Background: an optimization exercise with open tools, aiming at small area and a short achievable clock period. Do not read the settings as production practice.
At most, simulation tests tie the RTL to the original design; equivalence was not proved.
Not every run is shown, and edits may drop behaviour that the tests do not exercise.
No functional check of the RTL was part of runs 2 to 4 and 7.

**Run 1: met3 routing**

Scale bar: 50 µm.
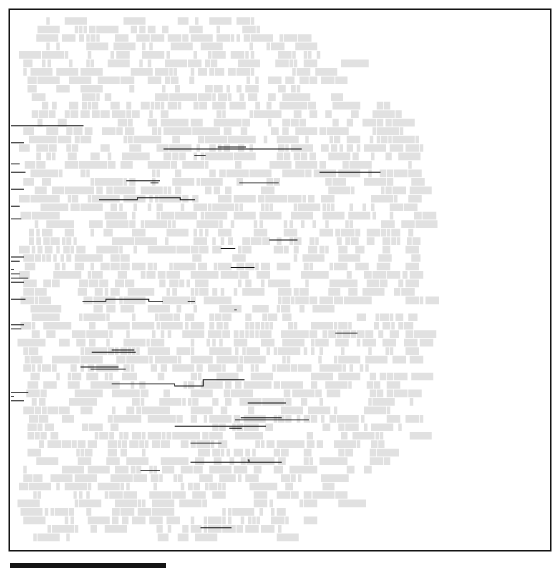
**Run 1: placement view**

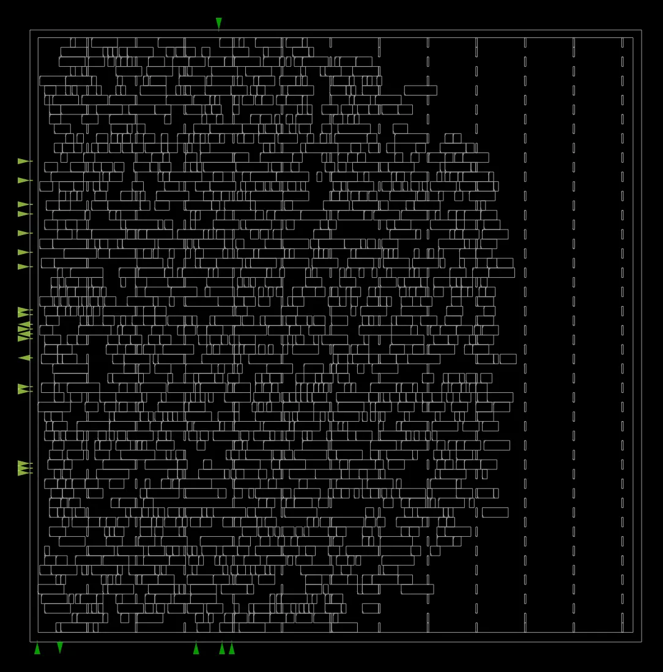
**Run 1: sequential cells coloured by instance or generate block**

Scale bar: 50 µm.
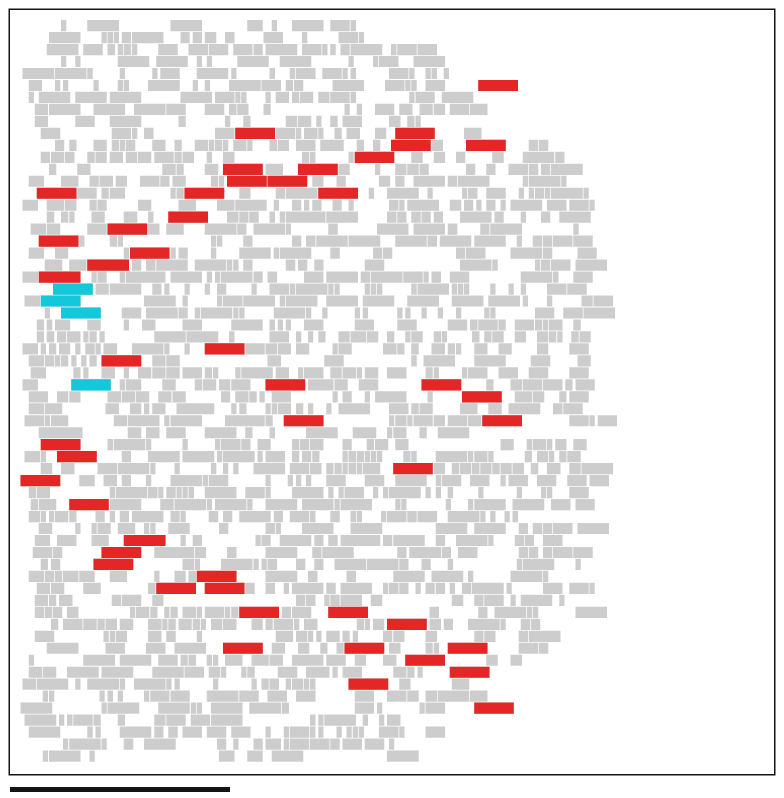
**Run 1: clock distribution**

Scale bar: 50 µm.
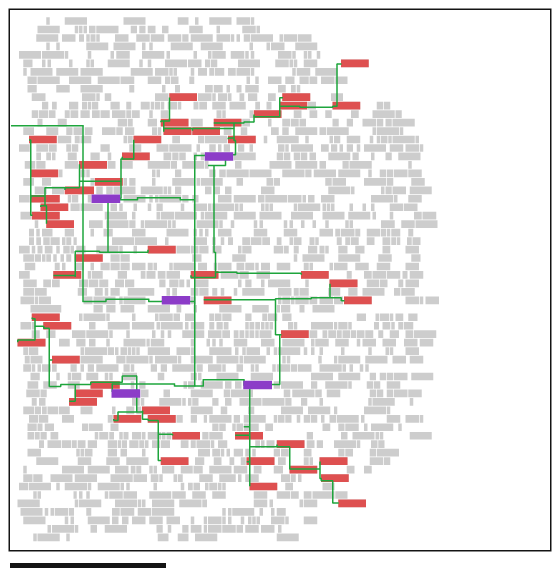
==> flow/design.v <==
`timescale 1ns/1ns
module datapath(
    input clk , rst , ldW1 , ldW2 , ldX1 , ldX2 , ldT , ldB,
    input signed [6:0] x1in, x2in,
    input signed [1:0] tin,
    output signed [1:0] tout,
    output eq
);
    reg signed [1:0] t ;
    reg signed [6:0] x1 , x2 ;
    reg signed [13:0] w1 , w2 , b ;
    localparam signed [13:0] posAlpha = 14'b00000011000000;
    localparam signed [13:0] negAlpha = 14'b11111101000000;
    wire signed [20:0] m1 , m2 , mw1 , mw2 ;
    wire signed [13:0] s , sw1 , sw2 , sb ;
    wire signed [13:0] alphaT ;
    assign alphaT = t[1] ? negAlpha : posAlpha ;
    assign m1 = x1 * w1 ;
    assign m2 = x2 * w2 ;
    assign s = m1[17:4] + m2[17:4] + b ;
    assign eq = ~(s[13] ^ t[1]) ;
    assign mw1 = x1 * alphaT ;
    assign mw2 = x2 * alphaT ;
    assign sw1 = mw1[17:4] + w1;
    assign sw2 = mw2[17:4] + w2;
    assign sb  = b + alphaT;
    always @(posedge clk, posedge rst) begin
        if (rst) begin
            w1 <= 0 ; w2 <= 0 ; b <= 0 ;
            x1 <= 0 ; x2 <= 0 ; t <= 0 ;
        end
        else begin
            x1 <= ldX1 ? x1in : x1;
            x2 <= ldX2 ? x2in : x2;
            t  <= ldT  ? tin  : t ;
            w1 <= ldW1 ? sw1 : w1 ;
            w2 <= ldW2 ? sw2 : w2 ;
            b  <= ldB  ? sb  : b  ;
        end
    end
    assign tout = { s[13] , 1'b1 } ;
endmodule  
`timescale 1ns/1ns
module controller(
  input clk , rst , eq , start , EOF , EOI ,
  output reg ldW1 , ldW2 , ldX1 , ldX2 , ldT , ldB , updating ,
  output learned
);
    reg [2:0] ns , ps;
    reg _learned ;
    assign learned = _learned ;
    localparam [2:0] idle = 0, starting = 1, toLearn = 2 , getX = 3, upadteWeight = 4 , getTestInput = 5 ;
    always @ (ps , eq , start , EOF , EOI , _learned) begin
        case (ps)
            idle      : ns = start ? starting : idle ;
            starting  : ns = _learned ? getTestInput : toLearn ;
            toLearn   : ns = getX ;
            getX      : begin
                if (EOF) begin
                    ns = starting;
                end else begin
                    if (eq)
                        ns = getX;
                    else
                        ns = upadteWeight;
                end
            end
            upadteWeight : ns = getX ;
            getTestInput : ns = EOI ? idle : getTestInput ;
            default: ns = idle;
        endcase
    end
    always @ (ps , eq) begin
        ldW1 = 0 ; ldW2 = 0 ; ldX1 = 0 ; ldX2 = 0 ; ldT = 0 ; ldB = 0 ; updating = 0 ;
        case (ps)
            getX: begin
                ldX1    = 1 ;
                ldX2    = 1 ;
                ldT     = 1 ;
                if (~eq) begin
                    updating = 1 ;
                end
            end
            upadteWeight: begin
                ldW1    = 1 ;
                ldW2    = 1 ;
                ldB     = 1 ;
            end
            getTestInput: begin
                ldX1 = 1 ;
                ldX2 = 1 ;
            end
            default: ;
        endcase
    end
    always @(posedge clk, posedge rst) begin
        if (rst) _learned <= 1'b0;
        else if (ns == toLearn) _learned <= 1'b1;
        else if (ns == upadteWeight) _learned <= 1'b0;
    end
    always @(posedge clk, posedge rst) begin
        if (rst) ps <= idle;
        else ps <= ns;
    end
endmodule  
`timescale 1ns/1ns
module neuron(
    input clk , rst , start , EOI , EOF ,
    input signed [6:0] x1 , x2 ,
    input signed [1:0] tin ,
    output learned , updating ,
    output signed [1:0] tout
);
    wire ldW1 , ldW2 , ldX1 , ldX2 , ldT , ldB , eq ;
    datapath dp(
        .clk(clk),
        .rst(rst),
        .ldW1(ldW1),
        .ldW2(ldW2),
        .ldX1(ldX1),
        .ldX2(ldX2),
        .ldT(ldT),
        .ldB(ldB),
        .eq(eq),
        .x1in(x1),
        .x2in(x2),
        .tin(tin),
        .tout(tout)
    );
    controller ct(
        .clk(clk),
        .rst(rst),
        .ldW1(ldW1),
        .ldW2(ldW2),
        .ldX1(ldX1),
        .ldX2(ldX2),
        .ldT(ldT),
        .ldB(ldB),
        .eq(eq),
        .EOF(EOF),
        .EOI(EOI),
        .start(start),
        .learned(learned),
        .updating(updating)
    );
endmodule  
==> flow/run.sh <==
#!/bin/bash
# synth_recipe.tcl (not shown) runs the flow's synth.tcl, then flattens the netlist and writes it again
# the make line also repeats each setting of config.mk as NAME=value (left out here)
make -C /OpenROAD-flow-scripts/flow DESIGN_CONFIG=/design/flow/config.mk WORK_HOME=/design/flow/orfs CLKGATE_MAP_FILE= SYNTH_SCRIPT=/design/flow/synth_recipe.tcl finish
==> flow/config.mk <==
export PLATFORM = sky130hd
export DESIGN_NAME = neuron
export DESIGN_NICKNAME = neuron
export VERILOG_FILES = /design/flow/design.v
export SDC_FILE = /design/flow/constraint.sdc
export NUM_CORES = 4
export LEC_CHECK = 0
export CAP_MARGIN = 20
export CORE_MARGIN = 2
export CORE_UTILIZATION = 40
export SLEW_MARGIN = 20
==> flow/constraint.sdc <==
create_clock -name core_clock -period 9.5 [get_ports {clk}]
set_input_delay 1.9000 -clock core_clock [delete_from_list [all_inputs] [get_ports {clk}]]
set_output_delay 1.9000 -clock core_clock [all_outputs]
set_load 0.01 [all_outputs]
==> summary.txt, run 1 <==
Antenna Cells=0; M1 GR Usage=0.2386; met3 Usage GRT=0.01272; DR iter-0 viols=292; number of global-route vias before repair=8236; met2 routed WL=between 10 and 15 mm; Unique masters post-synth=56; Final Max Tran Viols=0; GRT Total Usage=0.1614; H-tree depth=2; Top Usage Layer GRT=met2; Tightest Pin Transition=0.7751 ns; fillcell total=2799; most frequent CP cell=fa_1; Setup Total Neg Slack=0 ns; Initial DRT Pass Iterations=6; mux contribution to synthesized area=0.02220; layout cells sized above 1=0.06206; overall routed net length=22.47 mm; FF-to-FF Start=dp.x2[1]$_DFFE_PP0P_; met2 Use GR=0.2655; final hold violation count=0; PortBufs=22; DRC=0; WP data required=7.60 ns; Max-Slew Margin vs Limit=0.4820; wire per inst=13.56 µm; Via density=around 4.8; post-route ant nets=0; row count=62; largest family of logic cells by synthesized area=adder cells; worst skew pair latency=0.31 ns; Synth Area in Adders=0.4749; cell count after synthesis=around 1200; Final Critical Period=about 9.0 ns; maximum clock rate=between 0.1 and 0.15 GHz; global placer's final weighted congestion=0.7940; top cell type's share of synthesized area=0.3029; Post-Syn Area=between 0.01 and 0.015 mm²; post-synthesis simple-gate area fraction=0.1341; commonest cells in the netlist=238 x inv_1, 174 x fa_1, 158 x ha_1; postcts setup bufs=0; CP startpoint kind=flop; initial antenna violation count=0; post-synth top area cell=fa_1; post-synthesis compound-gate area fraction=0.09826; Final period util=0.9498; syn_area_per_cell=slightly above 9 µm²; Seq cells post-synth=51; PostCTS Resize Cnt=4; Post-synth ARST share=1.000; highest metal used=met4; Storage cell area=0.001280 mm²; Worst path slowest cell=fa_1; global-route wire length before repair=40.08 mm; Metal-1 WL=between 10 and 15 mm; Nets=roughly 1600; Synth Area in XOR/XNOR=0.07149; CP max stage delay=0.50 ns; die area=0.03012 mm²; Primary FF master, synth=dfrtp_1; sequential share of the synthesized area=0.1110; most common cell in the netlist=inv_1; IO Count=25; final setup skew=between 0.006 and 0.007 ns; Via Count=8012; CTS Sinks=51; CTS buffer count=5; Post-synth EDFFs=0; CTS root buffer=clkbuf_16; crit path kind=reg2out; Max clock buf depth=2; hold_buf cts=0; area of the multi-input gates=0.009253 mm²; WP data arrival=7.12 ns; Max-cap violations=0; status=complete, no violations; RSZ-0062 raised after global routing=false; crit end category=output port; Worst Setup SP=dp.x2[1]$_DFFE_PP0P_; CTS tree=yes; remaining global-route overflow=0; Die Wd=173.5 µm; clock slew at reported path FFs=0.07 ns; hpwl dp=18.78 mm; core area=0.02847 mm²
About 'met3 routing':
wire length on this layer = 498 µm
longest straight run = 44.2 µm
share of all routed wire = 2.2%

About 'placement view':
Final Util: 0.4411
Final Non-Filler Cells: 1657

About 'sequential cells coloured by instance or generate block':
dp -> red  # flops 47
ct -> cyan  # flops 4, where middle left

About 'clock distribution':
clock wires -> green  # length 931 µm
flip-flops -> red  # count 51
cells driving clock nets -> purple  # count 5
routed clock nets = 6

-- run 1: critical path, delay by kind of cell (launching register included) --
kind	cells	cell delay, ns
xor gates and xnor gates	3	0.76
buffers and inverters	7	0.71
and+or+nand+nor	2	0.35
adders and majority gates	7	2.95
AOI/OAI and AO/OA	10	1.63
DFF	1	0.40
-- run 1: final cells by class --
type | count | share of cell area
clock buffers | 8 | 0.01245
inverters | 240 | 0.07173
multi-input cells | 917 | 0.7368
flip-flops and latches | 51 | 0.1019
well taps | 384 | 0.03826
repair buffers | 57 | 0.03886
-- run 1: through the flow --
step / area (µm²) / worst slack, ns / cells / hold WS, ns
6_report: 12560 / 0.4770 / 1657 / 0.5023
2_1_floorplan: 11510 / 0.8279 / 1236 / 0.4666
3_3_place_gp: 12360 / 0.1654 / 1649 / 0.4810
5_1_grt: 12560 / 0.03178 / 1657 / 0.5117
3_5_place_dp: 12360 / 0.1421 / 1649 / 0.4891
4_1_cts: 12540 / 0.03119 / 1657 / 0.4993
-- run 1: flip-flops by register name, summed over array words and instances, names as in the netlist --
name / flops
dp.w1: 12
dp.b: 8
dp.w2: 12
ct.ps: 3
dp.x1: 7
dp.x2: 7
ct._learned: 1
dp.t: 1
-- run 1: final timing paths --
check                                              to  slack, ns  depth (start not counted)
worst max register to register     ct.ps[0]$_DFF_PP0_       2.47                         29
min in group asynchronous       dp.w2[12]$_DFFE_PP0N_       2.11                          3
max in group asynchronous        dp.x1[6]$_DFFE_PP0P_       6.89                          3
worst min-delay path             dp.b[13]$_DFFE_PP0N_       0.50                          1
worst min register to register   dp.b[13]$_DFFE_PP0N_       0.50                          1
worst max-delay path                         updating       0.48                         29
-- run 1: cells in the final DEF, fill, tap and decap left out, drive strengths merged, types with 20 or more instances in the layout --
cell type	synthesis	final
a21o	23	23
a21oi	49	49
and2	119	119
buf	4	35
clkdlybuf4s50	0	20
dfrtp	51	51
fa	174	174
ha	158	158
inv	238	238
mux2	20	20
nand2	62	62
nor2	52	52
o21ai	48	48
xnor2	64	64
xor2	25	25
==> inputs of run 2 (changes only) <==
==> flow/design.v (replaced) <==
`timescale 1ns/1ns
module datapath(
    input clk , rst , ldW , ldX , ldT ,
    input signed [6:0] x1in , x2in ,
    input signed [1:0] tin ,
    output [1:0] tout ,
    output eq
);
    reg signed [6:0] x1 , x2 ;
    reg t1 ;
    reg signed [11:0] w1h , w2h ;
    reg [7:0] bh ;
    wire signed [18:0] p1 = x1 * w1h ;
    wire signed [18:0] p2 = x2 * w2h ;
    wire [13:0] s = p1[15:2] + p2[15:2] + {bh, 6'b000000} ;
    assign eq = ~(s[13] ^ t1) ;
    assign tout = { s[13] , 1'b1 } ;
    wire signed [11:0] d1 = {{5{x1[6]}}, x1} + {{4{x1[6]}}, x1, 1'b0} ;
    wire signed [11:0] d2 = {{5{x2[6]}}, x2} + {{4{x2[6]}}, x2, 1'b0} ;
    always @(posedge clk, posedge rst) begin
        if (rst) begin
            w1h <= 0 ; w2h <= 0 ; bh <= 0 ;
            x1 <= 0 ; x2 <= 0 ; t1 <= 0 ;
        end
        else begin
            if (ldX) begin x1 <= x1in ; x2 <= x2in ; end
            if (ldT) t1 <= tin[1] ;
            if (ldW) begin
                w1h <= t1 ? w1h - d1 : w1h + d1 ;
                w2h <= t1 ? w2h - d2 : w2h + d2 ;
                bh  <= t1 ? bh - 8'd3 : bh + 8'd3 ;
            end
        end
    end
endmodule
`timescale 1ns/1ns
module controller(
    input clk , rst , eq , start , EOF , EOI ,
    output ldW , ldX , ldT , updating ,
    output reg learned
);
    reg [2:0] ps, ns;
    localparam [2:0] idle = 0, starting = 1, toLearn = 2, getX = 3, update = 4, test = 5;
    always @(*) begin
        case (ps)
            idle     : ns = start ? starting : idle;
            starting : ns = learned ? test : toLearn;
            toLearn  : ns = getX;
            getX     : ns = EOF ? starting : (eq ? getX : update);
            update   : ns = getX;
            test     : ns = EOI ? idle : test;
            default  : ns = idle;
        endcase
    end
    assign ldX = (ps == getX) | (ps == test);
    assign ldT = (ps == getX);
    assign ldW = (ps == update);
    assign updating = (ps == getX) & ~eq;
    always @(posedge clk, posedge rst) begin
        if (rst) learned <= 1'b0;
        else if (ns == toLearn) learned <= 1'b1;
        else if (ns == update) learned <= 1'b0;
    end
    always @(posedge clk, posedge rst) begin
        if (rst) ps <= idle;
        else ps <= ns;
    end
endmodule
`timescale 1ns/1ns
module neuron(
    input clk , rst , start , EOI , EOF ,
    input signed [6:0] x1 , x2 ,
    input signed [1:0] tin ,
    output learned , updating ,
    output signed [1:0] tout
);
    wire ldW, ldX, ldT, eq;
    datapath dp(
        .clk(clk), .rst(rst), .ldW(ldW), .ldX(ldX), .ldT(ldT),
        .x1in(x1), .x2in(x2), .tin(tin), .tout(tout), .eq(eq)
    );
    controller ct(
        .clk(clk), .rst(rst), .eq(eq), .start(start), .EOF(EOF), .EOI(EOI),
        .ldW(ldW), .ldX(ldX), .ldT(ldT), .updating(updating), .learned(learned)
    );
endmodule
**Run 2: sequential cells coloured by instance or generate block**

Scale bar: 50 µm.
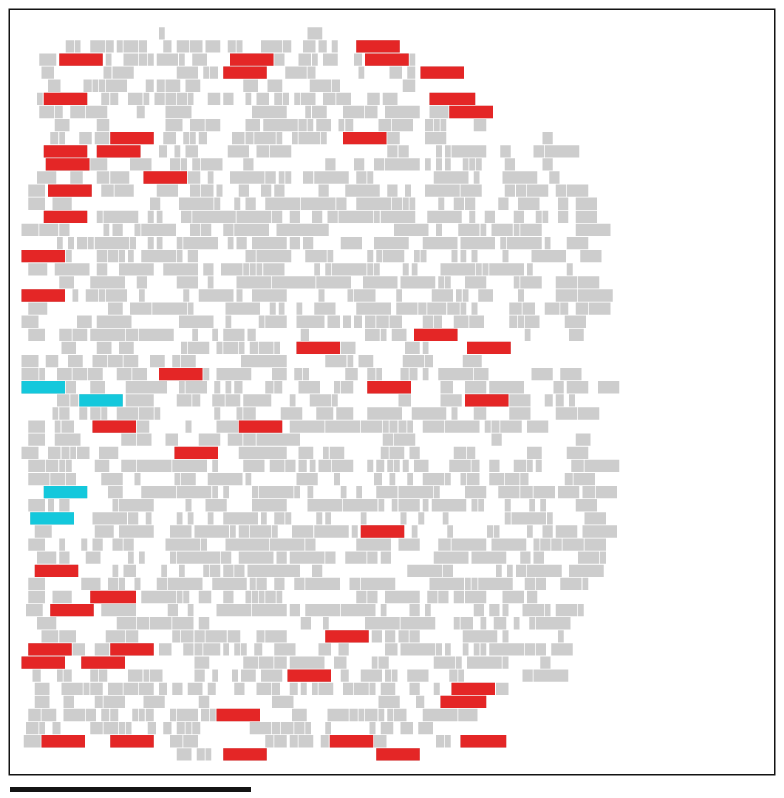
dp -> red  # flops 47
ct -> cyan  # flops 4, where middle left

**Run 2: placement view**

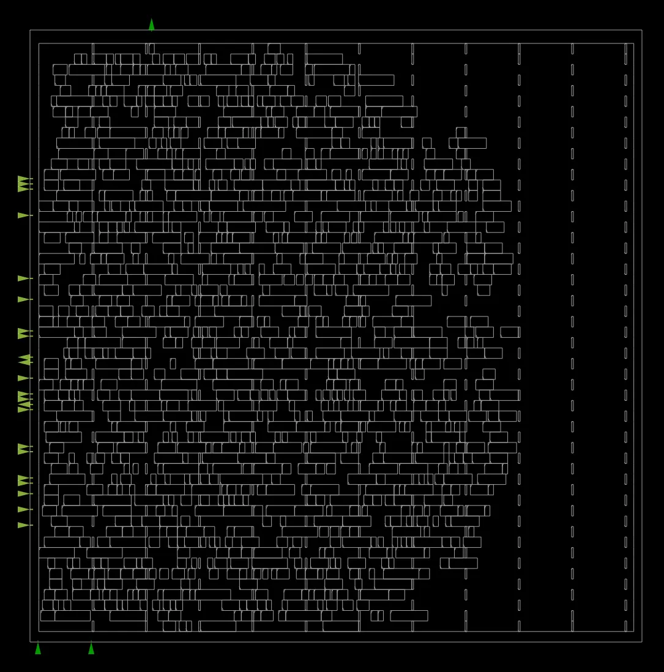
Final Util: 0.4483
core area: 0.02347 mm²
row count: 56
fillcell total: 2304

**Run 2: met3 routing**

Scale bar: 50 µm.
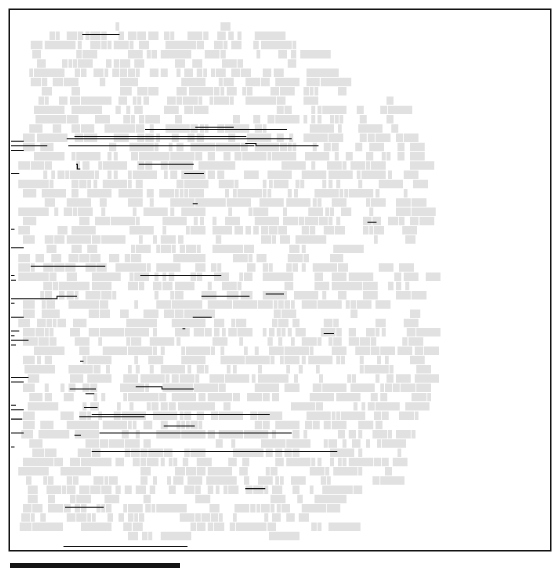
longest straight run = 71.8 µm
wire length on this layer = 726 µm
main direction = horizontal
nets with wire on the layer = 48
share of all routed wire = 3.7%

==> run 2 against run 1 <==
Via count shrank 14%. Still clean. Synthesized cell count shrank 15%. Register-to-register slack lost 0.09 ns. Core utilization grew 0.72 points.
==> summary.txt, run 2 <==
status=complete, no violations; overall routed net length=19.46 mm; number of global-route vias before repair=between 7000 and 8000; Max clock buf depth=2; Post-Syn Area=about 0.0096 mm²; Via density=4.910; Post-synth ARST share=1.000; crit end category=output port; Setup Total Neg Slack=0 ns; WP data arrival=7.11 ns; commonest cells in the netlist=173 x inv_1, 122 x ha_1, 118 x fa_1; hpwl dp=15.77 mm; most frequent cells in the layout=172 x inv_1, 122 x ha_1, 118 x fa_1, 103 x and2_1, 70 x nand2_1; cell count after synthesis=1049; Initial DRT Pass Iterations=4; most common cell in the netlist=inv_1; placed cell areas=0.01028 mm²; syn_area_per_cell=9.104 µm²; worst skew pair latency=0.30 ns; Nets=about 1300; CTS Sinks=51; RSZ-0062 raised after global routing=false; top cell type's share of synthesized area=0.2473; initial antenna violation count=0; global-route wire length before repair=~35 mm; Seq cells post-synth=51; Via Count=6893; placed cell count=1392; WP buf/inv=7; wire per inst=13.86 µm; final setup skew=~0.0066 ns; family with the most delay on the worst path=adder cells; Worst path slowest cell=fa_1; PortBufs=22; global placer's final weighted congestion=0.7934; most frequent CP cell=inv_1; CTS buffer count=5; crit path kind=reg2out; final hold violation count=0; Max-Slew Margin vs Limit=0.5024; CP max stage delay=0.53 ns; IO Count=25; remaining global-route overflow=0; Final Max Tran Viols=0; CTS tree=yes; Max-cap violations=0; post-route ant nets=0; commonest non-fill, non-tap cell in the layout=inv_1; sequential share of the synthesized area=0.1336; Final Critical Period=9.012 ns; WP data required=roughly 7.6 ns; Storage cell area=0.001281 mm²; Antenna Cells=0; DR iter-0 viols=250; Primary FF master, synth=dfrtp_1; GRT Total Usage=0.1720; hold_buf cts=0; H-tree depth=2; fin area=0.01052 mm²; Final Non-Filler Cells=1404; layout cells sized above 1=0.07558; Final period util=0.9486; Unique masters post-synth=61
## run 2: cell type report
| type | instances | area share |
|---|---|---|
| clock buffer | 6 | 0.01225 |
| multi-input combinational | 798 | 0.7161 |
| inverter | 174 | 0.06206 |
| sequential | 51 | 0.1217 |
| clock inverter | 2 | 0.005707 |
| timing repair buffer | 54 | 0.04423 |
| tap | 319 | 0.03793 |
## run 2: kinds of logic (layout without fill, tap and decap cells)
group / count (synthesis) / in the layout / share of synthesized area
simple gates: 286 / 286 / 0.1575
xor+xnor: 92 / 92 / 0.08673
compound gates: 158 / 158 / 0.1107
flops: 51 / 51 / 0.1336
mux: 21 / 21 / 0.02437
other cells: 1 / 1 / 0.0003927
buf+inv: 200 / 236 / 0.07952
fa+ha+maj: 240 / 240 / 0.4072
## run 2: final timing paths
kind                            cells past startpoint            startpoint                     end
worst min-delay path                                1  dp.bh[7]$_DFFE_PP0N_    dp.bh[7]$_DFFE_PP0N_
worst max register to register                     30  dp.x2[3]$_DFFE_PP0P_  ct.learned$_DFFE_PP0P_
min in group asynchronous                           3                   rst  ct.learned$_DFFE_PP0P_
max in group asynchronous                           3                   rst   dp.w2h[2]$_DFFE_PP0N_
worst min register to register                      1  dp.bh[7]$_DFFE_PP0N_    dp.bh[7]$_DFFE_PP0N_
worst max-delay path                               29  dp.x2[3]$_DFFE_PP0P_                updating
## run 2: routing by layer
metal	vias up	part of all wire	track usage
met5	-	0	0
met4	0	0.0078	0.02703
met3	8	0.037	0.01851
met2	88	0.46	0.2816
met1	3364	0.50	0.2508
li1	3433	-	-
## run 2: repair_timing
action / CTS / global route
pin swaps: 0 / 1
buffers inserted: 1 / 3
resized for setup: 4 / 7
endpoints found under the setup margin: 1 / 2
## run 2: through the flow
step                      worst slack, ns  hold WS [ns]
after floorplan                    0.9912        0.4619
after detailed placement           0.2489        0.4951
after CTS                         0.03246        0.5143
after global placement             0.3428        0.4924
final                              0.4881        0.5093
after global routing               0.1477        0.5482
--- run 3 (changed files replaced; the others as in run 2) ---
==> flow/design.v <==
`timescale 1ns/1ns
module datapath(
    input clk , rst , ldW , ldX , ldT ,
    input signed [6:0] x1in , x2in ,
    input signed [1:0] tin ,
    output [1:0] tout ,
    output eq
);
    reg signed [6:0] x1 , x2 ;
    reg t1 ;
    reg [11:0] w1h , w2h , wsum ;
    reg [7:0] bhp ;
    reg [7:0] u ;           
    wire [11:0] m = {12{t1}} ;
    wire [11:0] x1e = {{5{x1[6]}}, x1} , x2e = {{5{x2[6]}}, x2} , ue = {{4{u[7]}}, u} ;
    wire [11:0] w1u = ((w1h ^ m) + x1e + {x1e[10:0], 1'b0}) ^ m ;
    wire [11:0] w2u = ((w2h ^ m) + x2e + {x2e[10:0], 1'b0}) ^ m ;
    wire [11:0] wsu = ((wsum ^ m) + ue + {ue[10:0], 1'b0}) ^ m ;
    wire [7:0] bhu = t1 ? bhp - 8'd3 : bhp + 8'd3 ;
    wire [6:0] x1n = ldX ? x1in : x1 ;
    wire [6:0] x2n = ldX ? x2in : x2 ;
    wire [7:0] un = ldX ? {x1in[6], x1in} + {x2in[6], x2in} : u ;
    wire [11:0] w1n = ldW ? w1u : w1h ;
    wire [11:0] w2n = ldW ? w2u : w2h ;
    wire [11:0] wsn = ldW ? wsu : wsum ;
    wire [7:0] bhn = ldW ? bhu : bhp ;
    always @(posedge clk, posedge rst) begin
        if (rst) begin
            x1 <= 0 ; x2 <= 0 ; u <= 0 ; t1 <= 0 ;
            w1h <= 0 ; w2h <= 0 ; wsum <= 0 ; bhp <= 8'd16 ;
        end else begin
            x1 <= x1n ; x2 <= x2n ; u <= un ;
            w1h <= w1n ; w2h <= w2n ; wsum <= wsn ; bhp <= bhn ;
            if (ldT) t1 <= tin[1] ;
        end
    end
    wire sa0 = x1n[0] & ~x2n[0];
    wire sb0 = ~x1n[0] & x2n[0];
    wire sc0 = x1n[0] & x2n[0];
    wire sa1 = x1n[1] & ~x2n[1];
    wire sb1 = ~x1n[1] & x2n[1];
    wire sc1 = x1n[1] & x2n[1];
    wire sa2 = x1n[2] & ~x2n[2];
    wire sb2 = ~x1n[2] & x2n[2];
    wire sc2 = x1n[2] & x2n[2];
    wire sa3 = x1n[3] & ~x2n[3];
    wire sb3 = ~x1n[3] & x2n[3];
    wire sc3 = x1n[3] & x2n[3];
    wire sa4 = x1n[4] & ~x2n[4];
    wire sb4 = ~x1n[4] & x2n[4];
    wire sc4 = x1n[4] & x2n[4];
    wire sa5 = x1n[5] & ~x2n[5];
    wire sb5 = ~x1n[5] & x2n[5];
    wire sc5 = x1n[5] & x2n[5];
    wire sa6 = x1n[6] & ~x2n[6];
    wire sb6 = ~x1n[6] & x2n[6];
    wire sc6 = x1n[6] & x2n[6];
    wire ws12 = (w1n[11] == w2n[11]) ? w1n[11] : wsn[11];
    wire n1 = (sa0 & w1n[2] | sb0 & w2n[2] | sc0 & wsn[2]);
    wire n2 = (sa0 & w1n[3] | sb0 & w2n[3] | sc0 & wsn[3]);
    wire n3 = (sa0 & w1n[4] | sb0 & w2n[4] | sc0 & wsn[4]);
    wire n4 = (sa0 & w1n[5] | sb0 & w2n[5] | sc0 & wsn[5]);
    wire n5 = (sa0 & w1n[6] | sb0 & w2n[6] | sc0 & wsn[6]);
    wire n6 = (sa0 & w1n[7] | sb0 & w2n[7] | sc0 & wsn[7]);
    wire n7 = (sa0 & w1n[8] | sb0 & w2n[8] | sc0 & wsn[8]);
    wire n8 = (sa0 & w1n[9] | sb0 & w2n[9] | sc0 & wsn[9]);
    wire n9 = (sa0 & w1n[10] | sb0 & w2n[10] | sc0 & wsn[10]);
    wire n10 = (sa0 & w1n[11] | sb0 & w2n[11] | sc0 & wsn[11]);
    wire n11 = ~(sa0 & w1n[11] | sb0 & w2n[11] | sc0 & ws12);
    wire n12 = (sa1 & w1n[1] | sb1 & w2n[1] | sc1 & wsn[1]);
    wire n13 = (sa1 & w1n[2] | sb1 & w2n[2] | sc1 & wsn[2]);
    wire n14 = (sa1 & w1n[3] | sb1 & w2n[3] | sc1 & wsn[3]);
    wire n15 = (sa1 & w1n[4] | sb1 & w2n[4] | sc1 & wsn[4]);
    wire n16 = (sa1 & w1n[5] | sb1 & w2n[5] | sc1 & wsn[5]);
    wire n17 = (sa1 & w1n[6] | sb1 & w2n[6] | sc1 & wsn[6]);
    wire n18 = (sa1 & w1n[7] | sb1 & w2n[7] | sc1 & wsn[7]);
    wire n19 = (sa1 & w1n[8] | sb1 & w2n[8] | sc1 & wsn[8]);
    wire n20 = (sa1 & w1n[9] | sb1 & w2n[9] | sc1 & wsn[9]);
    wire n21 = (sa1 & w1n[10] | sb1 & w2n[10] | sc1 & wsn[10]);
    wire n22 = (sa1 & w1n[11] | sb1 & w2n[11] | sc1 & wsn[11]);
    wire n23 = ~(sa1 & w1n[11] | sb1 & w2n[11] | sc1 & ws12);
    wire n24 = (sa2 & w1n[0] | sb2 & w2n[0] | sc2 & wsn[0]);
    wire n25 = (sa2 & w1n[1] | sb2 & w2n[1] | sc2 & wsn[1]);
    wire n26 = (sa2 & w1n[2] | sb2 & w2n[2] | sc2 & wsn[2]);
    wire n27 = (sa2 & w1n[3] | sb2 & w2n[3] | sc2 & wsn[3]);
    wire n28 = (sa2 & w1n[4] | sb2 & w2n[4] | sc2 & wsn[4]);
    wire n29 = (sa2 & w1n[5] | sb2 & w2n[5] | sc2 & wsn[5]);
    wire n30 = (sa2 & w1n[6] | sb2 & w2n[6] | sc2 & wsn[6]);
    wire n31 = (sa2 & w1n[7] | sb2 & w2n[7] | sc2 & wsn[7]);
    wire n32 = (sa2 & w1n[8] | sb2 & w2n[8] | sc2 & wsn[8]);
    wire n33 = (sa2 & w1n[9] | sb2 & w2n[9] | sc2 & wsn[9]);
    wire n34 = (sa2 & w1n[10] | sb2 & w2n[10] | sc2 & wsn[10]);
    wire n35 = (sa2 & w1n[11] | sb2 & w2n[11] | sc2 & wsn[11]);
    wire n36 = ~(sa2 & w1n[11] | sb2 & w2n[11] | sc2 & ws12);
    wire n37 = (sa3 & w1n[0] | sb3 & w2n[0] | sc3 & wsn[0]);
    wire n38 = (sa3 & w1n[1] | sb3 & w2n[1] | sc3 & wsn[1]);
    wire n39 = (sa3 & w1n[2] | sb3 & w2n[2] | sc3 & wsn[2]);
    wire n40 = (sa3 & w1n[3] | sb3 & w2n[3] | sc3 & wsn[3]);
    wire n41 = (sa3 & w1n[4] | sb3 & w2n[4] | sc3 & wsn[4]);
    wire n42 = (sa3 & w1n[5] | sb3 & w2n[5] | sc3 & wsn[5]);
    wire n43 = (sa3 & w1n[6] | sb3 & w2n[6] | sc3 & wsn[6]);
    wire n44 = (sa3 & w1n[7] | sb3 & w2n[7] | sc3 & wsn[7]);
    wire n45 = (sa3 & w1n[8] | sb3 & w2n[8] | sc3 & wsn[8]);
    wire n46 = (sa3 & w1n[9] | sb3 & w2n[9] | sc3 & wsn[9]);
    wire n47 = (sa3 & w1n[10] | sb3 & w2n[10] | sc3 & wsn[10]);
    wire n48 = (sa3 & w1n[11] | sb3 & w2n[11] | sc3 & wsn[11]);
    wire n49 = ~(sa3 & w1n[11] | sb3 & w2n[11] | sc3 & ws12);
    wire n50 = (sa4 & w1n[0] | sb4 & w2n[0] | sc4 & wsn[0]);
    wire n51 = (sa4 & w1n[1] | sb4 & w2n[1] | sc4 & wsn[1]);
    wire n52 = (sa4 & w1n[2] | sb4 & w2n[2] | sc4 & wsn[2]);
    wire n53 = (sa4 & w1n[3] | sb4 & w2n[3] | sc4 & wsn[3]);
    wire n54 = (sa4 & w1n[4] | sb4 & w2n[4] | sc4 & wsn[4]);
    wire n55 = (sa4 & w1n[5] | sb4 & w2n[5] | sc4 & wsn[5]);
    wire n56 = (sa4 & w1n[6] | sb4 & w2n[6] | sc4 & wsn[6]);
    wire n57 = (sa4 & w1n[7] | sb4 & w2n[7] | sc4 & wsn[7]);
    wire n58 = (sa4 & w1n[8] | sb4 & w2n[8] | sc4 & wsn[8]);
    wire n59 = (sa4 & w1n[9] | sb4 & w2n[9] | sc4 & wsn[9]);
    wire n60 = (sa4 & w1n[10] | sb4 & w2n[10] | sc4 & wsn[10]);
    wire n61 = (sa4 & w1n[11] | sb4 & w2n[11] | sc4 & wsn[11]);
    wire n62 = (sa5 & w1n[0] | sb5 & w2n[0] | sc5 & wsn[0]);
    wire n63 = (sa5 & w1n[1] | sb5 & w2n[1] | sc5 & wsn[1]);
    wire n64 = (sa5 & w1n[2] | sb5 & w2n[2] | sc5 & wsn[2]);
    wire n65 = (sa5 & w1n[3] | sb5 & w2n[3] | sc5 & wsn[3]);
    wire n66 = (sa5 & w1n[4] | sb5 & w2n[4] | sc5 & wsn[4]);
    wire n67 = (sa5 & w1n[5] | sb5 & w2n[5] | sc5 & wsn[5]);
    wire n68 = (sa5 & w1n[6] | sb5 & w2n[6] | sc5 & wsn[6]);
    wire n69 = (sa5 & w1n[7] | sb5 & w2n[7] | sc5 & wsn[7]);
    wire n70 = (sa5 & w1n[8] | sb5 & w2n[8] | sc5 & wsn[8]);
    wire n71 = (sa5 & w1n[9] | sb5 & w2n[9] | sc5 & wsn[9]);
    wire n72 = (sa5 & w1n[10] | sb5 & w2n[10] | sc5 & wsn[10]);
    wire n73 = ~(sa6 & w1n[0] | sb6 & w2n[0] | sc6 & wsn[0]);
    wire n74 = ~(sa6 & w1n[1] | sb6 & w2n[1] | sc6 & wsn[1]);
    wire n75 = ~(sa6 & w1n[2] | sb6 & w2n[2] | sc6 & wsn[2]);
    wire n76 = ~(sa6 & w1n[3] | sb6 & w2n[3] | sc6 & wsn[3]);
    wire n77 = ~(sa6 & w1n[4] | sb6 & w2n[4] | sc6 & wsn[4]);
    wire n78 = ~(sa6 & w1n[5] | sb6 & w2n[5] | sc6 & wsn[5]);
    wire n79 = ~(sa6 & w1n[6] | sb6 & w2n[6] | sc6 & wsn[6]);
    wire n80 = ~(sa6 & w1n[7] | sb6 & w2n[7] | sc6 & wsn[7]);
    wire n81 = ~(sa6 & w1n[8] | sb6 & w2n[8] | sc6 & wsn[8]);
    wire n82 = ~(sa6 & w1n[9] | sb6 & w2n[9] | sc6 & wsn[9]);
    wire [2:0] tlo = {1'b0, (x1n[0] ? w1n[1:0] : 2'b00) + (x2n[0] ? w2n[1:0] : 2'b00)}
                   + {1'b0, (x1n[1] & w1n[0]) ^ (x2n[1] & w2n[0]), 1'b0};
    wire [1:0] m1 = x1n[1:0] * w1n[1:0];
    wire [1:0] m2 = x2n[1:0] * w2n[1:0];
    wire [3:0] kq = {1'b0, tlo} + 4'd4 - {2'b0, m1} - {2'b0, m2};
    wire n83 = 1'b1 ^ n1 ^ n12;
    wire n84 = 1'b1 & n1 | 1'b1 & n12 | n1 & n12;
    wire n85 = n24 ^ kq[2] ^ n83;
    wire n86 = n24 & kq[2] | n24 & n83 | kq[2] & n83;
    wire n87 = 1'b1 ^ n2 ^ n13;
    wire n88 = 1'b1 & n2 | 1'b1 & n13 | n2 & n13;
    wire n89 = n25 ^ n37 ^ kq[3];
    wire n90 = n25 & n37 | n25 & kq[3] | n37 & kq[3];
    wire n91 = n84 ^ n87 ^ n89;
    wire n92 = n84 & n87 | n84 & n89 | n87 & n89;
    wire n93 = 1'b1 ^ n3 ^ n14;
    wire n94 = 1'b1 & n3 | 1'b1 & n14 | n3 & n14;
    wire n95 = n26 ^ n38 ^ n50;
    wire n96 = n26 & n38 | n26 & n50 | n38 & n50;
    wire n97 = n88 ^ n93 ^ n95;
    wire n98 = n88 & n93 | n88 & n95 | n93 & n95;
    wire n99 = n90 ^ n97 ^ n92;
    wire n100 = n90 & n97 | n90 & n92 | n97 & n92;
    wire n101 = 1'b1 ^ n4 ^ n15;
    wire n102 = 1'b1 & n4 | 1'b1 & n15 | n4 & n15;
    wire n103 = n27 ^ n39 ^ n51;
    wire n104 = n27 & n39 | n27 & n51 | n39 & n51;
    wire n105 = n62 ^ n94 ^ n96;
    wire n106 = n62 & n94 | n62 & n96 | n94 & n96;
    wire n107 = n101 ^ n103 ^ n105;
    wire n108 = n101 & n103 | n101 & n105 | n103 & n105;
    wire n109 = n98 ^ n107 ^ n100;
    wire n110 = n98 & n107 | n98 & n100 | n107 & n100;
    wire n111 = n5 ^ n16 ^ n28;
    wire n112 = n5 & n16 | n5 & n28 | n16 & n28;
    wire n113 = n40 ^ n52 ^ n63;
    wire n114 = n40 & n52 | n40 & n63 | n52 & n63;
    wire n115 = n73 ^ n102 ^ n104;
    wire n116 = n73 & n102 | n73 & n104 | n102 & n104;
    wire n117 = n111 ^ n113 ^ n106;
    wire n118 = n111 & n113 | n111 & n106 | n113 & n106;
    wire n119 = n115 ^ n108 ^ n117;
    wire n120 = n115 & n108 | n115 & n117 | n108 & n117;
    wire n121 = n6 ^ n17 ^ n29;
    wire n122 = n6 & n17 | n6 & n29 | n17 & n29;
    wire n123 = n41 ^ n53 ^ n64;
    wire n124 = n41 & n53 | n41 & n64 | n53 & n64;
    wire n125 = n74 ^ n112 ^ n114;
    wire n126 = n74 & n112 | n74 & n114 | n112 & n114;
    wire n127 = n121 ^ n123 ^ n116;
    wire n128 = n121 & n123 | n121 & n116 | n123 & n116;
    wire n129 = n125 ^ n118 ^ n127;
    wire n130 = n125 & n118 | n125 & n127 | n118 & n127;
    wire n131 = bhn[0] ^ n7 ^ n18;
    wire n132 = bhn[0] & n7 | bhn[0] & n18 | n7 & n18;
    wire n133 = n30 ^ n42 ^ n54;
    wire n134 = n30 & n42 | n30 & n54 | n42 & n54;
    wire n135 = n65 ^ n75 ^ n122;
    wire n136 = n65 & n75 | n65 & n122 | n75 & n122;
    wire n137 = n124 ^ n131 ^ n133;
    wire n138 = n124 & n131 | n124 & n133 | n131 & n133;
    wire n139 = n126 ^ n135 ^ n137;
    wire n140 = n126 & n135 | n126 & n137 | n135 & n137;
    wire n141 = n128 ^ n139 ^ n130;
    wire n142 = n128 & n139 | n128 & n130 | n139 & n130;
    wire n143 = bhn[1] ^ n8 ^ n19;
    wire n144 = bhn[1] & n8 | bhn[1] & n19 | n8 & n19;
    wire n145 = n31 ^ n43 ^ n55;
    wire n146 = n31 & n43 | n31 & n55 | n43 & n55;
    wire n147 = n66 ^ n76 ^ n132;
    wire n148 = n66 & n76 | n66 & n132 | n76 & n132;
    wire n149 = n134 ^ n143 ^ n145;
    wire n150 = n134 & n143 | n134 & n145 | n143 & n145;
    wire n151 = n136 ^ n147 ^ n138;
    wire n152 = n136 & n147 | n136 & n138 | n147 & n138;
    wire n153 = n149 ^ n140 ^ n151;
    wire n154 = n149 & n140 | n149 & n151 | n140 & n151;
    wire n155 = bhn[2] ^ n9 ^ n20;
    wire n156 = bhn[2] & n9 | bhn[2] & n20 | n9 & n20;
    wire n157 = n32 ^ n44 ^ n56;
    wire n158 = n32 & n44 | n32 & n56 | n44 & n56;
    wire n159 = n67 ^ n77 ^ n144;
    wire n160 = n67 & n77 | n67 & n144 | n77 & n144;
    wire n161 = n146 ^ n155 ^ n157;
    wire n162 = n146 & n155 | n146 & n157 | n155 & n157;
    wire n163 = n148 ^ n159 ^ n150;
    wire n164 = n148 & n159 | n148 & n150 | n159 & n150;
    wire n165 = n161 ^ n152 ^ n163;
    wire n166 = n161 & n152 | n161 & n163 | n152 & n163;
    wire n167 = bhn[3] ^ n10 ^ n21;
    wire n168 = bhn[3] & n10 | bhn[3] & n21 | n10 & n21;
    wire n169 = n33 ^ n45 ^ n57;
    wire n170 = n33 & n45 | n33 & n57 | n45 & n57;
    wire n171 = n68 ^ n78 ^ n156;
    wire n172 = n68 & n78 | n68 & n156 | n78 & n156;
    wire n173 = n158 ^ n167 ^ n169;
    wire n174 = n158 & n167 | n158 & n169 | n167 & n169;
    wire n175 = n160 ^ n171 ^ n162;
    wire n176 = n160 & n171 | n160 & n162 | n171 & n162;
    wire n177 = n173 ^ n164 ^ n175;
    wire n178 = n173 & n164 | n173 & n175 | n164 & n175;
    wire n179 = bhn[4] ^ n11 ^ n22;
    wire n180 = bhn[4] & n11 | bhn[4] & n22 | n11 & n22;
    wire n181 = n34 ^ n46 ^ n58;
    wire n182 = n34 & n46 | n34 & n58 | n46 & n58;
    wire n183 = n69 ^ n79 ^ n168;
    wire n184 = n69 & n79 | n69 & n168 | n79 & n168;
    wire n185 = n170 ^ n179 ^ n181;
    wire n186 = n170 & n179 | n170 & n181 | n179 & n181;
    wire n187 = n172 ^ n183 ^ n174;
    wire n188 = n172 & n183 | n172 & n174 | n183 & n174;
    wire n189 = n185 ^ n176 ^ n187;
    wire n190 = n185 & n176 | n185 & n187 | n176 & n187;
    wire n191 = bhn[5] ^ n23 ^ n35;
    wire n192 = bhn[5] & n23 | bhn[5] & n35 | n23 & n35;
    wire n193 = n47 ^ n59 ^ n70;
    wire n194 = n47 & n59 | n47 & n70 | n59 & n70;
    wire n195 = n80 ^ n180 ^ n182;
    wire n196 = n80 & n180 | n80 & n182 | n180 & n182;
    wire n197 = n191 ^ n193 ^ n184;
    wire n198 = n191 & n193 | n191 & n184 | n193 & n184;
    wire n199 = n195 ^ n186 ^ n188;
    wire n200 = n195 & n186 | n195 & n188 | n186 & n188;
    wire n201 = n197 ^ n190 ^ n199;
    wire n202 = n197 & n190 | n197 & n199 | n190 & n199;
    wire n203 = bhn[6] ^ n36 ^ n48;
    wire n204 = bhn[6] & n36 | bhn[6] & n48 | n36 & n48;
    wire n205 = n60 ^ n71 ^ n81;
    wire n206 = n60 & n71 | n60 & n81 | n71 & n81;
    wire n207 = n192 ^ n194 ^ n203;
    wire n208 = n192 & n194 | n192 & n203 | n194 & n203;
    wire n209 = n205 ^ n196 ^ n207;
    wire n210 = n205 & n196 | n205 & n207 | n196 & n207;
    wire n211 = n198 ^ n209 ^ n200;
    wire n212 = n198 & n209 | n198 & n200 | n209 & n200;
    wire n213 = bhn[7] ^ n49 ^ n61;
    wire n214 = n72 ^ n82 ^ n204;
    wire n215 = n206 ^ n213 ^ n214;
    wire n216 = n208 ^ n210 ^ n215;
    reg [13:0] csa , csb ;
    always @(posedge clk, posedge rst) begin
        if (rst) begin csa <= 0 ; csb <= 0 ; end
        else begin csa <= {n212, n202, n201, n178, n166, n154, n142, n141, n120, n110, n109, n99, n86, n85} ; csb <= {n216, n211, 1'b0, n189, n177, n165, n153, 1'b0, n129, n119, 1'b0, 1'b0, n91, 1'b0} ; end
    end
    wire [13:0] s = csa + csb ;
    assign eq = ~(s[13] ^ t1) ;
    assign tout = { s[13] , 1'b1 } ;
endmodule
`timescale 1ns/1ns
module controller(
    input clk , rst , eq , start , EOF , EOI ,
    output ldW , ldX , ldT , updating ,
    output reg learned
);
    reg [2:0] ps, ns;
    localparam [2:0] idle = 0, starting = 1, toLearn = 2, getX = 3, update = 4, test = 5;
    always @(*) begin
        case (ps)
            idle     : ns = start ? starting : idle;
            starting : ns = learned ? test : toLearn;
            toLearn  : ns = getX;
            getX     : ns = EOF ? starting : (eq ? getX : update);
            update   : ns = getX;
            test     : ns = EOI ? idle : test;
            default  : ns = idle;
        endcase
    end
    assign ldX = (ps == getX) | (ps == test);
    assign ldT = (ps == getX);
    assign ldW = (ps == update);
    assign updating = (ps == getX) & ~eq;
    always @(posedge clk, posedge rst) begin
        if (rst) learned <= 1'b0;
        else if (ns == toLearn) learned <= 1'b1;
        else if (ns == update) learned <= 1'b0;
    end
    always @(posedge clk, posedge rst) begin
        if (rst) ps <= idle;
        else ps <= ns;
    end
endmodule
`timescale 1ns/1ns
module neuron(
    input clk , rst , start , EOI , EOF ,
    input signed [6:0] x1 , x2 ,
    input signed [1:0] tin ,
    output learned , updating ,
    output signed [1:0] tout
);
    wire ldW, ldX, ldT, eq;
    datapath dp(
        .clk(clk), .rst(rst), .ldW(ldW), .ldX(ldX), .ldT(ldT),
        .x1in(x1), .x2in(x2), .tin(tin), .tout(tout), .eq(eq)
    );
    controller ct(
        .clk(clk), .rst(rst), .eq(eq), .start(start), .EOF(EOF), .EOI(EOI),
        .ldW(ldW), .ldX(ldX), .ldT(ldT), .updating(updating), .learned(learned)
    );
endmodule
==> flow/config.mk <==
export PLATFORM = sky130hd
export DESIGN_NAME = neuron
export DESIGN_NICKNAME = neuron
export VERILOG_FILES = /design/flow/design.v
export SDC_FILE = /design/flow/constraint.sdc
export NUM_CORES = 4
export LEC_CHECK = 0
export CAP_MARGIN = 20
export CORE_MARGIN = 2
export CORE_UTILIZATION = 40
export SETUP_SLACK_MARGIN = 5
export SLEW_MARGIN = 20
**Run 3: sequential cells coloured by instance or generate block**

Scale bar: 50 µm.
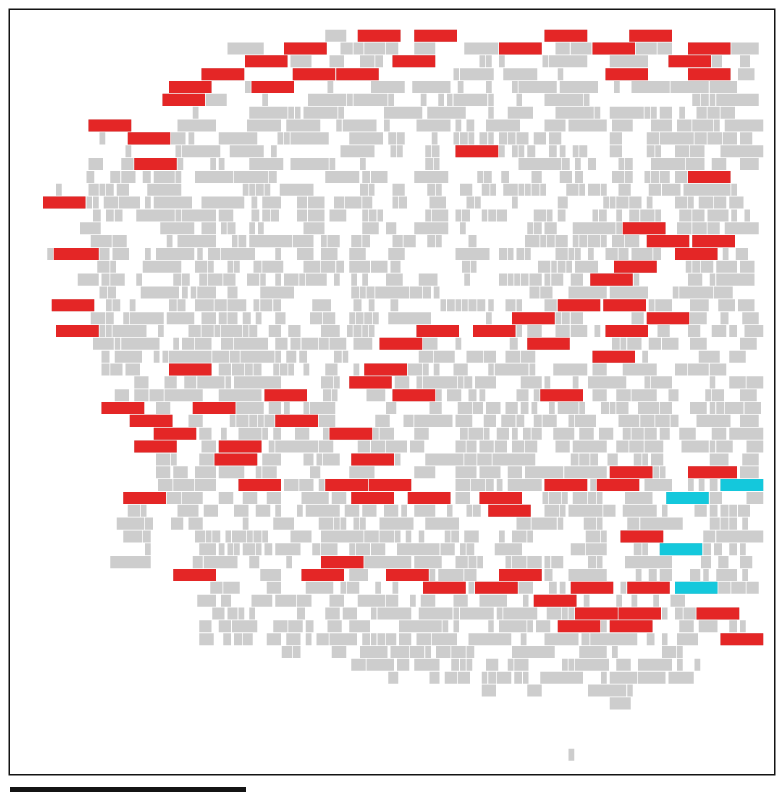
ct -> cyan  # flops 4
dp -> red  # flops 89, where spread over the die

**Run 3: met3 routing**

Scale bar: 50 µm.
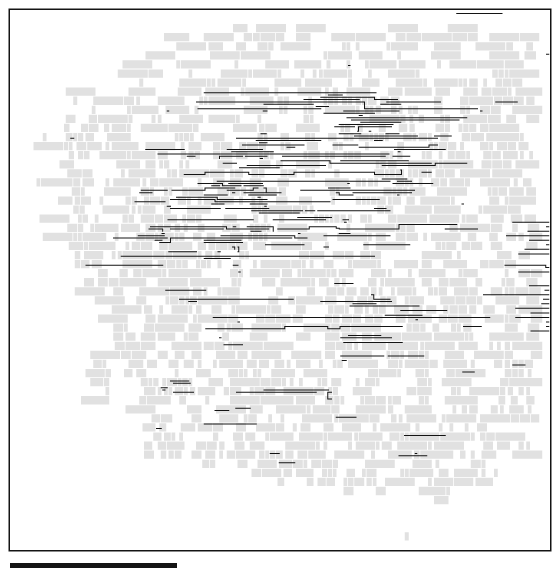
main direction = horizontal
longest straight run = 82.8 µm
share of all routed wire = 8.5%

**Run 3: placement by cell class**

Scale bar: 50 µm. Fill, decap, tap and diode cells in grey.
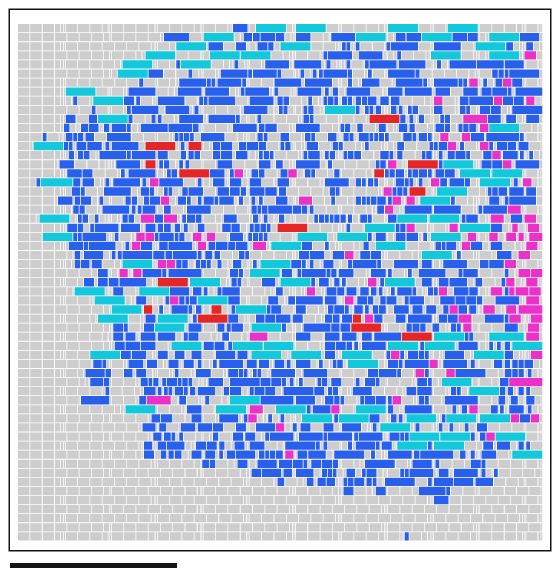
other buffers and delay cells -> magenta  # cells 99, share of their area 7.5%
flip-flops -> cyan  # cells 93, share of their area 20%
clock drivers and dummy loads -> red  # cells 16, share of their area 2.5%
all other logic -> blue  # cells 1003, share of their area 70%

==> run 3 against run 2 <==
Wire length rose by 53%. Sequential share of layout area grew 7.0 points. Non-clock buffer count rose by 45. Global-route usage is 6.2 points higher. First-iteration DRC count rose to 3.4 times the previous value. Final cell count grew 9.3%. Critical path type is now reg2reg. Critical endpoint is now dp.csb[13]$_DFF_PP0_. Highest routed layer unchanged.
==> summary.txt, run 3 <==
H-tree depth=3; status=complete, no violations; DRC=0; Primary FF master, synth=dfrtp_1; ClkCell Share=0.02391; Most flops, register=dp.csa; P&R area growth vs syn=22.35%; Unique masters post-synth=66; mux contribution to synthesized area=0.04759; Seq cells post-synth=93; final setup skew=0.01643 ns; Yosys warning count=2; # setup viols final=0; fin area=0.01219 mm²; Post-Syn Area=0.009965 mm²; initial antenna violation count=0; Non-Clock Buffer Area Fraction=0.07287; fillcell total=2244; worst skew pair latency=0.37 ns; most common cell in the netlist=inv_1; wire per inst=between 15 and 20 µm; multi-input gate count=836; layout cells sized above 1=0.2271; Worst path slowest cell=dfrtp_4; CTS Sinks=93; Top class by area=multi-input gates; top cell type's share of synthesized area=0.2310; Nets=1377; Final period util=0.6424; tap cells=324; CP max stage delay=0.56 ns; RSZ-0062 raised after global routing=true; max FFs per register=13; CTS buffer count=9; worst hold slack=0.4918 ns; largest family of logic cells by synthesized area=adder cells; Die Wd=161.8 µm; post-synthesis compound-gate area fraction=0.1649; hpwl dp=about 21 mm; number of sequential cells=93; die area=0.02619 mm²; core area=between 0.02 and 0.025 mm²; row count=57; Via Count=between 8000 and 9000; CTS tree=yes; Logic inverters=167; overall routed net length=29.73 mm; Post-synth ARST share=1.000; clock slew at reported path FFs=0.07 ns; maximum clock rate=~0.16 GHz; largest net degree at the start of global routing=67; WP data required=9.74 ns; family with the most delay on the worst path=adder cells; DR iter-0 viols=around 850; Die Y=161.8 µm; area of the multi-input gates=0.007627 mm²; commonest non-fill, non-tap cell in the layout=inv_1; hold_buf cts=0; GRT Total Usage=0.2341; Storage cell area=0.002332 mm²; Signal buffers=99; Seq area share=0.1913; final hold violation count=0; Antenna Cells=0; most frequent CP cell=xnor2_1; Setup Total Neg Slack=0 ns; sequential share of the synthesized area=0.2337; remaining global-route overflow=0; Synth Area in Adders=0.2524; global placer's final weighted congestion=0.9588; crit path kind=reg2reg; crit end category=flop; Max-cap violations=0; IO Count=25; most frequent cells in the layout=139 x inv_1, 99 x nand2_1, 91 x dfrtp_1, 76 x xnor2_1, 72 x a21oi_1; cell count after synthesis=1135; global-route wire length before repair=46.99 mm; post-synth top area cell=dfrtp_1; PortBufs=22; CP startpoint kind=flop; top area cells in the synthesized netlist=dfrtp_1 23%, fa_1 17%, ha_1 8.2%; Post-synth EDFFs=0; Max clock buf depth=2; post-route ant nets=0; WP buf/inv=4; commonest cells in the netlist=159 x inv_1, 101 x nand2_1, 92 x dfrtp_1; number of global-route vias before repair=about 8300; Synth Area in XOR/XNOR=0.1111; multi-input combinational area share=0.6256; Hold WC Path Type=reg2reg; Via density=~5.4; placed cell areas=0.01079 mm²; highest net fanout along the worst path=6; Max-Slew Margin vs Limit=0.4072; starting density of the core=0.4085; Final Critical Period=6.102 ns; CTS root buffer=clkbuf_16; clkbuf count=10; Tightest Pin Transition=0.8892 ns; Final Util=0.4998; post-synthesis simple-gate area fraction=0.1086; WP data arrival=6.34 ns; Initial DRT Pass Iterations=5; Final Max Tran Viols=0; syn_area_per_cell=8.779 µm²
-- run 3: cell count changes after synthesis, sizes merged, moves of 16 or more --
| cell | before | now |
|---|---|---|
| o22ai | 0 | 24 |
| buf | 8 | 24 |
| fa | 118 | 85 |
| and2 | 103 | 2 |
| nand2 | 71 | 101 |
| a22oi | 0 | 22 |
| a21oi | 43 | 90 |
| dfrtp | 51 | 92 |
| ha | 122 | 65 |
| nor2 | 51 | 81 |
| o21ai | 40 | 81 |
| xnor2 | 64 | 92 |
| mux2i | 3 | 38 |
-- run 3: metal layers --
layer	up-vias	track usage	part of all wire
met1	4014	0.3201	0.42
met4	0	0.07723	0.029
met2	359	0.3716	0.46
met5	-	0	0
met3	53	0.04980	0.085
li1	3919	-	-
-- run 3: cell families after synthesis --
family | count (synthesis)
other | 1
buffers and inverters | 206
AO/OA/AOI/OAI | 275
adder cells (fa/ha/maj) | 150
multiplexers | 43
flip-flops | 93
XOR/XNOR | 124
AND/OR/NAND/NOR | 243
-- run 3: final timing paths --
kind                                startpoint              endpoint  slack [ns]  depth (start not counted)
setup reg to reg             dp.t1$_DFFE_PP0P_  dp.csb[13]$_DFF_PP0_        3.40                         27
hold / removal             dp.bhp[7]$_DFF_PP0_   dp.bhp[7]$_DFF_PP0_        0.49                          1
min in group asynchronous                  rst   dp.csa[3]$_DFF_PP0_        1.87                          2
max in group asynchronous                  rst     dp.t1$_DFFE_PP0P_        6.34                          3
hold reg to reg            dp.bhp[7]$_DFF_PP0_   dp.bhp[7]$_DFF_PP0_        0.49                          1
setup / recovery             dp.t1$_DFFE_PP0P_  dp.csb[13]$_DFF_PP0_        3.40                         27
-- run 3: what timing repair did --
item | CTS | global route
pin swaps | 61 | 23
gates resized for setup | 118 | 38
setup buffers | 54 | 6
setup endpoints to repair | 24 | 22
-- run 3: per-stage QoR --
stage                     worst slack [ns]  std cells
after floorplan                      2.951       1135
after global placement               2.381       1459
after detailed placement             2.341       1459
after CTS                            3.409       1529
after global routing                 3.119       1535
final                                3.398       1535
==> inputs of run 4 (changes only) <==
--- a/flow/config.mk
+++ b/flow/config.mk
@@ -8,5 +8,4 @@
 export CAP_MARGIN = 20
 export CORE_MARGIN = 2
 export CORE_UTILIZATION = 40
-export SETUP_SLACK_MARGIN = 5
 export SLEW_MARGIN = 20
**Run 4: sequential cells coloured by instance or generate block**

Scale bar: 50 µm.
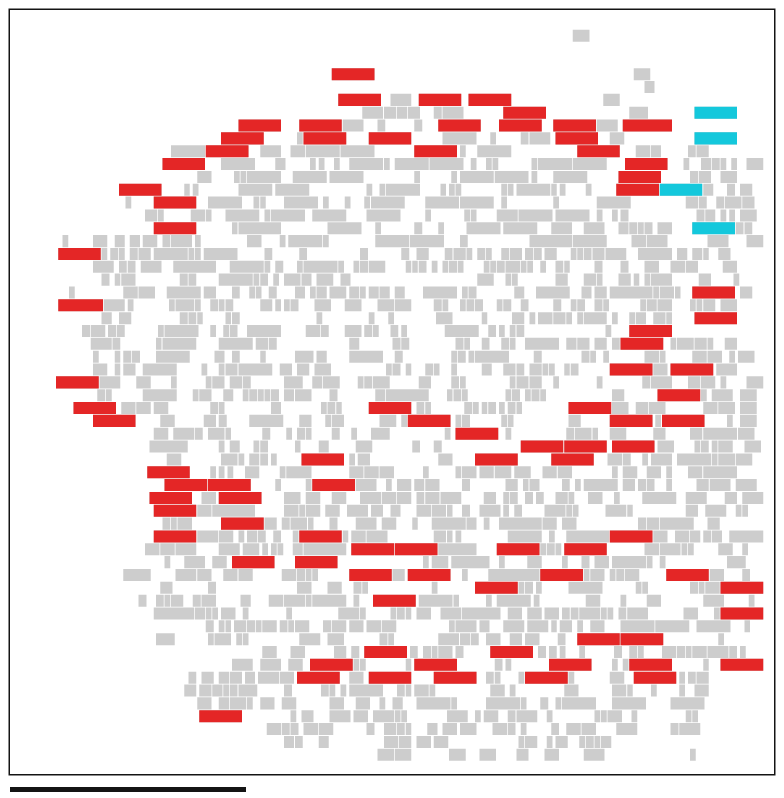
dp -> red  # flops 89, where spread over the die
ct -> cyan  # flops 4, where upper right

**Run 4: clock distribution**

Scale bar: 50 µm.
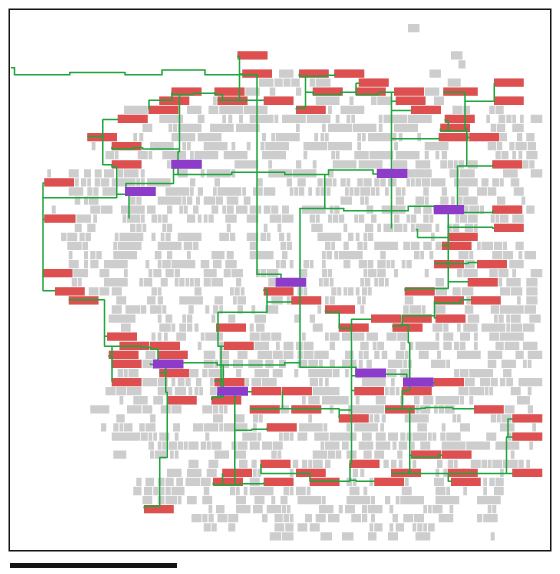
cells driving clock nets -> purple  # count 9
flip-flops -> red  # count 93
clock wires -> green  # length 1550 µm
flops lie = spread over the die
routed clock nets = 10

**Run 4: finished layout with every layer on**

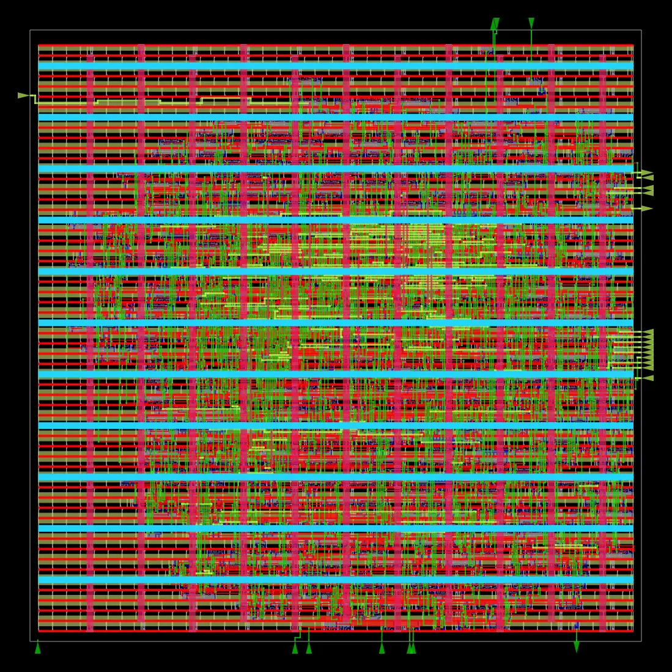
die area: 0.02619 mm²
row count: 57
Final Util: 0.4457
Die Wd: 161.8 µm
fin area: 0.01087 mm²

==> run 4 against run 3 <==
Wire length is 12% lower. Synthesized area unchanged. Count of clock-buffer cells in the layout did not move. Worst setup slack got worse by 1.6 ns. Still clean on timing, DRC and antenna. Critical path depth decreased by 1. Register-to-register slack got worse by 1.6 ns. Final cell count fell by 3.8%. Cell area shrank 11%.
==> summary.txt, run 4 <==
CP endpoint=dp.csb[13]$_DFF_PP0_; FF-to-FF Start=dp.t1$_DFFE_PP0P_; Post-synth EDFFs=0; final setup skew=0.01212 ns; postcts setup bufs=0; Worst Slack Setup Final=1.764 ns; Primary FF master, synth=dfrtp_1; commonest non-fill, non-tap cell in the layout=inv_1; family with the most delay on the worst path=adder cells; worst hold slack=0.4893 ns; met3 Usage GRT=0.04086; most common cell in the netlist=inv_1; # setup viols final=0; CTS tree=yes; IO Count=25; WP data required=between 9 and 10 ns; hold_buf cts=0; WP buf/inv=3; global placer's final weighted congestion=0.9328; global-route wire length before repair=about 43 mm; PostCTS Resize Cnt=0; Via density=5.316; layout cells sized above 1=0.05642; Max-Slew Margin vs Limit=0.3523; Hold WC Path Type=reg2reg; worst reg-to-reg setup slack=1.76 ns; CP max stage delay=0.94 ns; Unique masters post-synth=66; starting density of the core=0.4085; most frequent CP cell=xnor2_1; largest net degree at the start of global routing=62; Top Usage Layer GRT=met2; Initial DRT Pass Iterations=5; core area=between 0.02 and 0.025 mm²; Post-synth ARST share=1.000; status=complete, no violations; GRT Total Usage=0.2111; overall routed net length=26.31 mm; most frequent cells in the layout=158 x inv_1, 100 x nand2_1, 91 x xnor2_1, 91 x dfrtp_1, 89 x a21oi_1; M1 GR Usage=0.2973; CTS Sinks=93; cell count after synthesis=1135; Final period util=0.8143; number of global-route vias before repair=~7600; Final Max Tran Viols=0; CP startpoint kind=flop; DR iter-0 viols=roughly 750; Final Critical Period=7.736 ns; commonest cells in the netlist=159 x inv_1, 101 x nand2_1, 92 x dfrtp_1; crit end category=flop; Nets=around 1300; placed cell count=1460; Antenna Cells=0; P&R area growth vs syn=9.091%; FF-to-FF path depth=26; initial antenna violation count=0; top area cells in the synthesized netlist=dfrtp_1 23%, fa_1 17%, ha_1 8.2%; sequential share of the synthesized area=0.2337; wire per inst=~18 µm; maximum clock rate=0.1293 GHz; RSZ-0062 raised after global routing=false; Seq cells post-synth=93; placed cell areas=approximately 0.011 mm²; highest net fanout along the worst path=47; max FFs per register=13; CTS root buffer=clkbuf_16; remaining global-route overflow=0
run 4: cells by family (layout without fill, tap and decap cells):
group / Yosys count / count (layout) / share of synthesized area
AOI/OAI and AO/OA: 275 / 275 / 0.1649
xor gates and xnor gates: 124 / 124 / 0.1111
adders and majority gates: 150 / 150 / 0.2524
buffers and inverters: 206 / 223 / 0.08137
DFF: 93 / 93 / 0.2337
muxes: 43 / 43 / 0.04759
other: 1 / 1 / 0.0003763
and+or+nand+nor: 243 / 243 / 0.1086
run 4: metal layers:
| layer | share of wire | up-vias | wire (µm) |
|---|---|---|---|
| met5 | 0 | - | 0 |
| met4 | 0.013 | 0 | 331 |
| met3 | 0.065 | 29 | 1704 |
| met2 | 0.47 | 260 | 12350 |
| met1 | 0.45 | 3761 | 11920 |
| li1 | - | 3796 | - |
run 4: tightest hold or removal path: stages, from the launching register on:
cell and delay, ns:
dfrtp_1 0.35, nand2_1 0.05, o21ai_0 0.06
run 4: how the worst min path moves through the flow:
stage,to,cells past startpoint,startpoint
after floorplan,dp.u[1]$_DFFE_PP0N_,2,dp.u[1]$_DFFE_PP0N_
after global placement,dp.u[4]$_DFFE_PP0N_,2,dp.u[4]$_DFFE_PP0N_
after detailed placement,dp.u[4]$_DFFE_PP0N_,2,dp.u[4]$_DFFE_PP0N_
after CTS,dp.u[4]$_DFFE_PP0N_,2,dp.u[4]$_DFFE_PP0N_
after global routing,dp.u[2]$_DFFE_PP0N_,2,dp.u[2]$_DFFE_PP0N_
final,dp.u[4]$_DFFE_PP0N_,2,dp.u[4]$_DFFE_PP0N_
run 4: cell type report:
type	count	area, µm²
Clock buffer	10	239.0
Clock inverter	6	76.32
Fill cell	2402	13520
Inverter	167	629.4
Multi-Input combinational cell	836	6833
Sequential cell	93	2332
Tap cell	324	405.4
Timing Repair Buffer	40	355.3
## Run 5: files that changed since run 4, shown whole
==> flow/design.v <==
`timescale 1ns/1ns
module datapath(
    input clk , rst , ldX , ldT , upd ,
    input signed [6:0] x1in , x2in ,
    input signed [1:0] tin ,
    output [1:0] tout ,
    output eq
);
    reg signed [6:0] x1 , x2 ;
    reg t1 ;
    reg [11:0] w1h , w2h ;
    reg [7:0] bhp ;
    wire [11:0] m = {12{tin[1]}} ;
    wire [11:0] x1e = {{5{x1in[6]}}, x1in} , x2e = {{5{x2in[6]}}, x2in} ;
    wire [11:0] p1 = w1h ^ m , p2 = w2h ^ m ;
    wire [11:0] s1 = p1 ^ x1e ^ {x1e[10:0], 1'b0} ;
    wire [11:0] c1 = p1 & x1e | p1 & {x1e[10:0], 1'b0} | x1e & {x1e[10:0], 1'b0} ;
    wire [11:0] s2 = p2 ^ x2e ^ {x2e[10:0], 1'b0} ;
    wire [11:0] c2 = p2 & x2e | p2 & {x2e[10:0], 1'b0} | x2e & {x2e[10:0], 1'b0} ;
    wire [11:0] w1u = (s1 + {c1[10:0], 1'b0}) ^ m ;
    wire [11:0] w2u = (s2 + {c2[10:0], 1'b0}) ^ m ;
    wire [7:0] bhu = tin[1] ? bhp - 8'd3 : bhp + 8'd3 ;
    wire [6:0] x1n = ldX ? x1in : x1 ;
    wire [6:0] x2n = ldX ? x2in : x2 ;
    wire [12:0] ws = {w1h[11], w1h} + {w2h[11], w2h} ;
    always @(posedge clk, posedge rst) begin
        if (rst) begin
            x1 <= 0 ; x2 <= 0 ; t1 <= 0 ;
            w1h <= 0 ; w2h <= 0 ; bhp <= 8'd16 ;
        end else begin
            x1 <= x1n ; x2 <= x2n ;
            if (ldT) t1 <= tin[1] ;
            if (upd) begin
                w1h <= w1u ; w2h <= w2u ; bhp <= bhu ;
            end
        end
    end
    wire sa0 = x1n[0] & ~x2n[0];
    wire sb0 = ~x1n[0] & x2n[0];
    wire sc0 = x1n[0] & x2n[0];
    wire sa1 = x1n[1] & ~x2n[1];
    wire sb1 = ~x1n[1] & x2n[1];
    wire sc1 = x1n[1] & x2n[1];
    wire sa2 = x1n[2] & ~x2n[2];
    wire sb2 = ~x1n[2] & x2n[2];
    wire sc2 = x1n[2] & x2n[2];
    wire sa3 = x1n[3] & ~x2n[3];
    wire sb3 = ~x1n[3] & x2n[3];
    wire sc3 = x1n[3] & x2n[3];
    wire sa4 = x1n[4] & ~x2n[4];
    wire sb4 = ~x1n[4] & x2n[4];
    wire sc4 = x1n[4] & x2n[4];
    wire sa5 = x1n[5] & ~x2n[5];
    wire sb5 = ~x1n[5] & x2n[5];
    wire sc5 = x1n[5] & x2n[5];
    wire sa6 = x1n[6] & ~x2n[6];
    wire sb6 = ~x1n[6] & x2n[6];
    wire sc6 = x1n[6] & x2n[6];
    wire n1 = (sa0 & w1h[2] | sb0 & w2h[2] | sc0 & ws[2]);
    wire n2 = (sa0 & w1h[3] | sb0 & w2h[3] | sc0 & ws[3]);
    wire n3 = (sa0 & w1h[4] | sb0 & w2h[4] | sc0 & ws[4]);
    wire n4 = (sa0 & w1h[5] | sb0 & w2h[5] | sc0 & ws[5]);
    wire n5 = (sa0 & w1h[6] | sb0 & w2h[6] | sc0 & ws[6]);
    wire n6 = (sa0 & w1h[7] | sb0 & w2h[7] | sc0 & ws[7]);
    wire n7 = (sa0 & w1h[8] | sb0 & w2h[8] | sc0 & ws[8]);
    wire n8 = (sa0 & w1h[9] | sb0 & w2h[9] | sc0 & ws[9]);
    wire n9 = (sa0 & w1h[10] | sb0 & w2h[10] | sc0 & ws[10]);
    wire n10 = (sa0 & w1h[11] | sb0 & w2h[11] | sc0 & ws[11]);
    wire n11 = ~(sa0 & w1h[11] | sb0 & w2h[11] | sc0 & ws[12]);
    wire n12 = (sa1 & w1h[1] | sb1 & w2h[1] | sc1 & ws[1]);
    wire n13 = (sa1 & w1h[2] | sb1 & w2h[2] | sc1 & ws[2]);
    wire n14 = (sa1 & w1h[3] | sb1 & w2h[3] | sc1 & ws[3]);
    wire n15 = (sa1 & w1h[4] | sb1 & w2h[4] | sc1 & ws[4]);
    wire n16 = (sa1 & w1h[5] | sb1 & w2h[5] | sc1 & ws[5]);
    wire n17 = (sa1 & w1h[6] | sb1 & w2h[6] | sc1 & ws[6]);
    wire n18 = (sa1 & w1h[7] | sb1 & w2h[7] | sc1 & ws[7]);
    wire n19 = (sa1 & w1h[8] | sb1 & w2h[8] | sc1 & ws[8]);
    wire n20 = (sa1 & w1h[9] | sb1 & w2h[9] | sc1 & ws[9]);
    wire n21 = (sa1 & w1h[10] | sb1 & w2h[10] | sc1 & ws[10]);
    wire n22 = (sa1 & w1h[11] | sb1 & w2h[11] | sc1 & ws[11]);
    wire n23 = ~(sa1 & w1h[11] | sb1 & w2h[11] | sc1 & ws[12]);
    wire n24 = (sa2 & w1h[0] | sb2 & w2h[0] | sc2 & ws[0]);
    wire n25 = (sa2 & w1h[1] | sb2 & w2h[1] | sc2 & ws[1]);
    wire n26 = (sa2 & w1h[2] | sb2 & w2h[2] | sc2 & ws[2]);
    wire n27 = (sa2 & w1h[3] | sb2 & w2h[3] | sc2 & ws[3]);
    wire n28 = (sa2 & w1h[4] | sb2 & w2h[4] | sc2 & ws[4]);
    wire n29 = (sa2 & w1h[5] | sb2 & w2h[5] | sc2 & ws[5]);
    wire n30 = (sa2 & w1h[6] | sb2 & w2h[6] | sc2 & ws[6]);
    wire n31 = (sa2 & w1h[7] | sb2 & w2h[7] | sc2 & ws[7]);
    wire n32 = (sa2 & w1h[8] | sb2 & w2h[8] | sc2 & ws[8]);
    wire n33 = (sa2 & w1h[9] | sb2 & w2h[9] | sc2 & ws[9]);
    wire n34 = (sa2 & w1h[10] | sb2 & w2h[10] | sc2 & ws[10]);
    wire n35 = (sa2 & w1h[11] | sb2 & w2h[11] | sc2 & ws[11]);
    wire n36 = ~(sa2 & w1h[11] | sb2 & w2h[11] | sc2 & ws[12]);
    wire n37 = (sa3 & w1h[0] | sb3 & w2h[0] | sc3 & ws[0]);
    wire n38 = (sa3 & w1h[1] | sb3 & w2h[1] | sc3 & ws[1]);
    wire n39 = (sa3 & w1h[2] | sb3 & w2h[2] | sc3 & ws[2]);
    wire n40 = (sa3 & w1h[3] | sb3 & w2h[3] | sc3 & ws[3]);
    wire n41 = (sa3 & w1h[4] | sb3 & w2h[4] | sc3 & ws[4]);
    wire n42 = (sa3 & w1h[5] | sb3 & w2h[5] | sc3 & ws[5]);
    wire n43 = (sa3 & w1h[6] | sb3 & w2h[6] | sc3 & ws[6]);
    wire n44 = (sa3 & w1h[7] | sb3 & w2h[7] | sc3 & ws[7]);
    wire n45 = (sa3 & w1h[8] | sb3 & w2h[8] | sc3 & ws[8]);
    wire n46 = (sa3 & w1h[9] | sb3 & w2h[9] | sc3 & ws[9]);
    wire n47 = (sa3 & w1h[10] | sb3 & w2h[10] | sc3 & ws[10]);
    wire n48 = (sa3 & w1h[11] | sb3 & w2h[11] | sc3 & ws[11]);
    wire n49 = ~(sa3 & w1h[11] | sb3 & w2h[11] | sc3 & ws[12]);
    wire n50 = (sa4 & w1h[0] | sb4 & w2h[0] | sc4 & ws[0]);
    wire n51 = (sa4 & w1h[1] | sb4 & w2h[1] | sc4 & ws[1]);
    wire n52 = (sa4 & w1h[2] | sb4 & w2h[2] | sc4 & ws[2]);
    wire n53 = (sa4 & w1h[3] | sb4 & w2h[3] | sc4 & ws[3]);
    wire n54 = (sa4 & w1h[4] | sb4 & w2h[4] | sc4 & ws[4]);
    wire n55 = (sa4 & w1h[5] | sb4 & w2h[5] | sc4 & ws[5]);
    wire n56 = (sa4 & w1h[6] | sb4 & w2h[6] | sc4 & ws[6]);
    wire n57 = (sa4 & w1h[7] | sb4 & w2h[7] | sc4 & ws[7]);
    wire n58 = (sa4 & w1h[8] | sb4 & w2h[8] | sc4 & ws[8]);
    wire n59 = (sa4 & w1h[9] | sb4 & w2h[9] | sc4 & ws[9]);
    wire n60 = (sa4 & w1h[10] | sb4 & w2h[10] | sc4 & ws[10]);
    wire n61 = (sa4 & w1h[11] | sb4 & w2h[11] | sc4 & ws[11]);
    wire n62 = (sa5 & w1h[0] | sb5 & w2h[0] | sc5 & ws[0]);
    wire n63 = (sa5 & w1h[1] | sb5 & w2h[1] | sc5 & ws[1]);
    wire n64 = (sa5 & w1h[2] | sb5 & w2h[2] | sc5 & ws[2]);
    wire n65 = (sa5 & w1h[3] | sb5 & w2h[3] | sc5 & ws[3]);
    wire n66 = (sa5 & w1h[4] | sb5 & w2h[4] | sc5 & ws[4]);
    wire n67 = (sa5 & w1h[5] | sb5 & w2h[5] | sc5 & ws[5]);
    wire n68 = (sa5 & w1h[6] | sb5 & w2h[6] | sc5 & ws[6]);
    wire n69 = (sa5 & w1h[7] | sb5 & w2h[7] | sc5 & ws[7]);
    wire n70 = (sa5 & w1h[8] | sb5 & w2h[8] | sc5 & ws[8]);
    wire n71 = (sa5 & w1h[9] | sb5 & w2h[9] | sc5 & ws[9]);
    wire n72 = (sa5 & w1h[10] | sb5 & w2h[10] | sc5 & ws[10]);
    wire n73 = ~(sa6 & w1h[0] | sb6 & w2h[0] | sc6 & ws[0]);
    wire n74 = ~(sa6 & w1h[1] | sb6 & w2h[1] | sc6 & ws[1]);
    wire n75 = ~(sa6 & w1h[2] | sb6 & w2h[2] | sc6 & ws[2]);
    wire n76 = ~(sa6 & w1h[3] | sb6 & w2h[3] | sc6 & ws[3]);
    wire n77 = ~(sa6 & w1h[4] | sb6 & w2h[4] | sc6 & ws[4]);
    wire n78 = ~(sa6 & w1h[5] | sb6 & w2h[5] | sc6 & ws[5]);
    wire n79 = ~(sa6 & w1h[6] | sb6 & w2h[6] | sc6 & ws[6]);
    wire n80 = ~(sa6 & w1h[7] | sb6 & w2h[7] | sc6 & ws[7]);
    wire n81 = ~(sa6 & w1h[8] | sb6 & w2h[8] | sc6 & ws[8]);
    wire n82 = ~(sa6 & w1h[9] | sb6 & w2h[9] | sc6 & ws[9]);
    wire [1:0] lo1 = {x1n[0] & w1h[1], x1n[0] & w1h[0]} ;
    wire [1:0] lo2 = {x2n[0] & w2h[1], x2n[0] & w2h[0]} ;
    wire [2:0] tlo = {1'b0, lo1 + lo2} + {1'b0, (x1n[1] & w1h[0]) ^ (x2n[1] & w2h[0]), 1'b0} ;
    wire [1:0] m1 = {(x1n[1] & w1h[0]) ^ (x1n[0] & w1h[1]), x1n[0] & w1h[0]} ;
    wire [1:0] m2 = {(x2n[1] & w2h[0]) ^ (x2n[0] & w2h[1]), x2n[0] & w2h[0]} ;
    wire [3:0] kq = {1'b0, tlo} + 4'd4 - {2'b0, m1} - {2'b0, m2} ;
    wire n83 = 1'b1 ^ n1 ^ n12;
    wire n84 = 1'b1 & n1 | 1'b1 & n12 | n1 & n12;
    wire n85 = n24 ^ kq[2] ^ n83;
    wire n86 = n24 & kq[2] | n24 & n83 | kq[2] & n83;
    wire n87 = 1'b1 ^ n2 ^ n13;
    wire n88 = 1'b1 & n2 | 1'b1 & n13 | n2 & n13;
    wire n89 = n25 ^ n37 ^ kq[3];
    wire n90 = n25 & n37 | n25 & kq[3] | n37 & kq[3];
    wire n91 = n84 ^ n87 ^ n89;
    wire n92 = n84 & n87 | n84 & n89 | n87 & n89;
    wire n93 = 1'b1 ^ n3 ^ n14;
    wire n94 = 1'b1 & n3 | 1'b1 & n14 | n3 & n14;
    wire n95 = n26 ^ n38 ^ n50;
    wire n96 = n26 & n38 | n26 & n50 | n38 & n50;
    wire n97 = n88 ^ n93 ^ n95;
    wire n98 = n88 & n93 | n88 & n95 | n93 & n95;
    wire n99 = n90 ^ n97 ^ n92;
    wire n100 = n90 & n97 | n90 & n92 | n97 & n92;
    wire n101 = 1'b1 ^ n4 ^ n15;
    wire n102 = 1'b1 & n4 | 1'b1 & n15 | n4 & n15;
    wire n103 = n27 ^ n39 ^ n51;
    wire n104 = n27 & n39 | n27 & n51 | n39 & n51;
    wire n105 = n62 ^ n94 ^ n96;
    wire n106 = n62 & n94 | n62 & n96 | n94 & n96;
    wire n107 = n101 ^ n103 ^ n105;
    wire n108 = n101 & n103 | n101 & n105 | n103 & n105;
    wire n109 = n98 ^ n107 ^ n100;
    wire n110 = n98 & n107 | n98 & n100 | n107 & n100;
    wire n111 = n5 ^ n16 ^ n28;
    wire n112 = n5 & n16 | n5 & n28 | n16 & n28;
    wire n113 = n40 ^ n52 ^ n63;
    wire n114 = n40 & n52 | n40 & n63 | n52 & n63;
    wire n115 = n73 ^ n102 ^ n104;
    wire n116 = n73 & n102 | n73 & n104 | n102 & n104;
    wire n117 = n111 ^ n113 ^ n106;
    wire n118 = n111 & n113 | n111 & n106 | n113 & n106;
    wire n119 = n115 ^ n108 ^ n117;
    wire n120 = n115 & n108 | n115 & n117 | n108 & n117;
    wire n121 = n6 ^ n17 ^ n29;
    wire n122 = n6 & n17 | n6 & n29 | n17 & n29;
    wire n123 = n41 ^ n53 ^ n64;
    wire n124 = n41 & n53 | n41 & n64 | n53 & n64;
    wire n125 = n74 ^ n112 ^ n114;
    wire n126 = n74 & n112 | n74 & n114 | n112 & n114;
    wire n127 = n121 ^ n123 ^ n116;
    wire n128 = n121 & n123 | n121 & n116 | n123 & n116;
    wire n129 = n125 ^ n118 ^ n127;
    wire n130 = n125 & n118 | n125 & n127 | n118 & n127;
    wire n131 = bhp[0] ^ n7 ^ n18;
    wire n132 = bhp[0] & n7 | bhp[0] & n18 | n7 & n18;
    wire n133 = n30 ^ n42 ^ n54;
    wire n134 = n30 & n42 | n30 & n54 | n42 & n54;
    wire n135 = n65 ^ n75 ^ n122;
    wire n136 = n65 & n75 | n65 & n122 | n75 & n122;
    wire n137 = n124 ^ n131 ^ n133;
    wire n138 = n124 & n131 | n124 & n133 | n131 & n133;
    wire n139 = n126 ^ n135 ^ n137;
    wire n140 = n126 & n135 | n126 & n137 | n135 & n137;
    wire n141 = n128 ^ n139 ^ n130;
    wire n142 = n128 & n139 | n128 & n130 | n139 & n130;
    wire n143 = bhp[1] ^ n8 ^ n19;
    wire n144 = bhp[1] & n8 | bhp[1] & n19 | n8 & n19;
    wire n145 = n31 ^ n43 ^ n55;
    wire n146 = n31 & n43 | n31 & n55 | n43 & n55;
    wire n147 = n66 ^ n76 ^ n132;
    wire n148 = n66 & n76 | n66 & n132 | n76 & n132;
    wire n149 = n134 ^ n143 ^ n145;
    wire n150 = n134 & n143 | n134 & n145 | n143 & n145;
    wire n151 = n136 ^ n147 ^ n138;
    wire n152 = n136 & n147 | n136 & n138 | n147 & n138;
    wire n153 = n149 ^ n140 ^ n151;
    wire n154 = n149 & n140 | n149 & n151 | n140 & n151;
    wire n155 = bhp[2] ^ n9 ^ n20;
    wire n156 = bhp[2] & n9 | bhp[2] & n20 | n9 & n20;
    wire n157 = n32 ^ n44 ^ n56;
    wire n158 = n32 & n44 | n32 & n56 | n44 & n56;
    wire n159 = n67 ^ n77 ^ n144;
    wire n160 = n67 & n77 | n67 & n144 | n77 & n144;
    wire n161 = n146 ^ n155 ^ n157;
    wire n162 = n146 & n155 | n146 & n157 | n155 & n157;
    wire n163 = n148 ^ n159 ^ n150;
    wire n164 = n148 & n159 | n148 & n150 | n159 & n150;
    wire n165 = n161 ^ n152 ^ n163;
    wire n166 = n161 & n152 | n161 & n163 | n152 & n163;
    wire n167 = bhp[3] ^ n10 ^ n21;
    wire n168 = bhp[3] & n10 | bhp[3] & n21 | n10 & n21;
    wire n169 = n33 ^ n45 ^ n57;
    wire n170 = n33 & n45 | n33 & n57 | n45 & n57;
    wire n171 = n68 ^ n78 ^ n156;
    wire n172 = n68 & n78 | n68 & n156 | n78 & n156;
    wire n173 = n158 ^ n167 ^ n169;
    wire n174 = n158 & n167 | n158 & n169 | n167 & n169;
    wire n175 = n160 ^ n171 ^ n162;
    wire n176 = n160 & n171 | n160 & n162 | n171 & n162;
    wire n177 = n173 ^ n164 ^ n175;
    wire n178 = n173 & n164 | n173 & n175 | n164 & n175;
    wire n179 = bhp[4] ^ n11 ^ n22;
    wire n180 = bhp[4] & n11 | bhp[4] & n22 | n11 & n22;
    wire n181 = n34 ^ n46 ^ n58;
    wire n182 = n34 & n46 | n34 & n58 | n46 & n58;
    wire n183 = n69 ^ n79 ^ n168;
    wire n184 = n69 & n79 | n69 & n168 | n79 & n168;
    wire n185 = n170 ^ n179 ^ n181;
    wire n186 = n170 & n179 | n170 & n181 | n179 & n181;
    wire n187 = n172 ^ n183 ^ n174;
    wire n188 = n172 & n183 | n172 & n174 | n183 & n174;
    wire n189 = n185 ^ n176 ^ n187;
    wire n190 = n185 & n176 | n185 & n187 | n176 & n187;
    wire n191 = bhp[5] ^ n23 ^ n35;
    wire n192 = bhp[5] & n23 | bhp[5] & n35 | n23 & n35;
    wire n193 = n47 ^ n59 ^ n70;
    wire n194 = n47 & n59 | n47 & n70 | n59 & n70;
    wire n195 = n80 ^ n180 ^ n182;
    wire n196 = n80 & n180 | n80 & n182 | n180 & n182;
    wire n197 = n191 ^ n193 ^ n184;
    wire n198 = n191 & n193 | n191 & n184 | n193 & n184;
    wire n199 = n195 ^ n186 ^ n188;
    wire n200 = n195 & n186 | n195 & n188 | n186 & n188;
    wire n201 = n197 ^ n190 ^ n199;
    wire n202 = n197 & n190 | n197 & n199 | n190 & n199;
    wire n203 = bhp[6] ^ n36 ^ n48;
    wire n204 = bhp[6] & n36 | bhp[6] & n48 | n36 & n48;
    wire n205 = n60 ^ n71 ^ n81;
    wire n206 = n60 & n71 | n60 & n81 | n71 & n81;
    wire n207 = n192 ^ n194 ^ n203;
    wire n208 = n192 & n194 | n192 & n203 | n194 & n203;
    wire n209 = n205 ^ n196 ^ n207;
    wire n210 = n205 & n196 | n205 & n207 | n196 & n207;
    wire n211 = n198 ^ n209 ^ n200;
    wire n212 = n198 & n209 | n198 & n200 | n209 & n200;
    wire n213 = bhp[7] ^ n49 ^ n61;
    wire n214 = n72 ^ n82 ^ n204;
    wire n215 = n206 ^ n213 ^ n214;
    wire n216 = n208 ^ n210 ^ n215;
    reg [13:0] csa , csb ;
    always @(posedge clk, posedge rst) begin
        if (rst) begin csa <= 0 ; csb <= 0 ; end
        else begin csa <= {n212, n202, n201, n178, n166, n154, n142, n141, n120, n110, n109, n99, n86, n85} ; csb <= {n216, n211, 1'b0, n189, n177, n165, n153, 1'b0, n129, n119, 1'b0, 1'b0, n91, 1'b0} ; end
    end
    wire [13:0] s = csa + csb ;
    assign eq = ~(s[13] ^ t1) ;
    assign tout = { s[13] , 1'b1 } ;
endmodule
`timescale 1ns/1ns
module controller(
    input clk , rst , eq , start , EOF , EOI ,
    output ldX , ldT , upd , updating ,
    output reg learned
);
    reg [2:0] ps, ns;
    localparam [2:0] idle = 0, starting = 1, toLearn = 2, getX = 3, update = 4, test = 5;
    always @(*) begin
        case (ps)
            idle     : ns = start ? starting : idle;
            starting : ns = learned ? test : toLearn;
            toLearn  : ns = getX;
            getX     : ns = EOF ? starting : (eq ? getX : update);
            update   : ns = getX;
            test     : ns = EOI ? idle : test;
            default  : ns = idle;
        endcase
    end
    assign ldX = (ps == getX) | (ps == test);
    assign ldT = (ps == getX);
    assign upd = (ps == getX) & ~EOF & ~eq;
    assign updating = (ps == getX) & ~eq;
    always @(posedge clk, posedge rst) begin
        if (rst) learned <= 1'b0;
        else if (ns == toLearn) learned <= 1'b1;
        else if (ns == update) learned <= 1'b0;
    end
    always @(posedge clk, posedge rst) begin
        if (rst) ps <= idle;
        else ps <= ns;
    end
endmodule
`timescale 1ns/1ns
module neuron(
    input clk , rst , start , EOI , EOF ,
    input signed [6:0] x1 , x2 ,
    input signed [1:0] tin ,
    output learned , updating ,
    output signed [1:0] tout
);
    wire ldX, ldT, upd, eq;
    datapath dp(
        .clk(clk), .rst(rst), .ldX(ldX), .ldT(ldT), .upd(upd),
        .x1in(x1), .x2in(x2), .tin(tin), .tout(tout), .eq(eq)
    );
    controller ct(
        .clk(clk), .rst(rst), .eq(eq), .start(start), .EOF(EOF), .EOI(EOI),
        .ldX(ldX), .ldT(ldT), .upd(upd), .updating(updating), .learned(learned)
    );
endmodule
**Run 5: placement view**

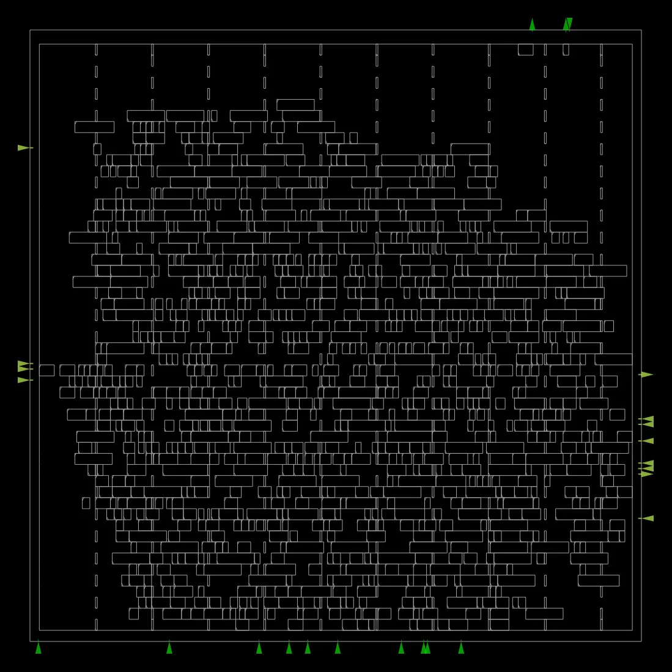
Final Non-Filler Cells: 1270
number of sequential cells: 73

**Run 5: finished layout with every layer on**

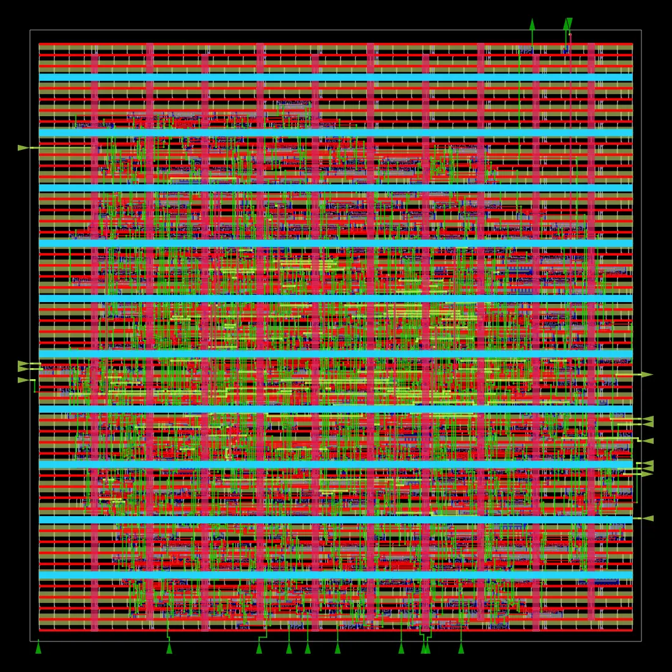
Die Wd: 150.4 µm
overall routed net length: 21.16 mm
Die Y: 150.4 µm

**Run 5: met3 routing**

Scale bar: 50 µm.
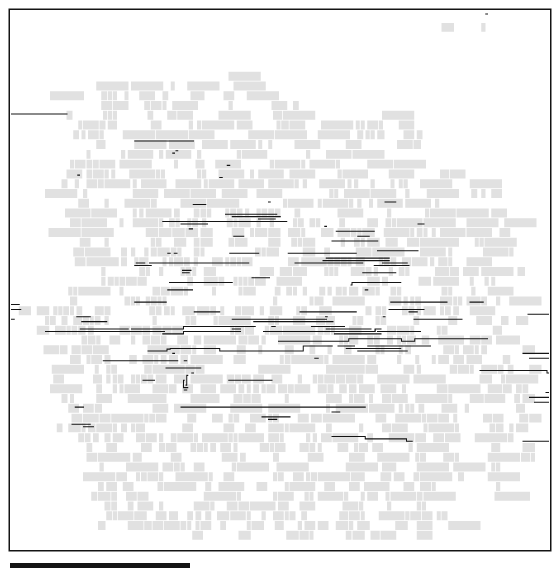
share of all routed wire = 5.0%
main direction = horizontal

==> run 5 against run 4 <==
Wire length down 20%. Highest routed layer unchanged. Clock skew fell by 0.0032 ns. Flip-flop and latch count decreased by 20. Fmax grew 14%.
==> summary.txt, run 5 <==
status=complete, no violations; Tightest Pin Transition=1.043 ns; highest net fanout along the worst path=12; post-route ant nets=0; Final period util=0.7152; Final Critical Period=6.795 ns; hpwl dp=approximately 16 mm; WP buf/inv=4; CP startpoint kind=input pin; Via density=5.258; CTS root buffer=clkbuf_16; wire per inst=16.66 µm; WP data required=9.75 ns; layout cells sized above 1=0.06030; max FFs per register=13; fillcell total=slightly above 2000; GRT Total Usage=0.2040; PortBufs=22; CP max stage delay=0.80 ns; Post-Syn Area=0.008568 mm²; number of global-route vias before repair=between 6000 and 7000; Nets=1143; Max-Slew Margin vs Limit=0.3048; row count=53; DR iter-0 viols=476; core area=about 0.021 mm²; RSZ-0062 raised after global routing=false; crit end category=flop; Seq cells post-synth=73; Top Registers=dp.csa (13), dp.w1h (12), dp.w2h (12); post-synth top area cell=dfrtp_1; Final Max Tran Viols=0; syn_area_per_cell=about 8.6 µm²; most frequent cells in the layout=125 x inv_1, 98 x a21oi_1, 88 x nand2_1, 78 x nor2_1, 77 x fa_1; die area=0.02261 mm²; Most flops, register=dp.csa; global placer's final weighted congestion=between 0.8 and 0.9; family with the most delay on the worst path=simple AND/OR/NAND/NOR gates; # setup viols final=0; WP data arrival=7.04 ns; worst reg-to-reg setup slack=3.90 ns; Post-synth EDFFs=0; final hold violation count=0; Setup Total Neg Slack=0 ns; commonest non-fill, non-tap cell in the layout=inv_1; remaining global-route overflow=0; Worst path slowest cell=a21oi_1; Max-cap violations=0; starting density of the core=0.4076; CTS tree=yes; largest net degree at the start of global routing=74; worst skew pair latency=0.36 ns; clock slew at reported path FFs=0.06 ns; Max clock buf depth=2; final setup skew=approximately 0.009 ns; initial antenna violation count=0; Storage cell area=0.001828 mm²; Post-synth ARST share=1.000; Hold Path Sink=dp.t1$_DFFE_PP0P_; maximum clock rate=between 0.1 and 0.15 GHz; Initial DRT Pass Iterations=5; CTS Sinks=73; Via Count=6678; Unique masters post-synth=63; area of the multi-input gates=approximately 0.0060 mm²; hold_buf cts=0; Hold WC Path Type=reg2reg; Antenna Cells=0; Worst Setup SP=x1[3]; top cell type's share of synthesized area=0.2103; IO Count=25; most frequent CP cell=xnor2_1; Final Util=0.4453; Primary FF master, synth=dfrtp_1; FF-to-FF path depth=22; P&R area growth vs syn=9.244%; sequential share of the synthesized area=0.2133; global-route wire length before repair=roughly 36 mm; most common cell in the netlist=inv_1; postcts setup bufs=0; PostCTS Resize Cnt=0; Yosys warning count=2; H-tree depth=3; Reg2Reg Capture Point=dp.csb[13]$_DFF_PP0_; min-delay src=dp.t1$_DFFE_PP0P_; WHS Path Cells=2; cell count after synthesis=1000
==> run 5: cells by family (layout without fill, tap and decap cells) <==
| logic type | Yosys count | count (layout) | share of synthesized area |
|---|---|---|---|
| AOI/OAI and AO/OA | 242 | 242 | 0.1659 |
| and+or+nand+nor | 209 | 209 | 0.1048 |
| buffers and inverters | 191 | 186 | 0.08791 |
| adders and majority gates | 132 | 132 | 0.2602 |
| xor gates and xnor gates | 95 | 95 | 0.09799 |
| DFF | 73 | 73 | 0.2133 |
| muxes | 57 | 57 | 0.06936 |
| other | 1 | 1 | 0.0004377 |
==> run 5: routing by layer <==
layer  wire length, µm  GRT usage  vias up
met5                 0          0        -
met4               584    0.07170        0
met3              1049    0.02879       36
met2              9681     0.3275      184
met1              9847     0.2821     3205
li1                  -          -     3253
==> run 5: per-stage QoR <==
step | std cells | hold WS [ns] | worst slack, ns | instance area [µm²]
detailed placement | 1253 | 0.4896 | 2.376 | 8985
CTS | 1269 | 0.5027 | 2.729 | 9329
global placement | 1253 | 0.4829 | 2.474 | 8985
finish | 1270 | 0.4977 | 2.705 | 9360
floorplan | 1000 | 0.4650 | 3.696 | 8568
global route | 1270 | 0.5277 | 2.281 | 9360
==> run 5: how the worst max path moves through the flow <==
stage	endpoint	slack (ns)	cells past startpoint
6_report	dp.csb[13]$_DFF_PP0_	2.71	19
5_1_grt	dp.csb[13]$_DFF_PP0_	2.28	19
4_1_cts	dp.csb[13]$_DFF_PP0_	2.73	19
3_5_place_dp	dp.csb[13]$_DFF_PP0_	2.38	19
3_3_place_gp	dp.csb[13]$_DFF_PP0_	2.47	19
2_1_floorplan	dp.w1h[11]$_DFFE_PP0P_	3.70	17
==> run 5: layout make-up <==
type                    count  share of cell area
clock buffers               9             0.02406
clock inverters             7             0.01270
inverters                 133             0.05334
multi-input cells         736              0.6407
flip-flops and latches     73              0.1953
well taps                 275             0.03676
repair buffers             37             0.03716
==> run 5: worst register-to-register path, delay by kind of cell (launching register included) <==
family                     cells  cell delay (ns)
DFF                            1             0.60
AOI/OAI and AO/OA              6             1.18
and+or+nand+nor                5             0.72
adders and majority gates      5             2.15
xor gates and xnor gates       5             0.81
buffers and inverters          1             0.06
==> inputs of run 6 (changes only) <==
--- a/flow/config.mk
+++ b/flow/config.mk
@@ -8,4 +8,5 @@
 export CAP_MARGIN = 20
 export CORE_MARGIN = 2
 export CORE_UTILIZATION = 40
+export SETUP_SLACK_MARGIN = 5
 export SLEW_MARGIN = 20
**Run 6: finished layout with every layer on**

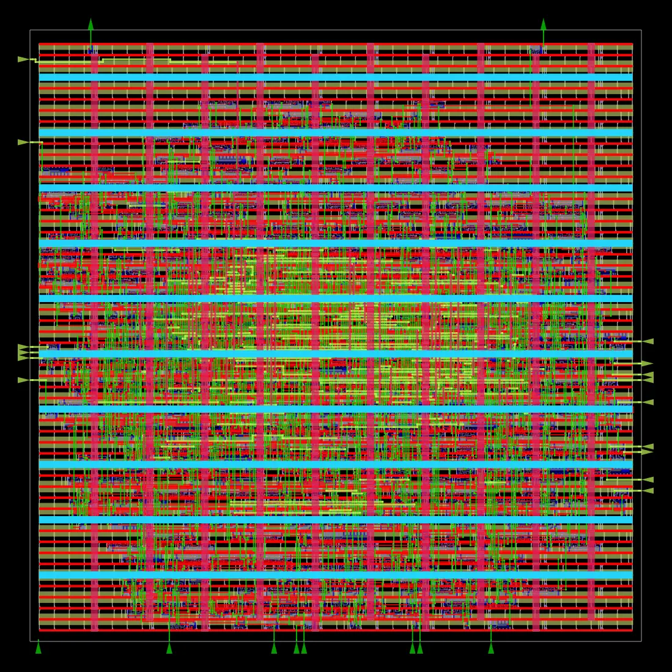
die area: 0.02261 mm²
IO Count: 25
overall routed net length: 24.25 mm
Final Non-Filler Cells: 1361
Final Util: 0.5229

**Run 6: clock distribution**

Scale bar: 50 µm.
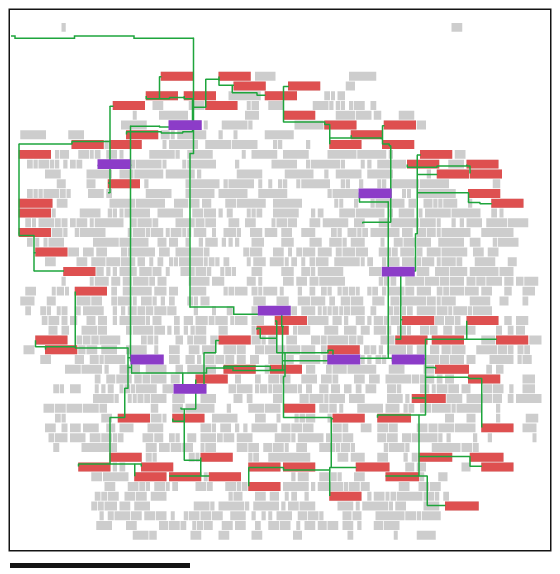
flip-flops -> red  # count 73
clock wires -> green  # length 1260 µm
cells driving clock nets -> purple  # count 9
routed clock nets = 10

**Run 6: placement by cell class**

Scale bar: 50 µm. Fill, decap, tap and diode cells in grey.
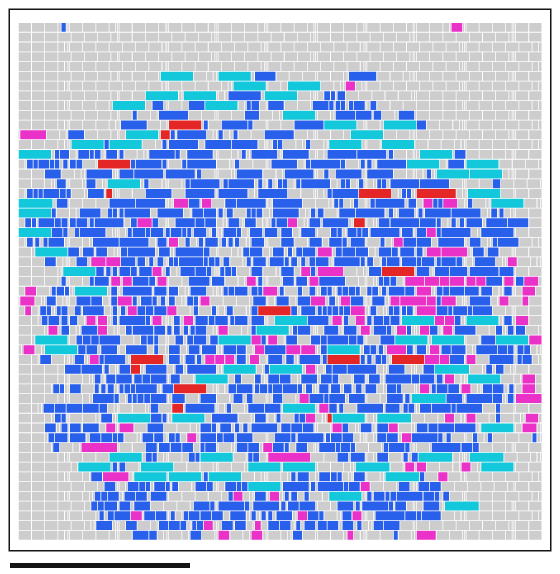
all other logic -> blue  # cells 869, share of their area 69%
other buffers and delay cells -> magenta  # cells 127, share of their area 11%
flip-flops -> cyan  # cells 73, share of their area 17%
clock drivers and dummy loads -> red  # cells 16, share of their area 2.8%

==> run 6 against run 5 <==
Die area unchanged. Largest cell class unchanged. Synthesized cell count stayed put. Still clean. Highest routed layer unchanged. Clock skew grew 0.0027 ns. Sequential share of layout area down 2.8 points. Critical path type unchanged.
==> summary.txt, run 6 <==
max FFs per register=13; Initial DRT Pass Iterations=5; global-route wire length before repair=just under 40 mm; PortBufs=22; worst reg-to-reg setup slack=4.51 ns; Post-Syn Area=0.008568 mm²; CTS root buffer=clkbuf_16; Die Wd=about 150 µm; layout cells sized above 1=0.3088; syn_area_per_cell=8.568 µm²; CTS buffer count=9; maximum clock rate=0.1939 GHz; CP startpoint kind=input pin; crit end category=flop; Nets=~1200; status=complete, no violations; Final period util=0.5429; cells along the critical path=buf_6, inv_4, nor2_2, a21oi_2, buf_4, clkinvlp_4, nor2_4, nand2_2, nand2_2, a31oi_4, fa_2, fa_1, fa_2, xnor2_2, xnor2_1, xnor2_1, or3_1, nand2_2, xnor2_2, xnor2_2; top area cells in the synthesized netlist=dfrtp_1 21%, fa_1 18%, ha_1 8.0%; WP data required=9.75 ns; Max clock buf depth=2; commonest non-fill, non-tap cell in the layout=inv_1; wire per inst=17.82 µm; worst hold slack=0.4945 ns; Max-cap violations=0; number of global-route vias before repair=approximately 7300; GRT Total Usage=0.2281; CP endpoint=dp.csb[13]$_DFF_PP0_; Final Max Tran Viols=0; RSZ-0062 raised after global routing=true; worst skew pair latency=0.35 ns; commonest cells in the netlist=126 x inv_1, 99 x a21oi_1, 88 x nand2_1; final hold violation count=0; post-route ant nets=0; remaining global-route overflow=0; min-delay src=dp.bhp[7]$_DFFE_PP0P_; Final Critical Period=5.158 ns; CP Depth=20; family with the most delay on the worst path=adder cells; DR iter-0 viols=594; Post-synth ARST share=1.000; CTS Sinks=73; initial antenna violation count=0; post-synth top area cell=dfrtp_1; Tightest Pin Transition=roughly 0.81 ns; placed cell count=around 1200; Unique masters post-synth=63; Post-synth EDFFs=0; core area=between 0.02 and 0.025 mm²; WP data arrival=5.41 ns; WHS Path Cells=1; Max-Slew Margin vs Limit=0.4568; Hold WC Path Type=reg2reg; fin area=roughly 0.011 mm²; Most flops, register=dp.csa; Worst Setup SP=x1[2]; Yosys warning count=2; Seq cells post-synth=73; P&R area growth vs syn=28.29%; # setup viols final=0; hold_buf cts=0; starting density of the core=0.4076; H-tree depth=3; Setup Total Neg Slack=0 ns; placed cell areas=slightly above 0.009 mm²; clock slew at reported path FFs=0.06 ns; most common cell in the netlist=inv_1; most frequent cells in the layout=93 x inv_1, 81 x nand2_1, 77 x buf_4, 70 x a21oi_1, 64 x dfrtp_1; Reg2Reg Capture Point=dp.csb[13]$_DFF_PP0_; FF-to-FF path depth=22; Worst path slowest cell=fa_1; crit path kind=in2reg; largest net degree at the start of global routing=74; Die Y=150.4 µm; Hold Path Sink=dp.bhp[7]$_DFFE_PP0P_; top cell type's share of synthesized area=0.2103; sequential share of the synthesized area=0.2133; Via Count=7257; Primary FF master, synth=dfrtp_1; hpwl dp=16.20 mm; Via density=5.332; Top Registers=dp.csa (13), dp.w1h (12), dp.w2h (12); cell count after synthesis=1000; global placer's final weighted congestion=0.8861; row count=53; CTS tree=yes; final setup skew=0.01164 ns; highest net fanout along the worst path=2; WP buf/inv=4; CP max stage delay=approximately 0.50 ns; DRC=0; FF-to-FF Start=dp.w2h[0]$_DFFE_PP0P_
## run 6: repair_timing
action | CTS | global route
gates cloned | 1 | 0
pin swaps | 65 | 41
resized for setup | 206 | 72
buffers inserted | 82 | 12
endpoints found under the setup margin | 31 | 24
## run 6: metal layers
metal	GRT usage	vias up	routed length, µm
li1	-	3438	-
met1	0.3108	3481	10570
met2	0.3502	260	10840
met3	0.05273	78	1920
met4	0.09292	0	913
met5	0	-	0
## run 6: cell families (layout without fill, tap and decap cells)
family / after synthesis / count (layout) / share of synthesized area
compound gates: 242 / 242 / 0.1659
xor+xnor: 95 / 95 / 0.09799
fa+ha+maj: 132 / 132 / 0.2602
buf+inv: 191 / 276 / 0.08791
flops: 73 / 73 / 0.2133
mux: 57 / 57 / 0.06936
other cells: 1 / 2 / 0.0004377
simple gates: 209 / 209 / 0.1048
## run 6: worst reg2reg max path: stages (launching register included)
cell	delay [ns]
dfrtp_2	0.39
ha_1	0.17
inv_1	0.06
fa_1	0.46
nor2b_2	0.14
o31a_1	0.18
a22oi_2	0.11
a21oi_2	0.21
nand2_1	0.13
a21oi_4	0.21
nor2_1	0.08
a21oi_1	0.16
o21ai_2	0.09
fa_1	0.49
fa_1	0.43
fa_2	0.37
xnor2_2	0.15
xnor2_1	0.19
xnor2_1	0.12
or3_1	0.33
nand2_2	0.10
xnor2_2	0.09
xnor2_2	0.23
## run 6: area by class of cell
| type | count | area [µm²] |
|---|---|---|
| fillers | 1856 | 10030 |
| inverters | 133 | 573.1 |
| well taps | 275 | 344.1 |
| multi-input cells | 736 | 6739 |
| repair buffers | 127 | 1199 |
| clock inverters | 6 | 67.56 |
| flip-flops and latches | 73 | 1838 |
| clock buffers | 10 | 229.0 |
| diodes | 1 | 2.502 |
## run 6: stage by stage
step                setup WS, ns  utilization
detailed placement         2.975       0.4357
global placement           2.944       0.4357
floorplan                  4.165            -
global route               4.236       0.5228
finish                     4.342       0.5229
CTS                        4.351       0.5086
--- run 7: outline of the changes from run 6 ---
flow/design.v: 340 -> 667 lines; modules unchanged: 2
  datapath: edited, 288 -> 611 lines
  fa: new, 4 lines
==> module fa as of run 7 <==
module fa(input a, b, c, output s, co);
    assign s = a ^ b ^ c ;
    assign co = a & b | a & c | b & c ;
endmodule
--- a/flow/config.mk
+++ b/flow/config.mk
@@ -11,2 +11,3 @@
 export SETUP_SLACK_MARGIN = 5
 export SLEW_MARGIN = 20
+export SYNTH_HIERARCHICAL = 1
**Run 7: placement by cell class**

Scale bar: 50 µm. Fill, decap, tap and diode cells in grey.
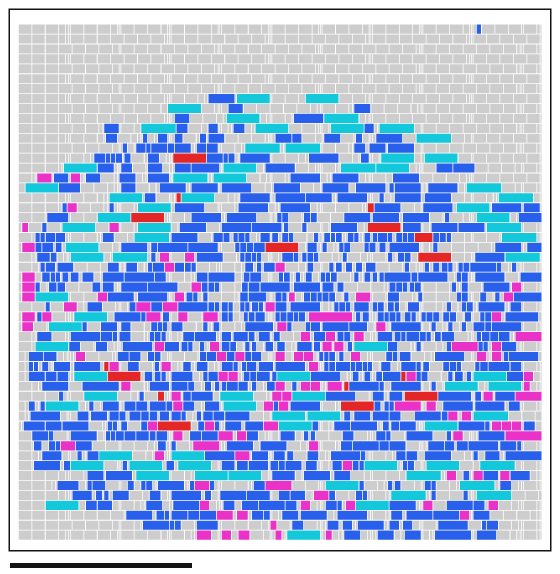
flip-flops -> cyan  # cells 77, share of their area 19%
all other logic -> blue  # cells 743, share of their area 68%
other buffers and delay cells -> magenta  # cells 115, share of their area 10%
clock drivers and dummy loads -> red  # cells 16, share of their area 2.6%

**Run 7: met3 routing**

Scale bar: 50 µm.
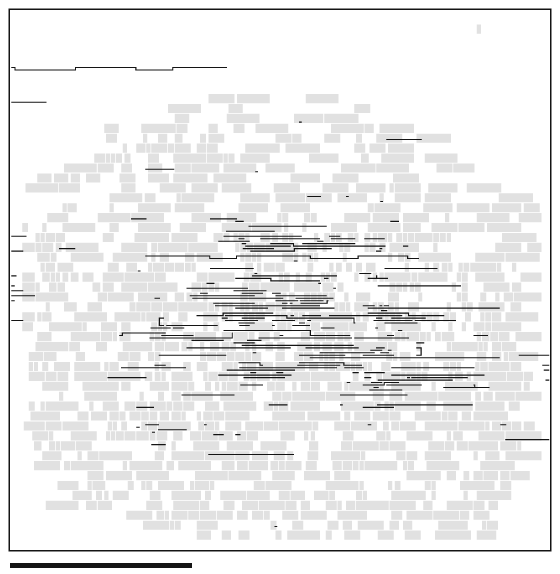
longest straight run = 51.8 µm
nets with wire on the layer = 105
wire length on this layer = 1730 µm
share of all routed wire = 7.3%
main direction = horizontal

**Run 7: sequential cells coloured by instance or generate block**

Scale bar: 50 µm.
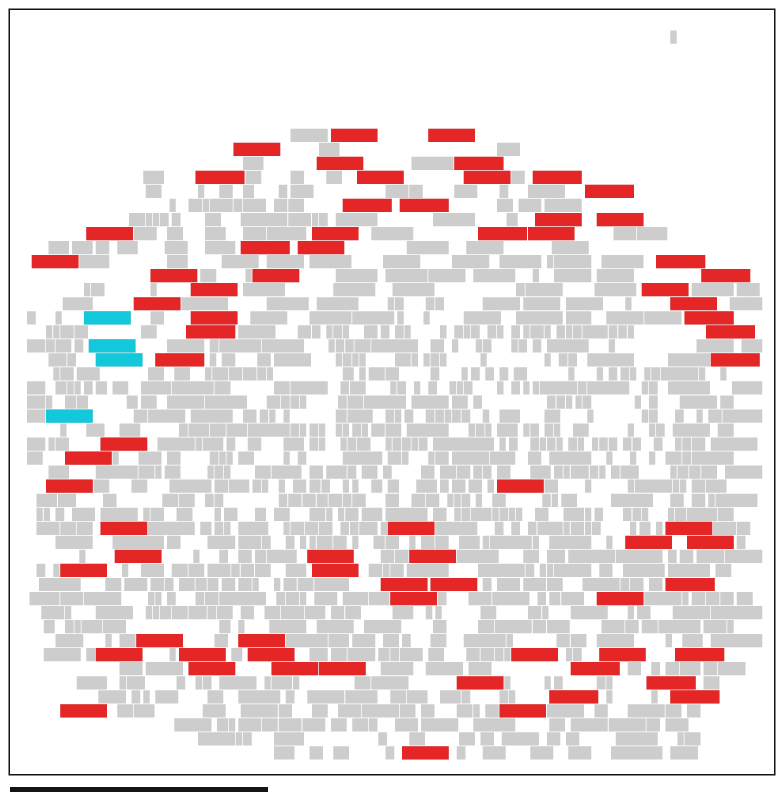
dp -> red  # flops 73, where spread over the die
ct -> cyan  # flops 4, where middle left

==> run 7 against run 6 <==
Hold slack improved by 0.011 ns. Global-route usage is 0.42 points higher. Core utilization is 0.85 points lower. Critical path type unchanged. Largest cell class unchanged.
==> summary.txt, run 7 <==
status=complete, no violations; crit path kind=in2reg; Final period util=0.5293; maximum clock rate=0.1989 GHz; Unique masters post-synth=63; P&R area growth vs syn=25.81%; Hold Path Sink=dp.bhp[7]$_DFFE_PP0P_; fillcell total=1831; Final Util=0.5144; GRT Total Usage=0.2323; Post-Syn Area=slightly above 0.008 mm²; Die Y=148.0 µm; Yosys warning count=8; hpwl dp=about 15 mm; Final Critical Period=between 5 and 6 ns; most common cell in the netlist=fa_1; highest net fanout along the worst path=4; WHS Path Cells=1; met3 Usage GRT=0.04259; Worst Setup SP=x2[2]; row count=52; RSZ-0062 raised after global routing=true; top cell type's share of synthesized area=0.2436; core area=0.02030 mm²; syn_area_per_cell=between 9 and 10 µm²; Via density=5.590; Top Registers=dp.cs (26), dp.w1h (12), dp.w2h (12); starting density of the core=0.4088; post-synthesis simple-gate area fraction=0.1141; M1 GR Usage=0.3049; largest family of logic cells by synthesized area=adder cells; area of the multi-input gates=0.006701 mm²; CTS root buffer=clkbuf_16; met2 Use GR=0.3731; Final Max Tran Viols=0; Post-synth ARST share=1.000; Final Non-Filler Cells=about 1200; CTS Sinks=77; top area cells in the synthesized netlist=fa_1 24%, dfrtp_1 19%, ha_1 7.2%; Antenna Cells=0; H-tree depth=3; Most flops, register=dp.cs; hold_buf cts=0; max FFs per register=26; Primary FF master, synth=dfrtp_1; Max-cap violations=0; Die Wd=148.0 µm; crit end category=flop; die area=0.02192 mm²; placed cell count=1113; CP startpoint kind=input pin; CTS buffer count=9; WP data arrival=5.28 ns; worst reg-to-reg setup slack=4.54 ns; Synth Area in Adders=0.3160; DR iter-0 viols=486; Via Count=6825; Tightest Pin Transition=between 0.9 and 1 ns; remaining global-route overflow=0; FF-to-FF path depth=21; post-route ant nets=0; number of global-route vias before repair=7153; global-route wire length before repair=between 30 and 40 mm; final hold violation count=0; post-synthesis compound-gate area fraction=0.1770
run 7: cell types whose count changed in the layout (fill, tap and decap cells not counted), moves of 12 or more:
cell     change
inv_1       -67
mux2i_1     -40
xnor2_1     -29
inv_2       -20
o21ai_0     +19
fa_1        +18
a21oi_2     -17
nand2_1     +15
dfstp_2     +14
mux2_2      +12
run 7: layout make-up:
class | instances | area share
clock inverter | 2 | 0.0009587
multi-input combinational | 708 | 0.6418
sequential | 77 | 0.1871
inverter | 35 | 0.01342
timing repair buffer | 115 | 0.1001
clock buffer | 14 | 0.02433
tap | 270 | 0.03235
run 7: per-stage QoR:
stage,setup WS [ns],area [µm²],hold slack [ns]
after CTS,4.488,10240,0.5128
after global placement,2.860,8845,0.5034
after global routing,4.327,10440,0.5446
final,4.472,10440,0.5060
after detailed placement,2.882,8845,0.5015
after floorplan,4.105,8656,0.4652
run 7: timing repair:
action                                  4_1_cts  5_1_grt
cloned                                        8        0
endpoints found under the setup margin       48       33
buffers inserted                             72       12
pin swaps                                    69       41
gates resized for setup                     173       38
run 7: worst max-delay path: stages:
cell and delay (ns):
clkdlybuf4s15_2 0.22, mux2i_4 0.19, inv_4 0.07, nor2_4 0.12, nand2_2 0.08, a21boi_4 0.17, fa_1 0.47, fa_1 0.52
fa_2 0.39, xnor2_2 0.14, xnor2_1 0.13, xnor2_1 0.22, xnor2_1 0.17, xnor2_1 0.16, xnor2_1 0.15, xnor2_1 0.18
run 7: modules after synthesis, one instance, submodules excluded, a selection:
| module | times used | cell area [µm²] | flops+latches |
|---|---|---|---|
| controller | 1 | 262.8 | 4 |
| datapath | 1 | 6295 | 73 |
| fa | 87 | 20.02 | 0 |
run 7: metal layers:
metal,routed length (µm),vias up
met4,1098,0
met2,11120,303
met1,9837,3330
met5,0,-
met3,1727,89
li1,-,3103
run 7: kinds of logic after synthesis:
logic type | Yosys count
buf+inv | 93
fa+ha+maj | 149
xor+xnor | 62
mux | 34
flops | 77
compound gates | 235
simple gates | 217
other cells | 1

==> screenshots <==
Placement view.
Plate I
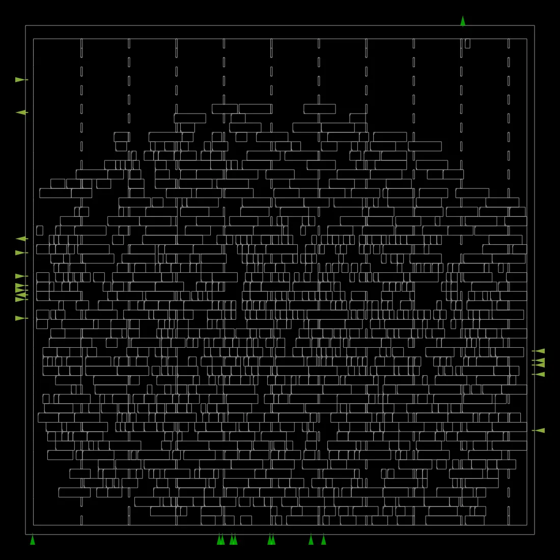
Plate II
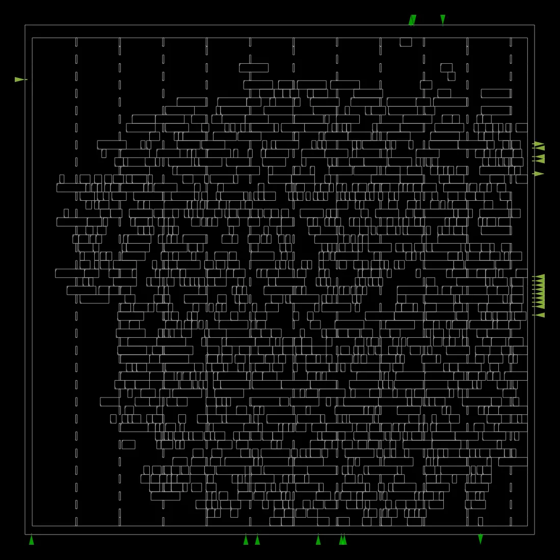
Plate III
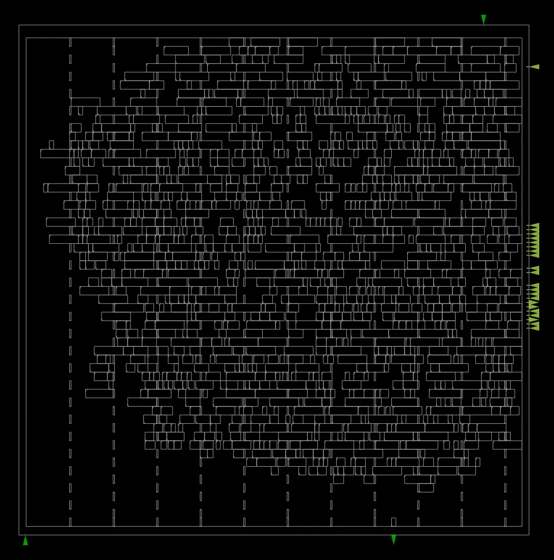
Plate IV
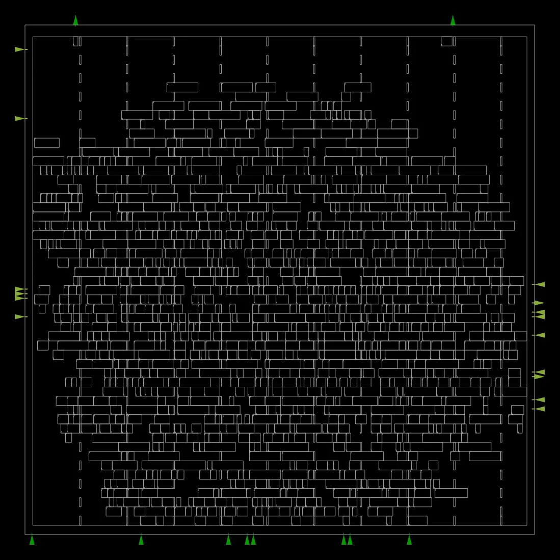
Plate I: run 7
Plate IV: run 6
Plate III: run 3
Plate II: run 4


==> screenshots <==
Clock distribution.
Scale bar: 50 µm.
image #1
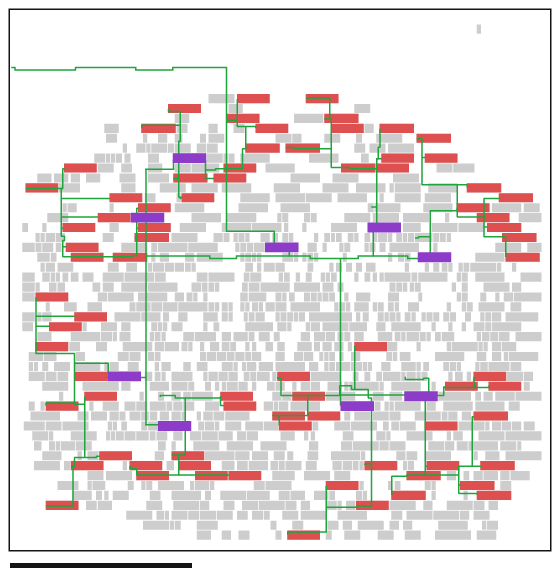
image #2
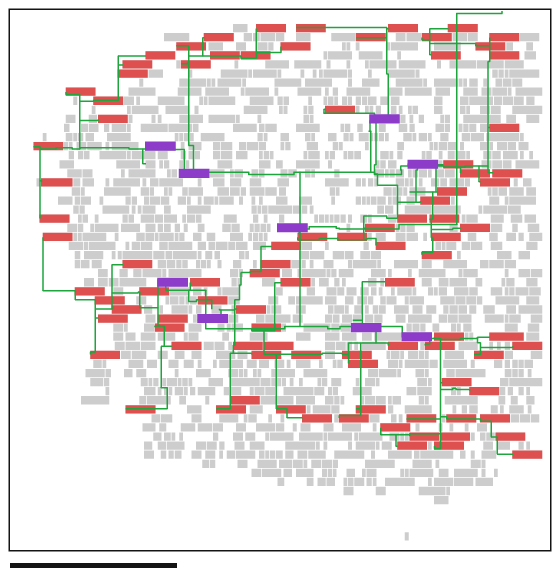
image #3
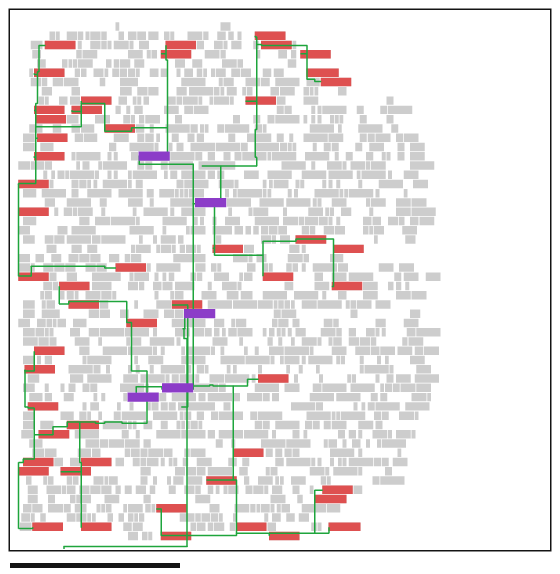
image #4
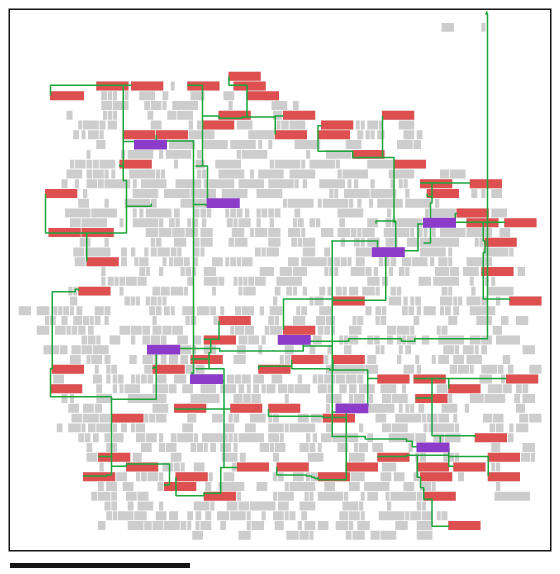
run 2: image #3
run 7: image #1
run 5: image #4
run 3: image #2
The one with the most sequential cells is image #2.
The one with the fewest sequential cells is image #3.

Key to image #2:
cells driving clock nets -> purple  # count 9
flip-flops -> red  # count 93
clock wires -> green  # length 1530 µm
flops lie = spread over the die
routed clock nets = 10

port drivers added, routing unchanged:
How much do the figures lean on ideal ports? The routed layouts below were timed once more, with nothing changed but the port constraints.
Step 1: set_driving_cell puts a clkbuf_16 on clk and a buf_2 on each other input, an assumption about the parent block.
Step 2, shift: input delay + t, output delay - t, t = (earliest + latest rising clock arrival at the registers) / 2. This alone moves slack from input paths to output paths.
Three values: no drivers, after step 1, after step 2; two values: the first two.
| run | t (ns) | slack for setup (ns) | worst data-port slew with drivers (ns) | cell pins on the clock port's net |
|---|---|---|---|---|
| run 1 | 0.345 | 0.477 / 0.436 / 0.781 | 0.04 | 1 |
| run 2 | 0.335 | 0.488 / 0.450 / 0.785 | 0.04 | 1 |
| run 3 | 0.405 | 3.398 / 3.398 / 3.212 | 0.04 | 1 |
| run 4 | 0.409 | 1.764 / 1.764 / 1.764 | 0.04 | 1 |
| run 5 | 0.399 | 2.705 / 2.731 / 2.332 | 0.04 | 1 |
| run 6 | 0.394 | 4.342 / 4.357 / 3.963 | 0.06 | 1 |
| run 7 | 0.385 | 4.472 / 4.422 / 4.037 | 0.17 | 1 |
After both steps setup and hold are still met in every run listed. The setup slack of run 7, which loses most, moves by -0.050 ns with the drivers and by -0.435 ns with both steps.
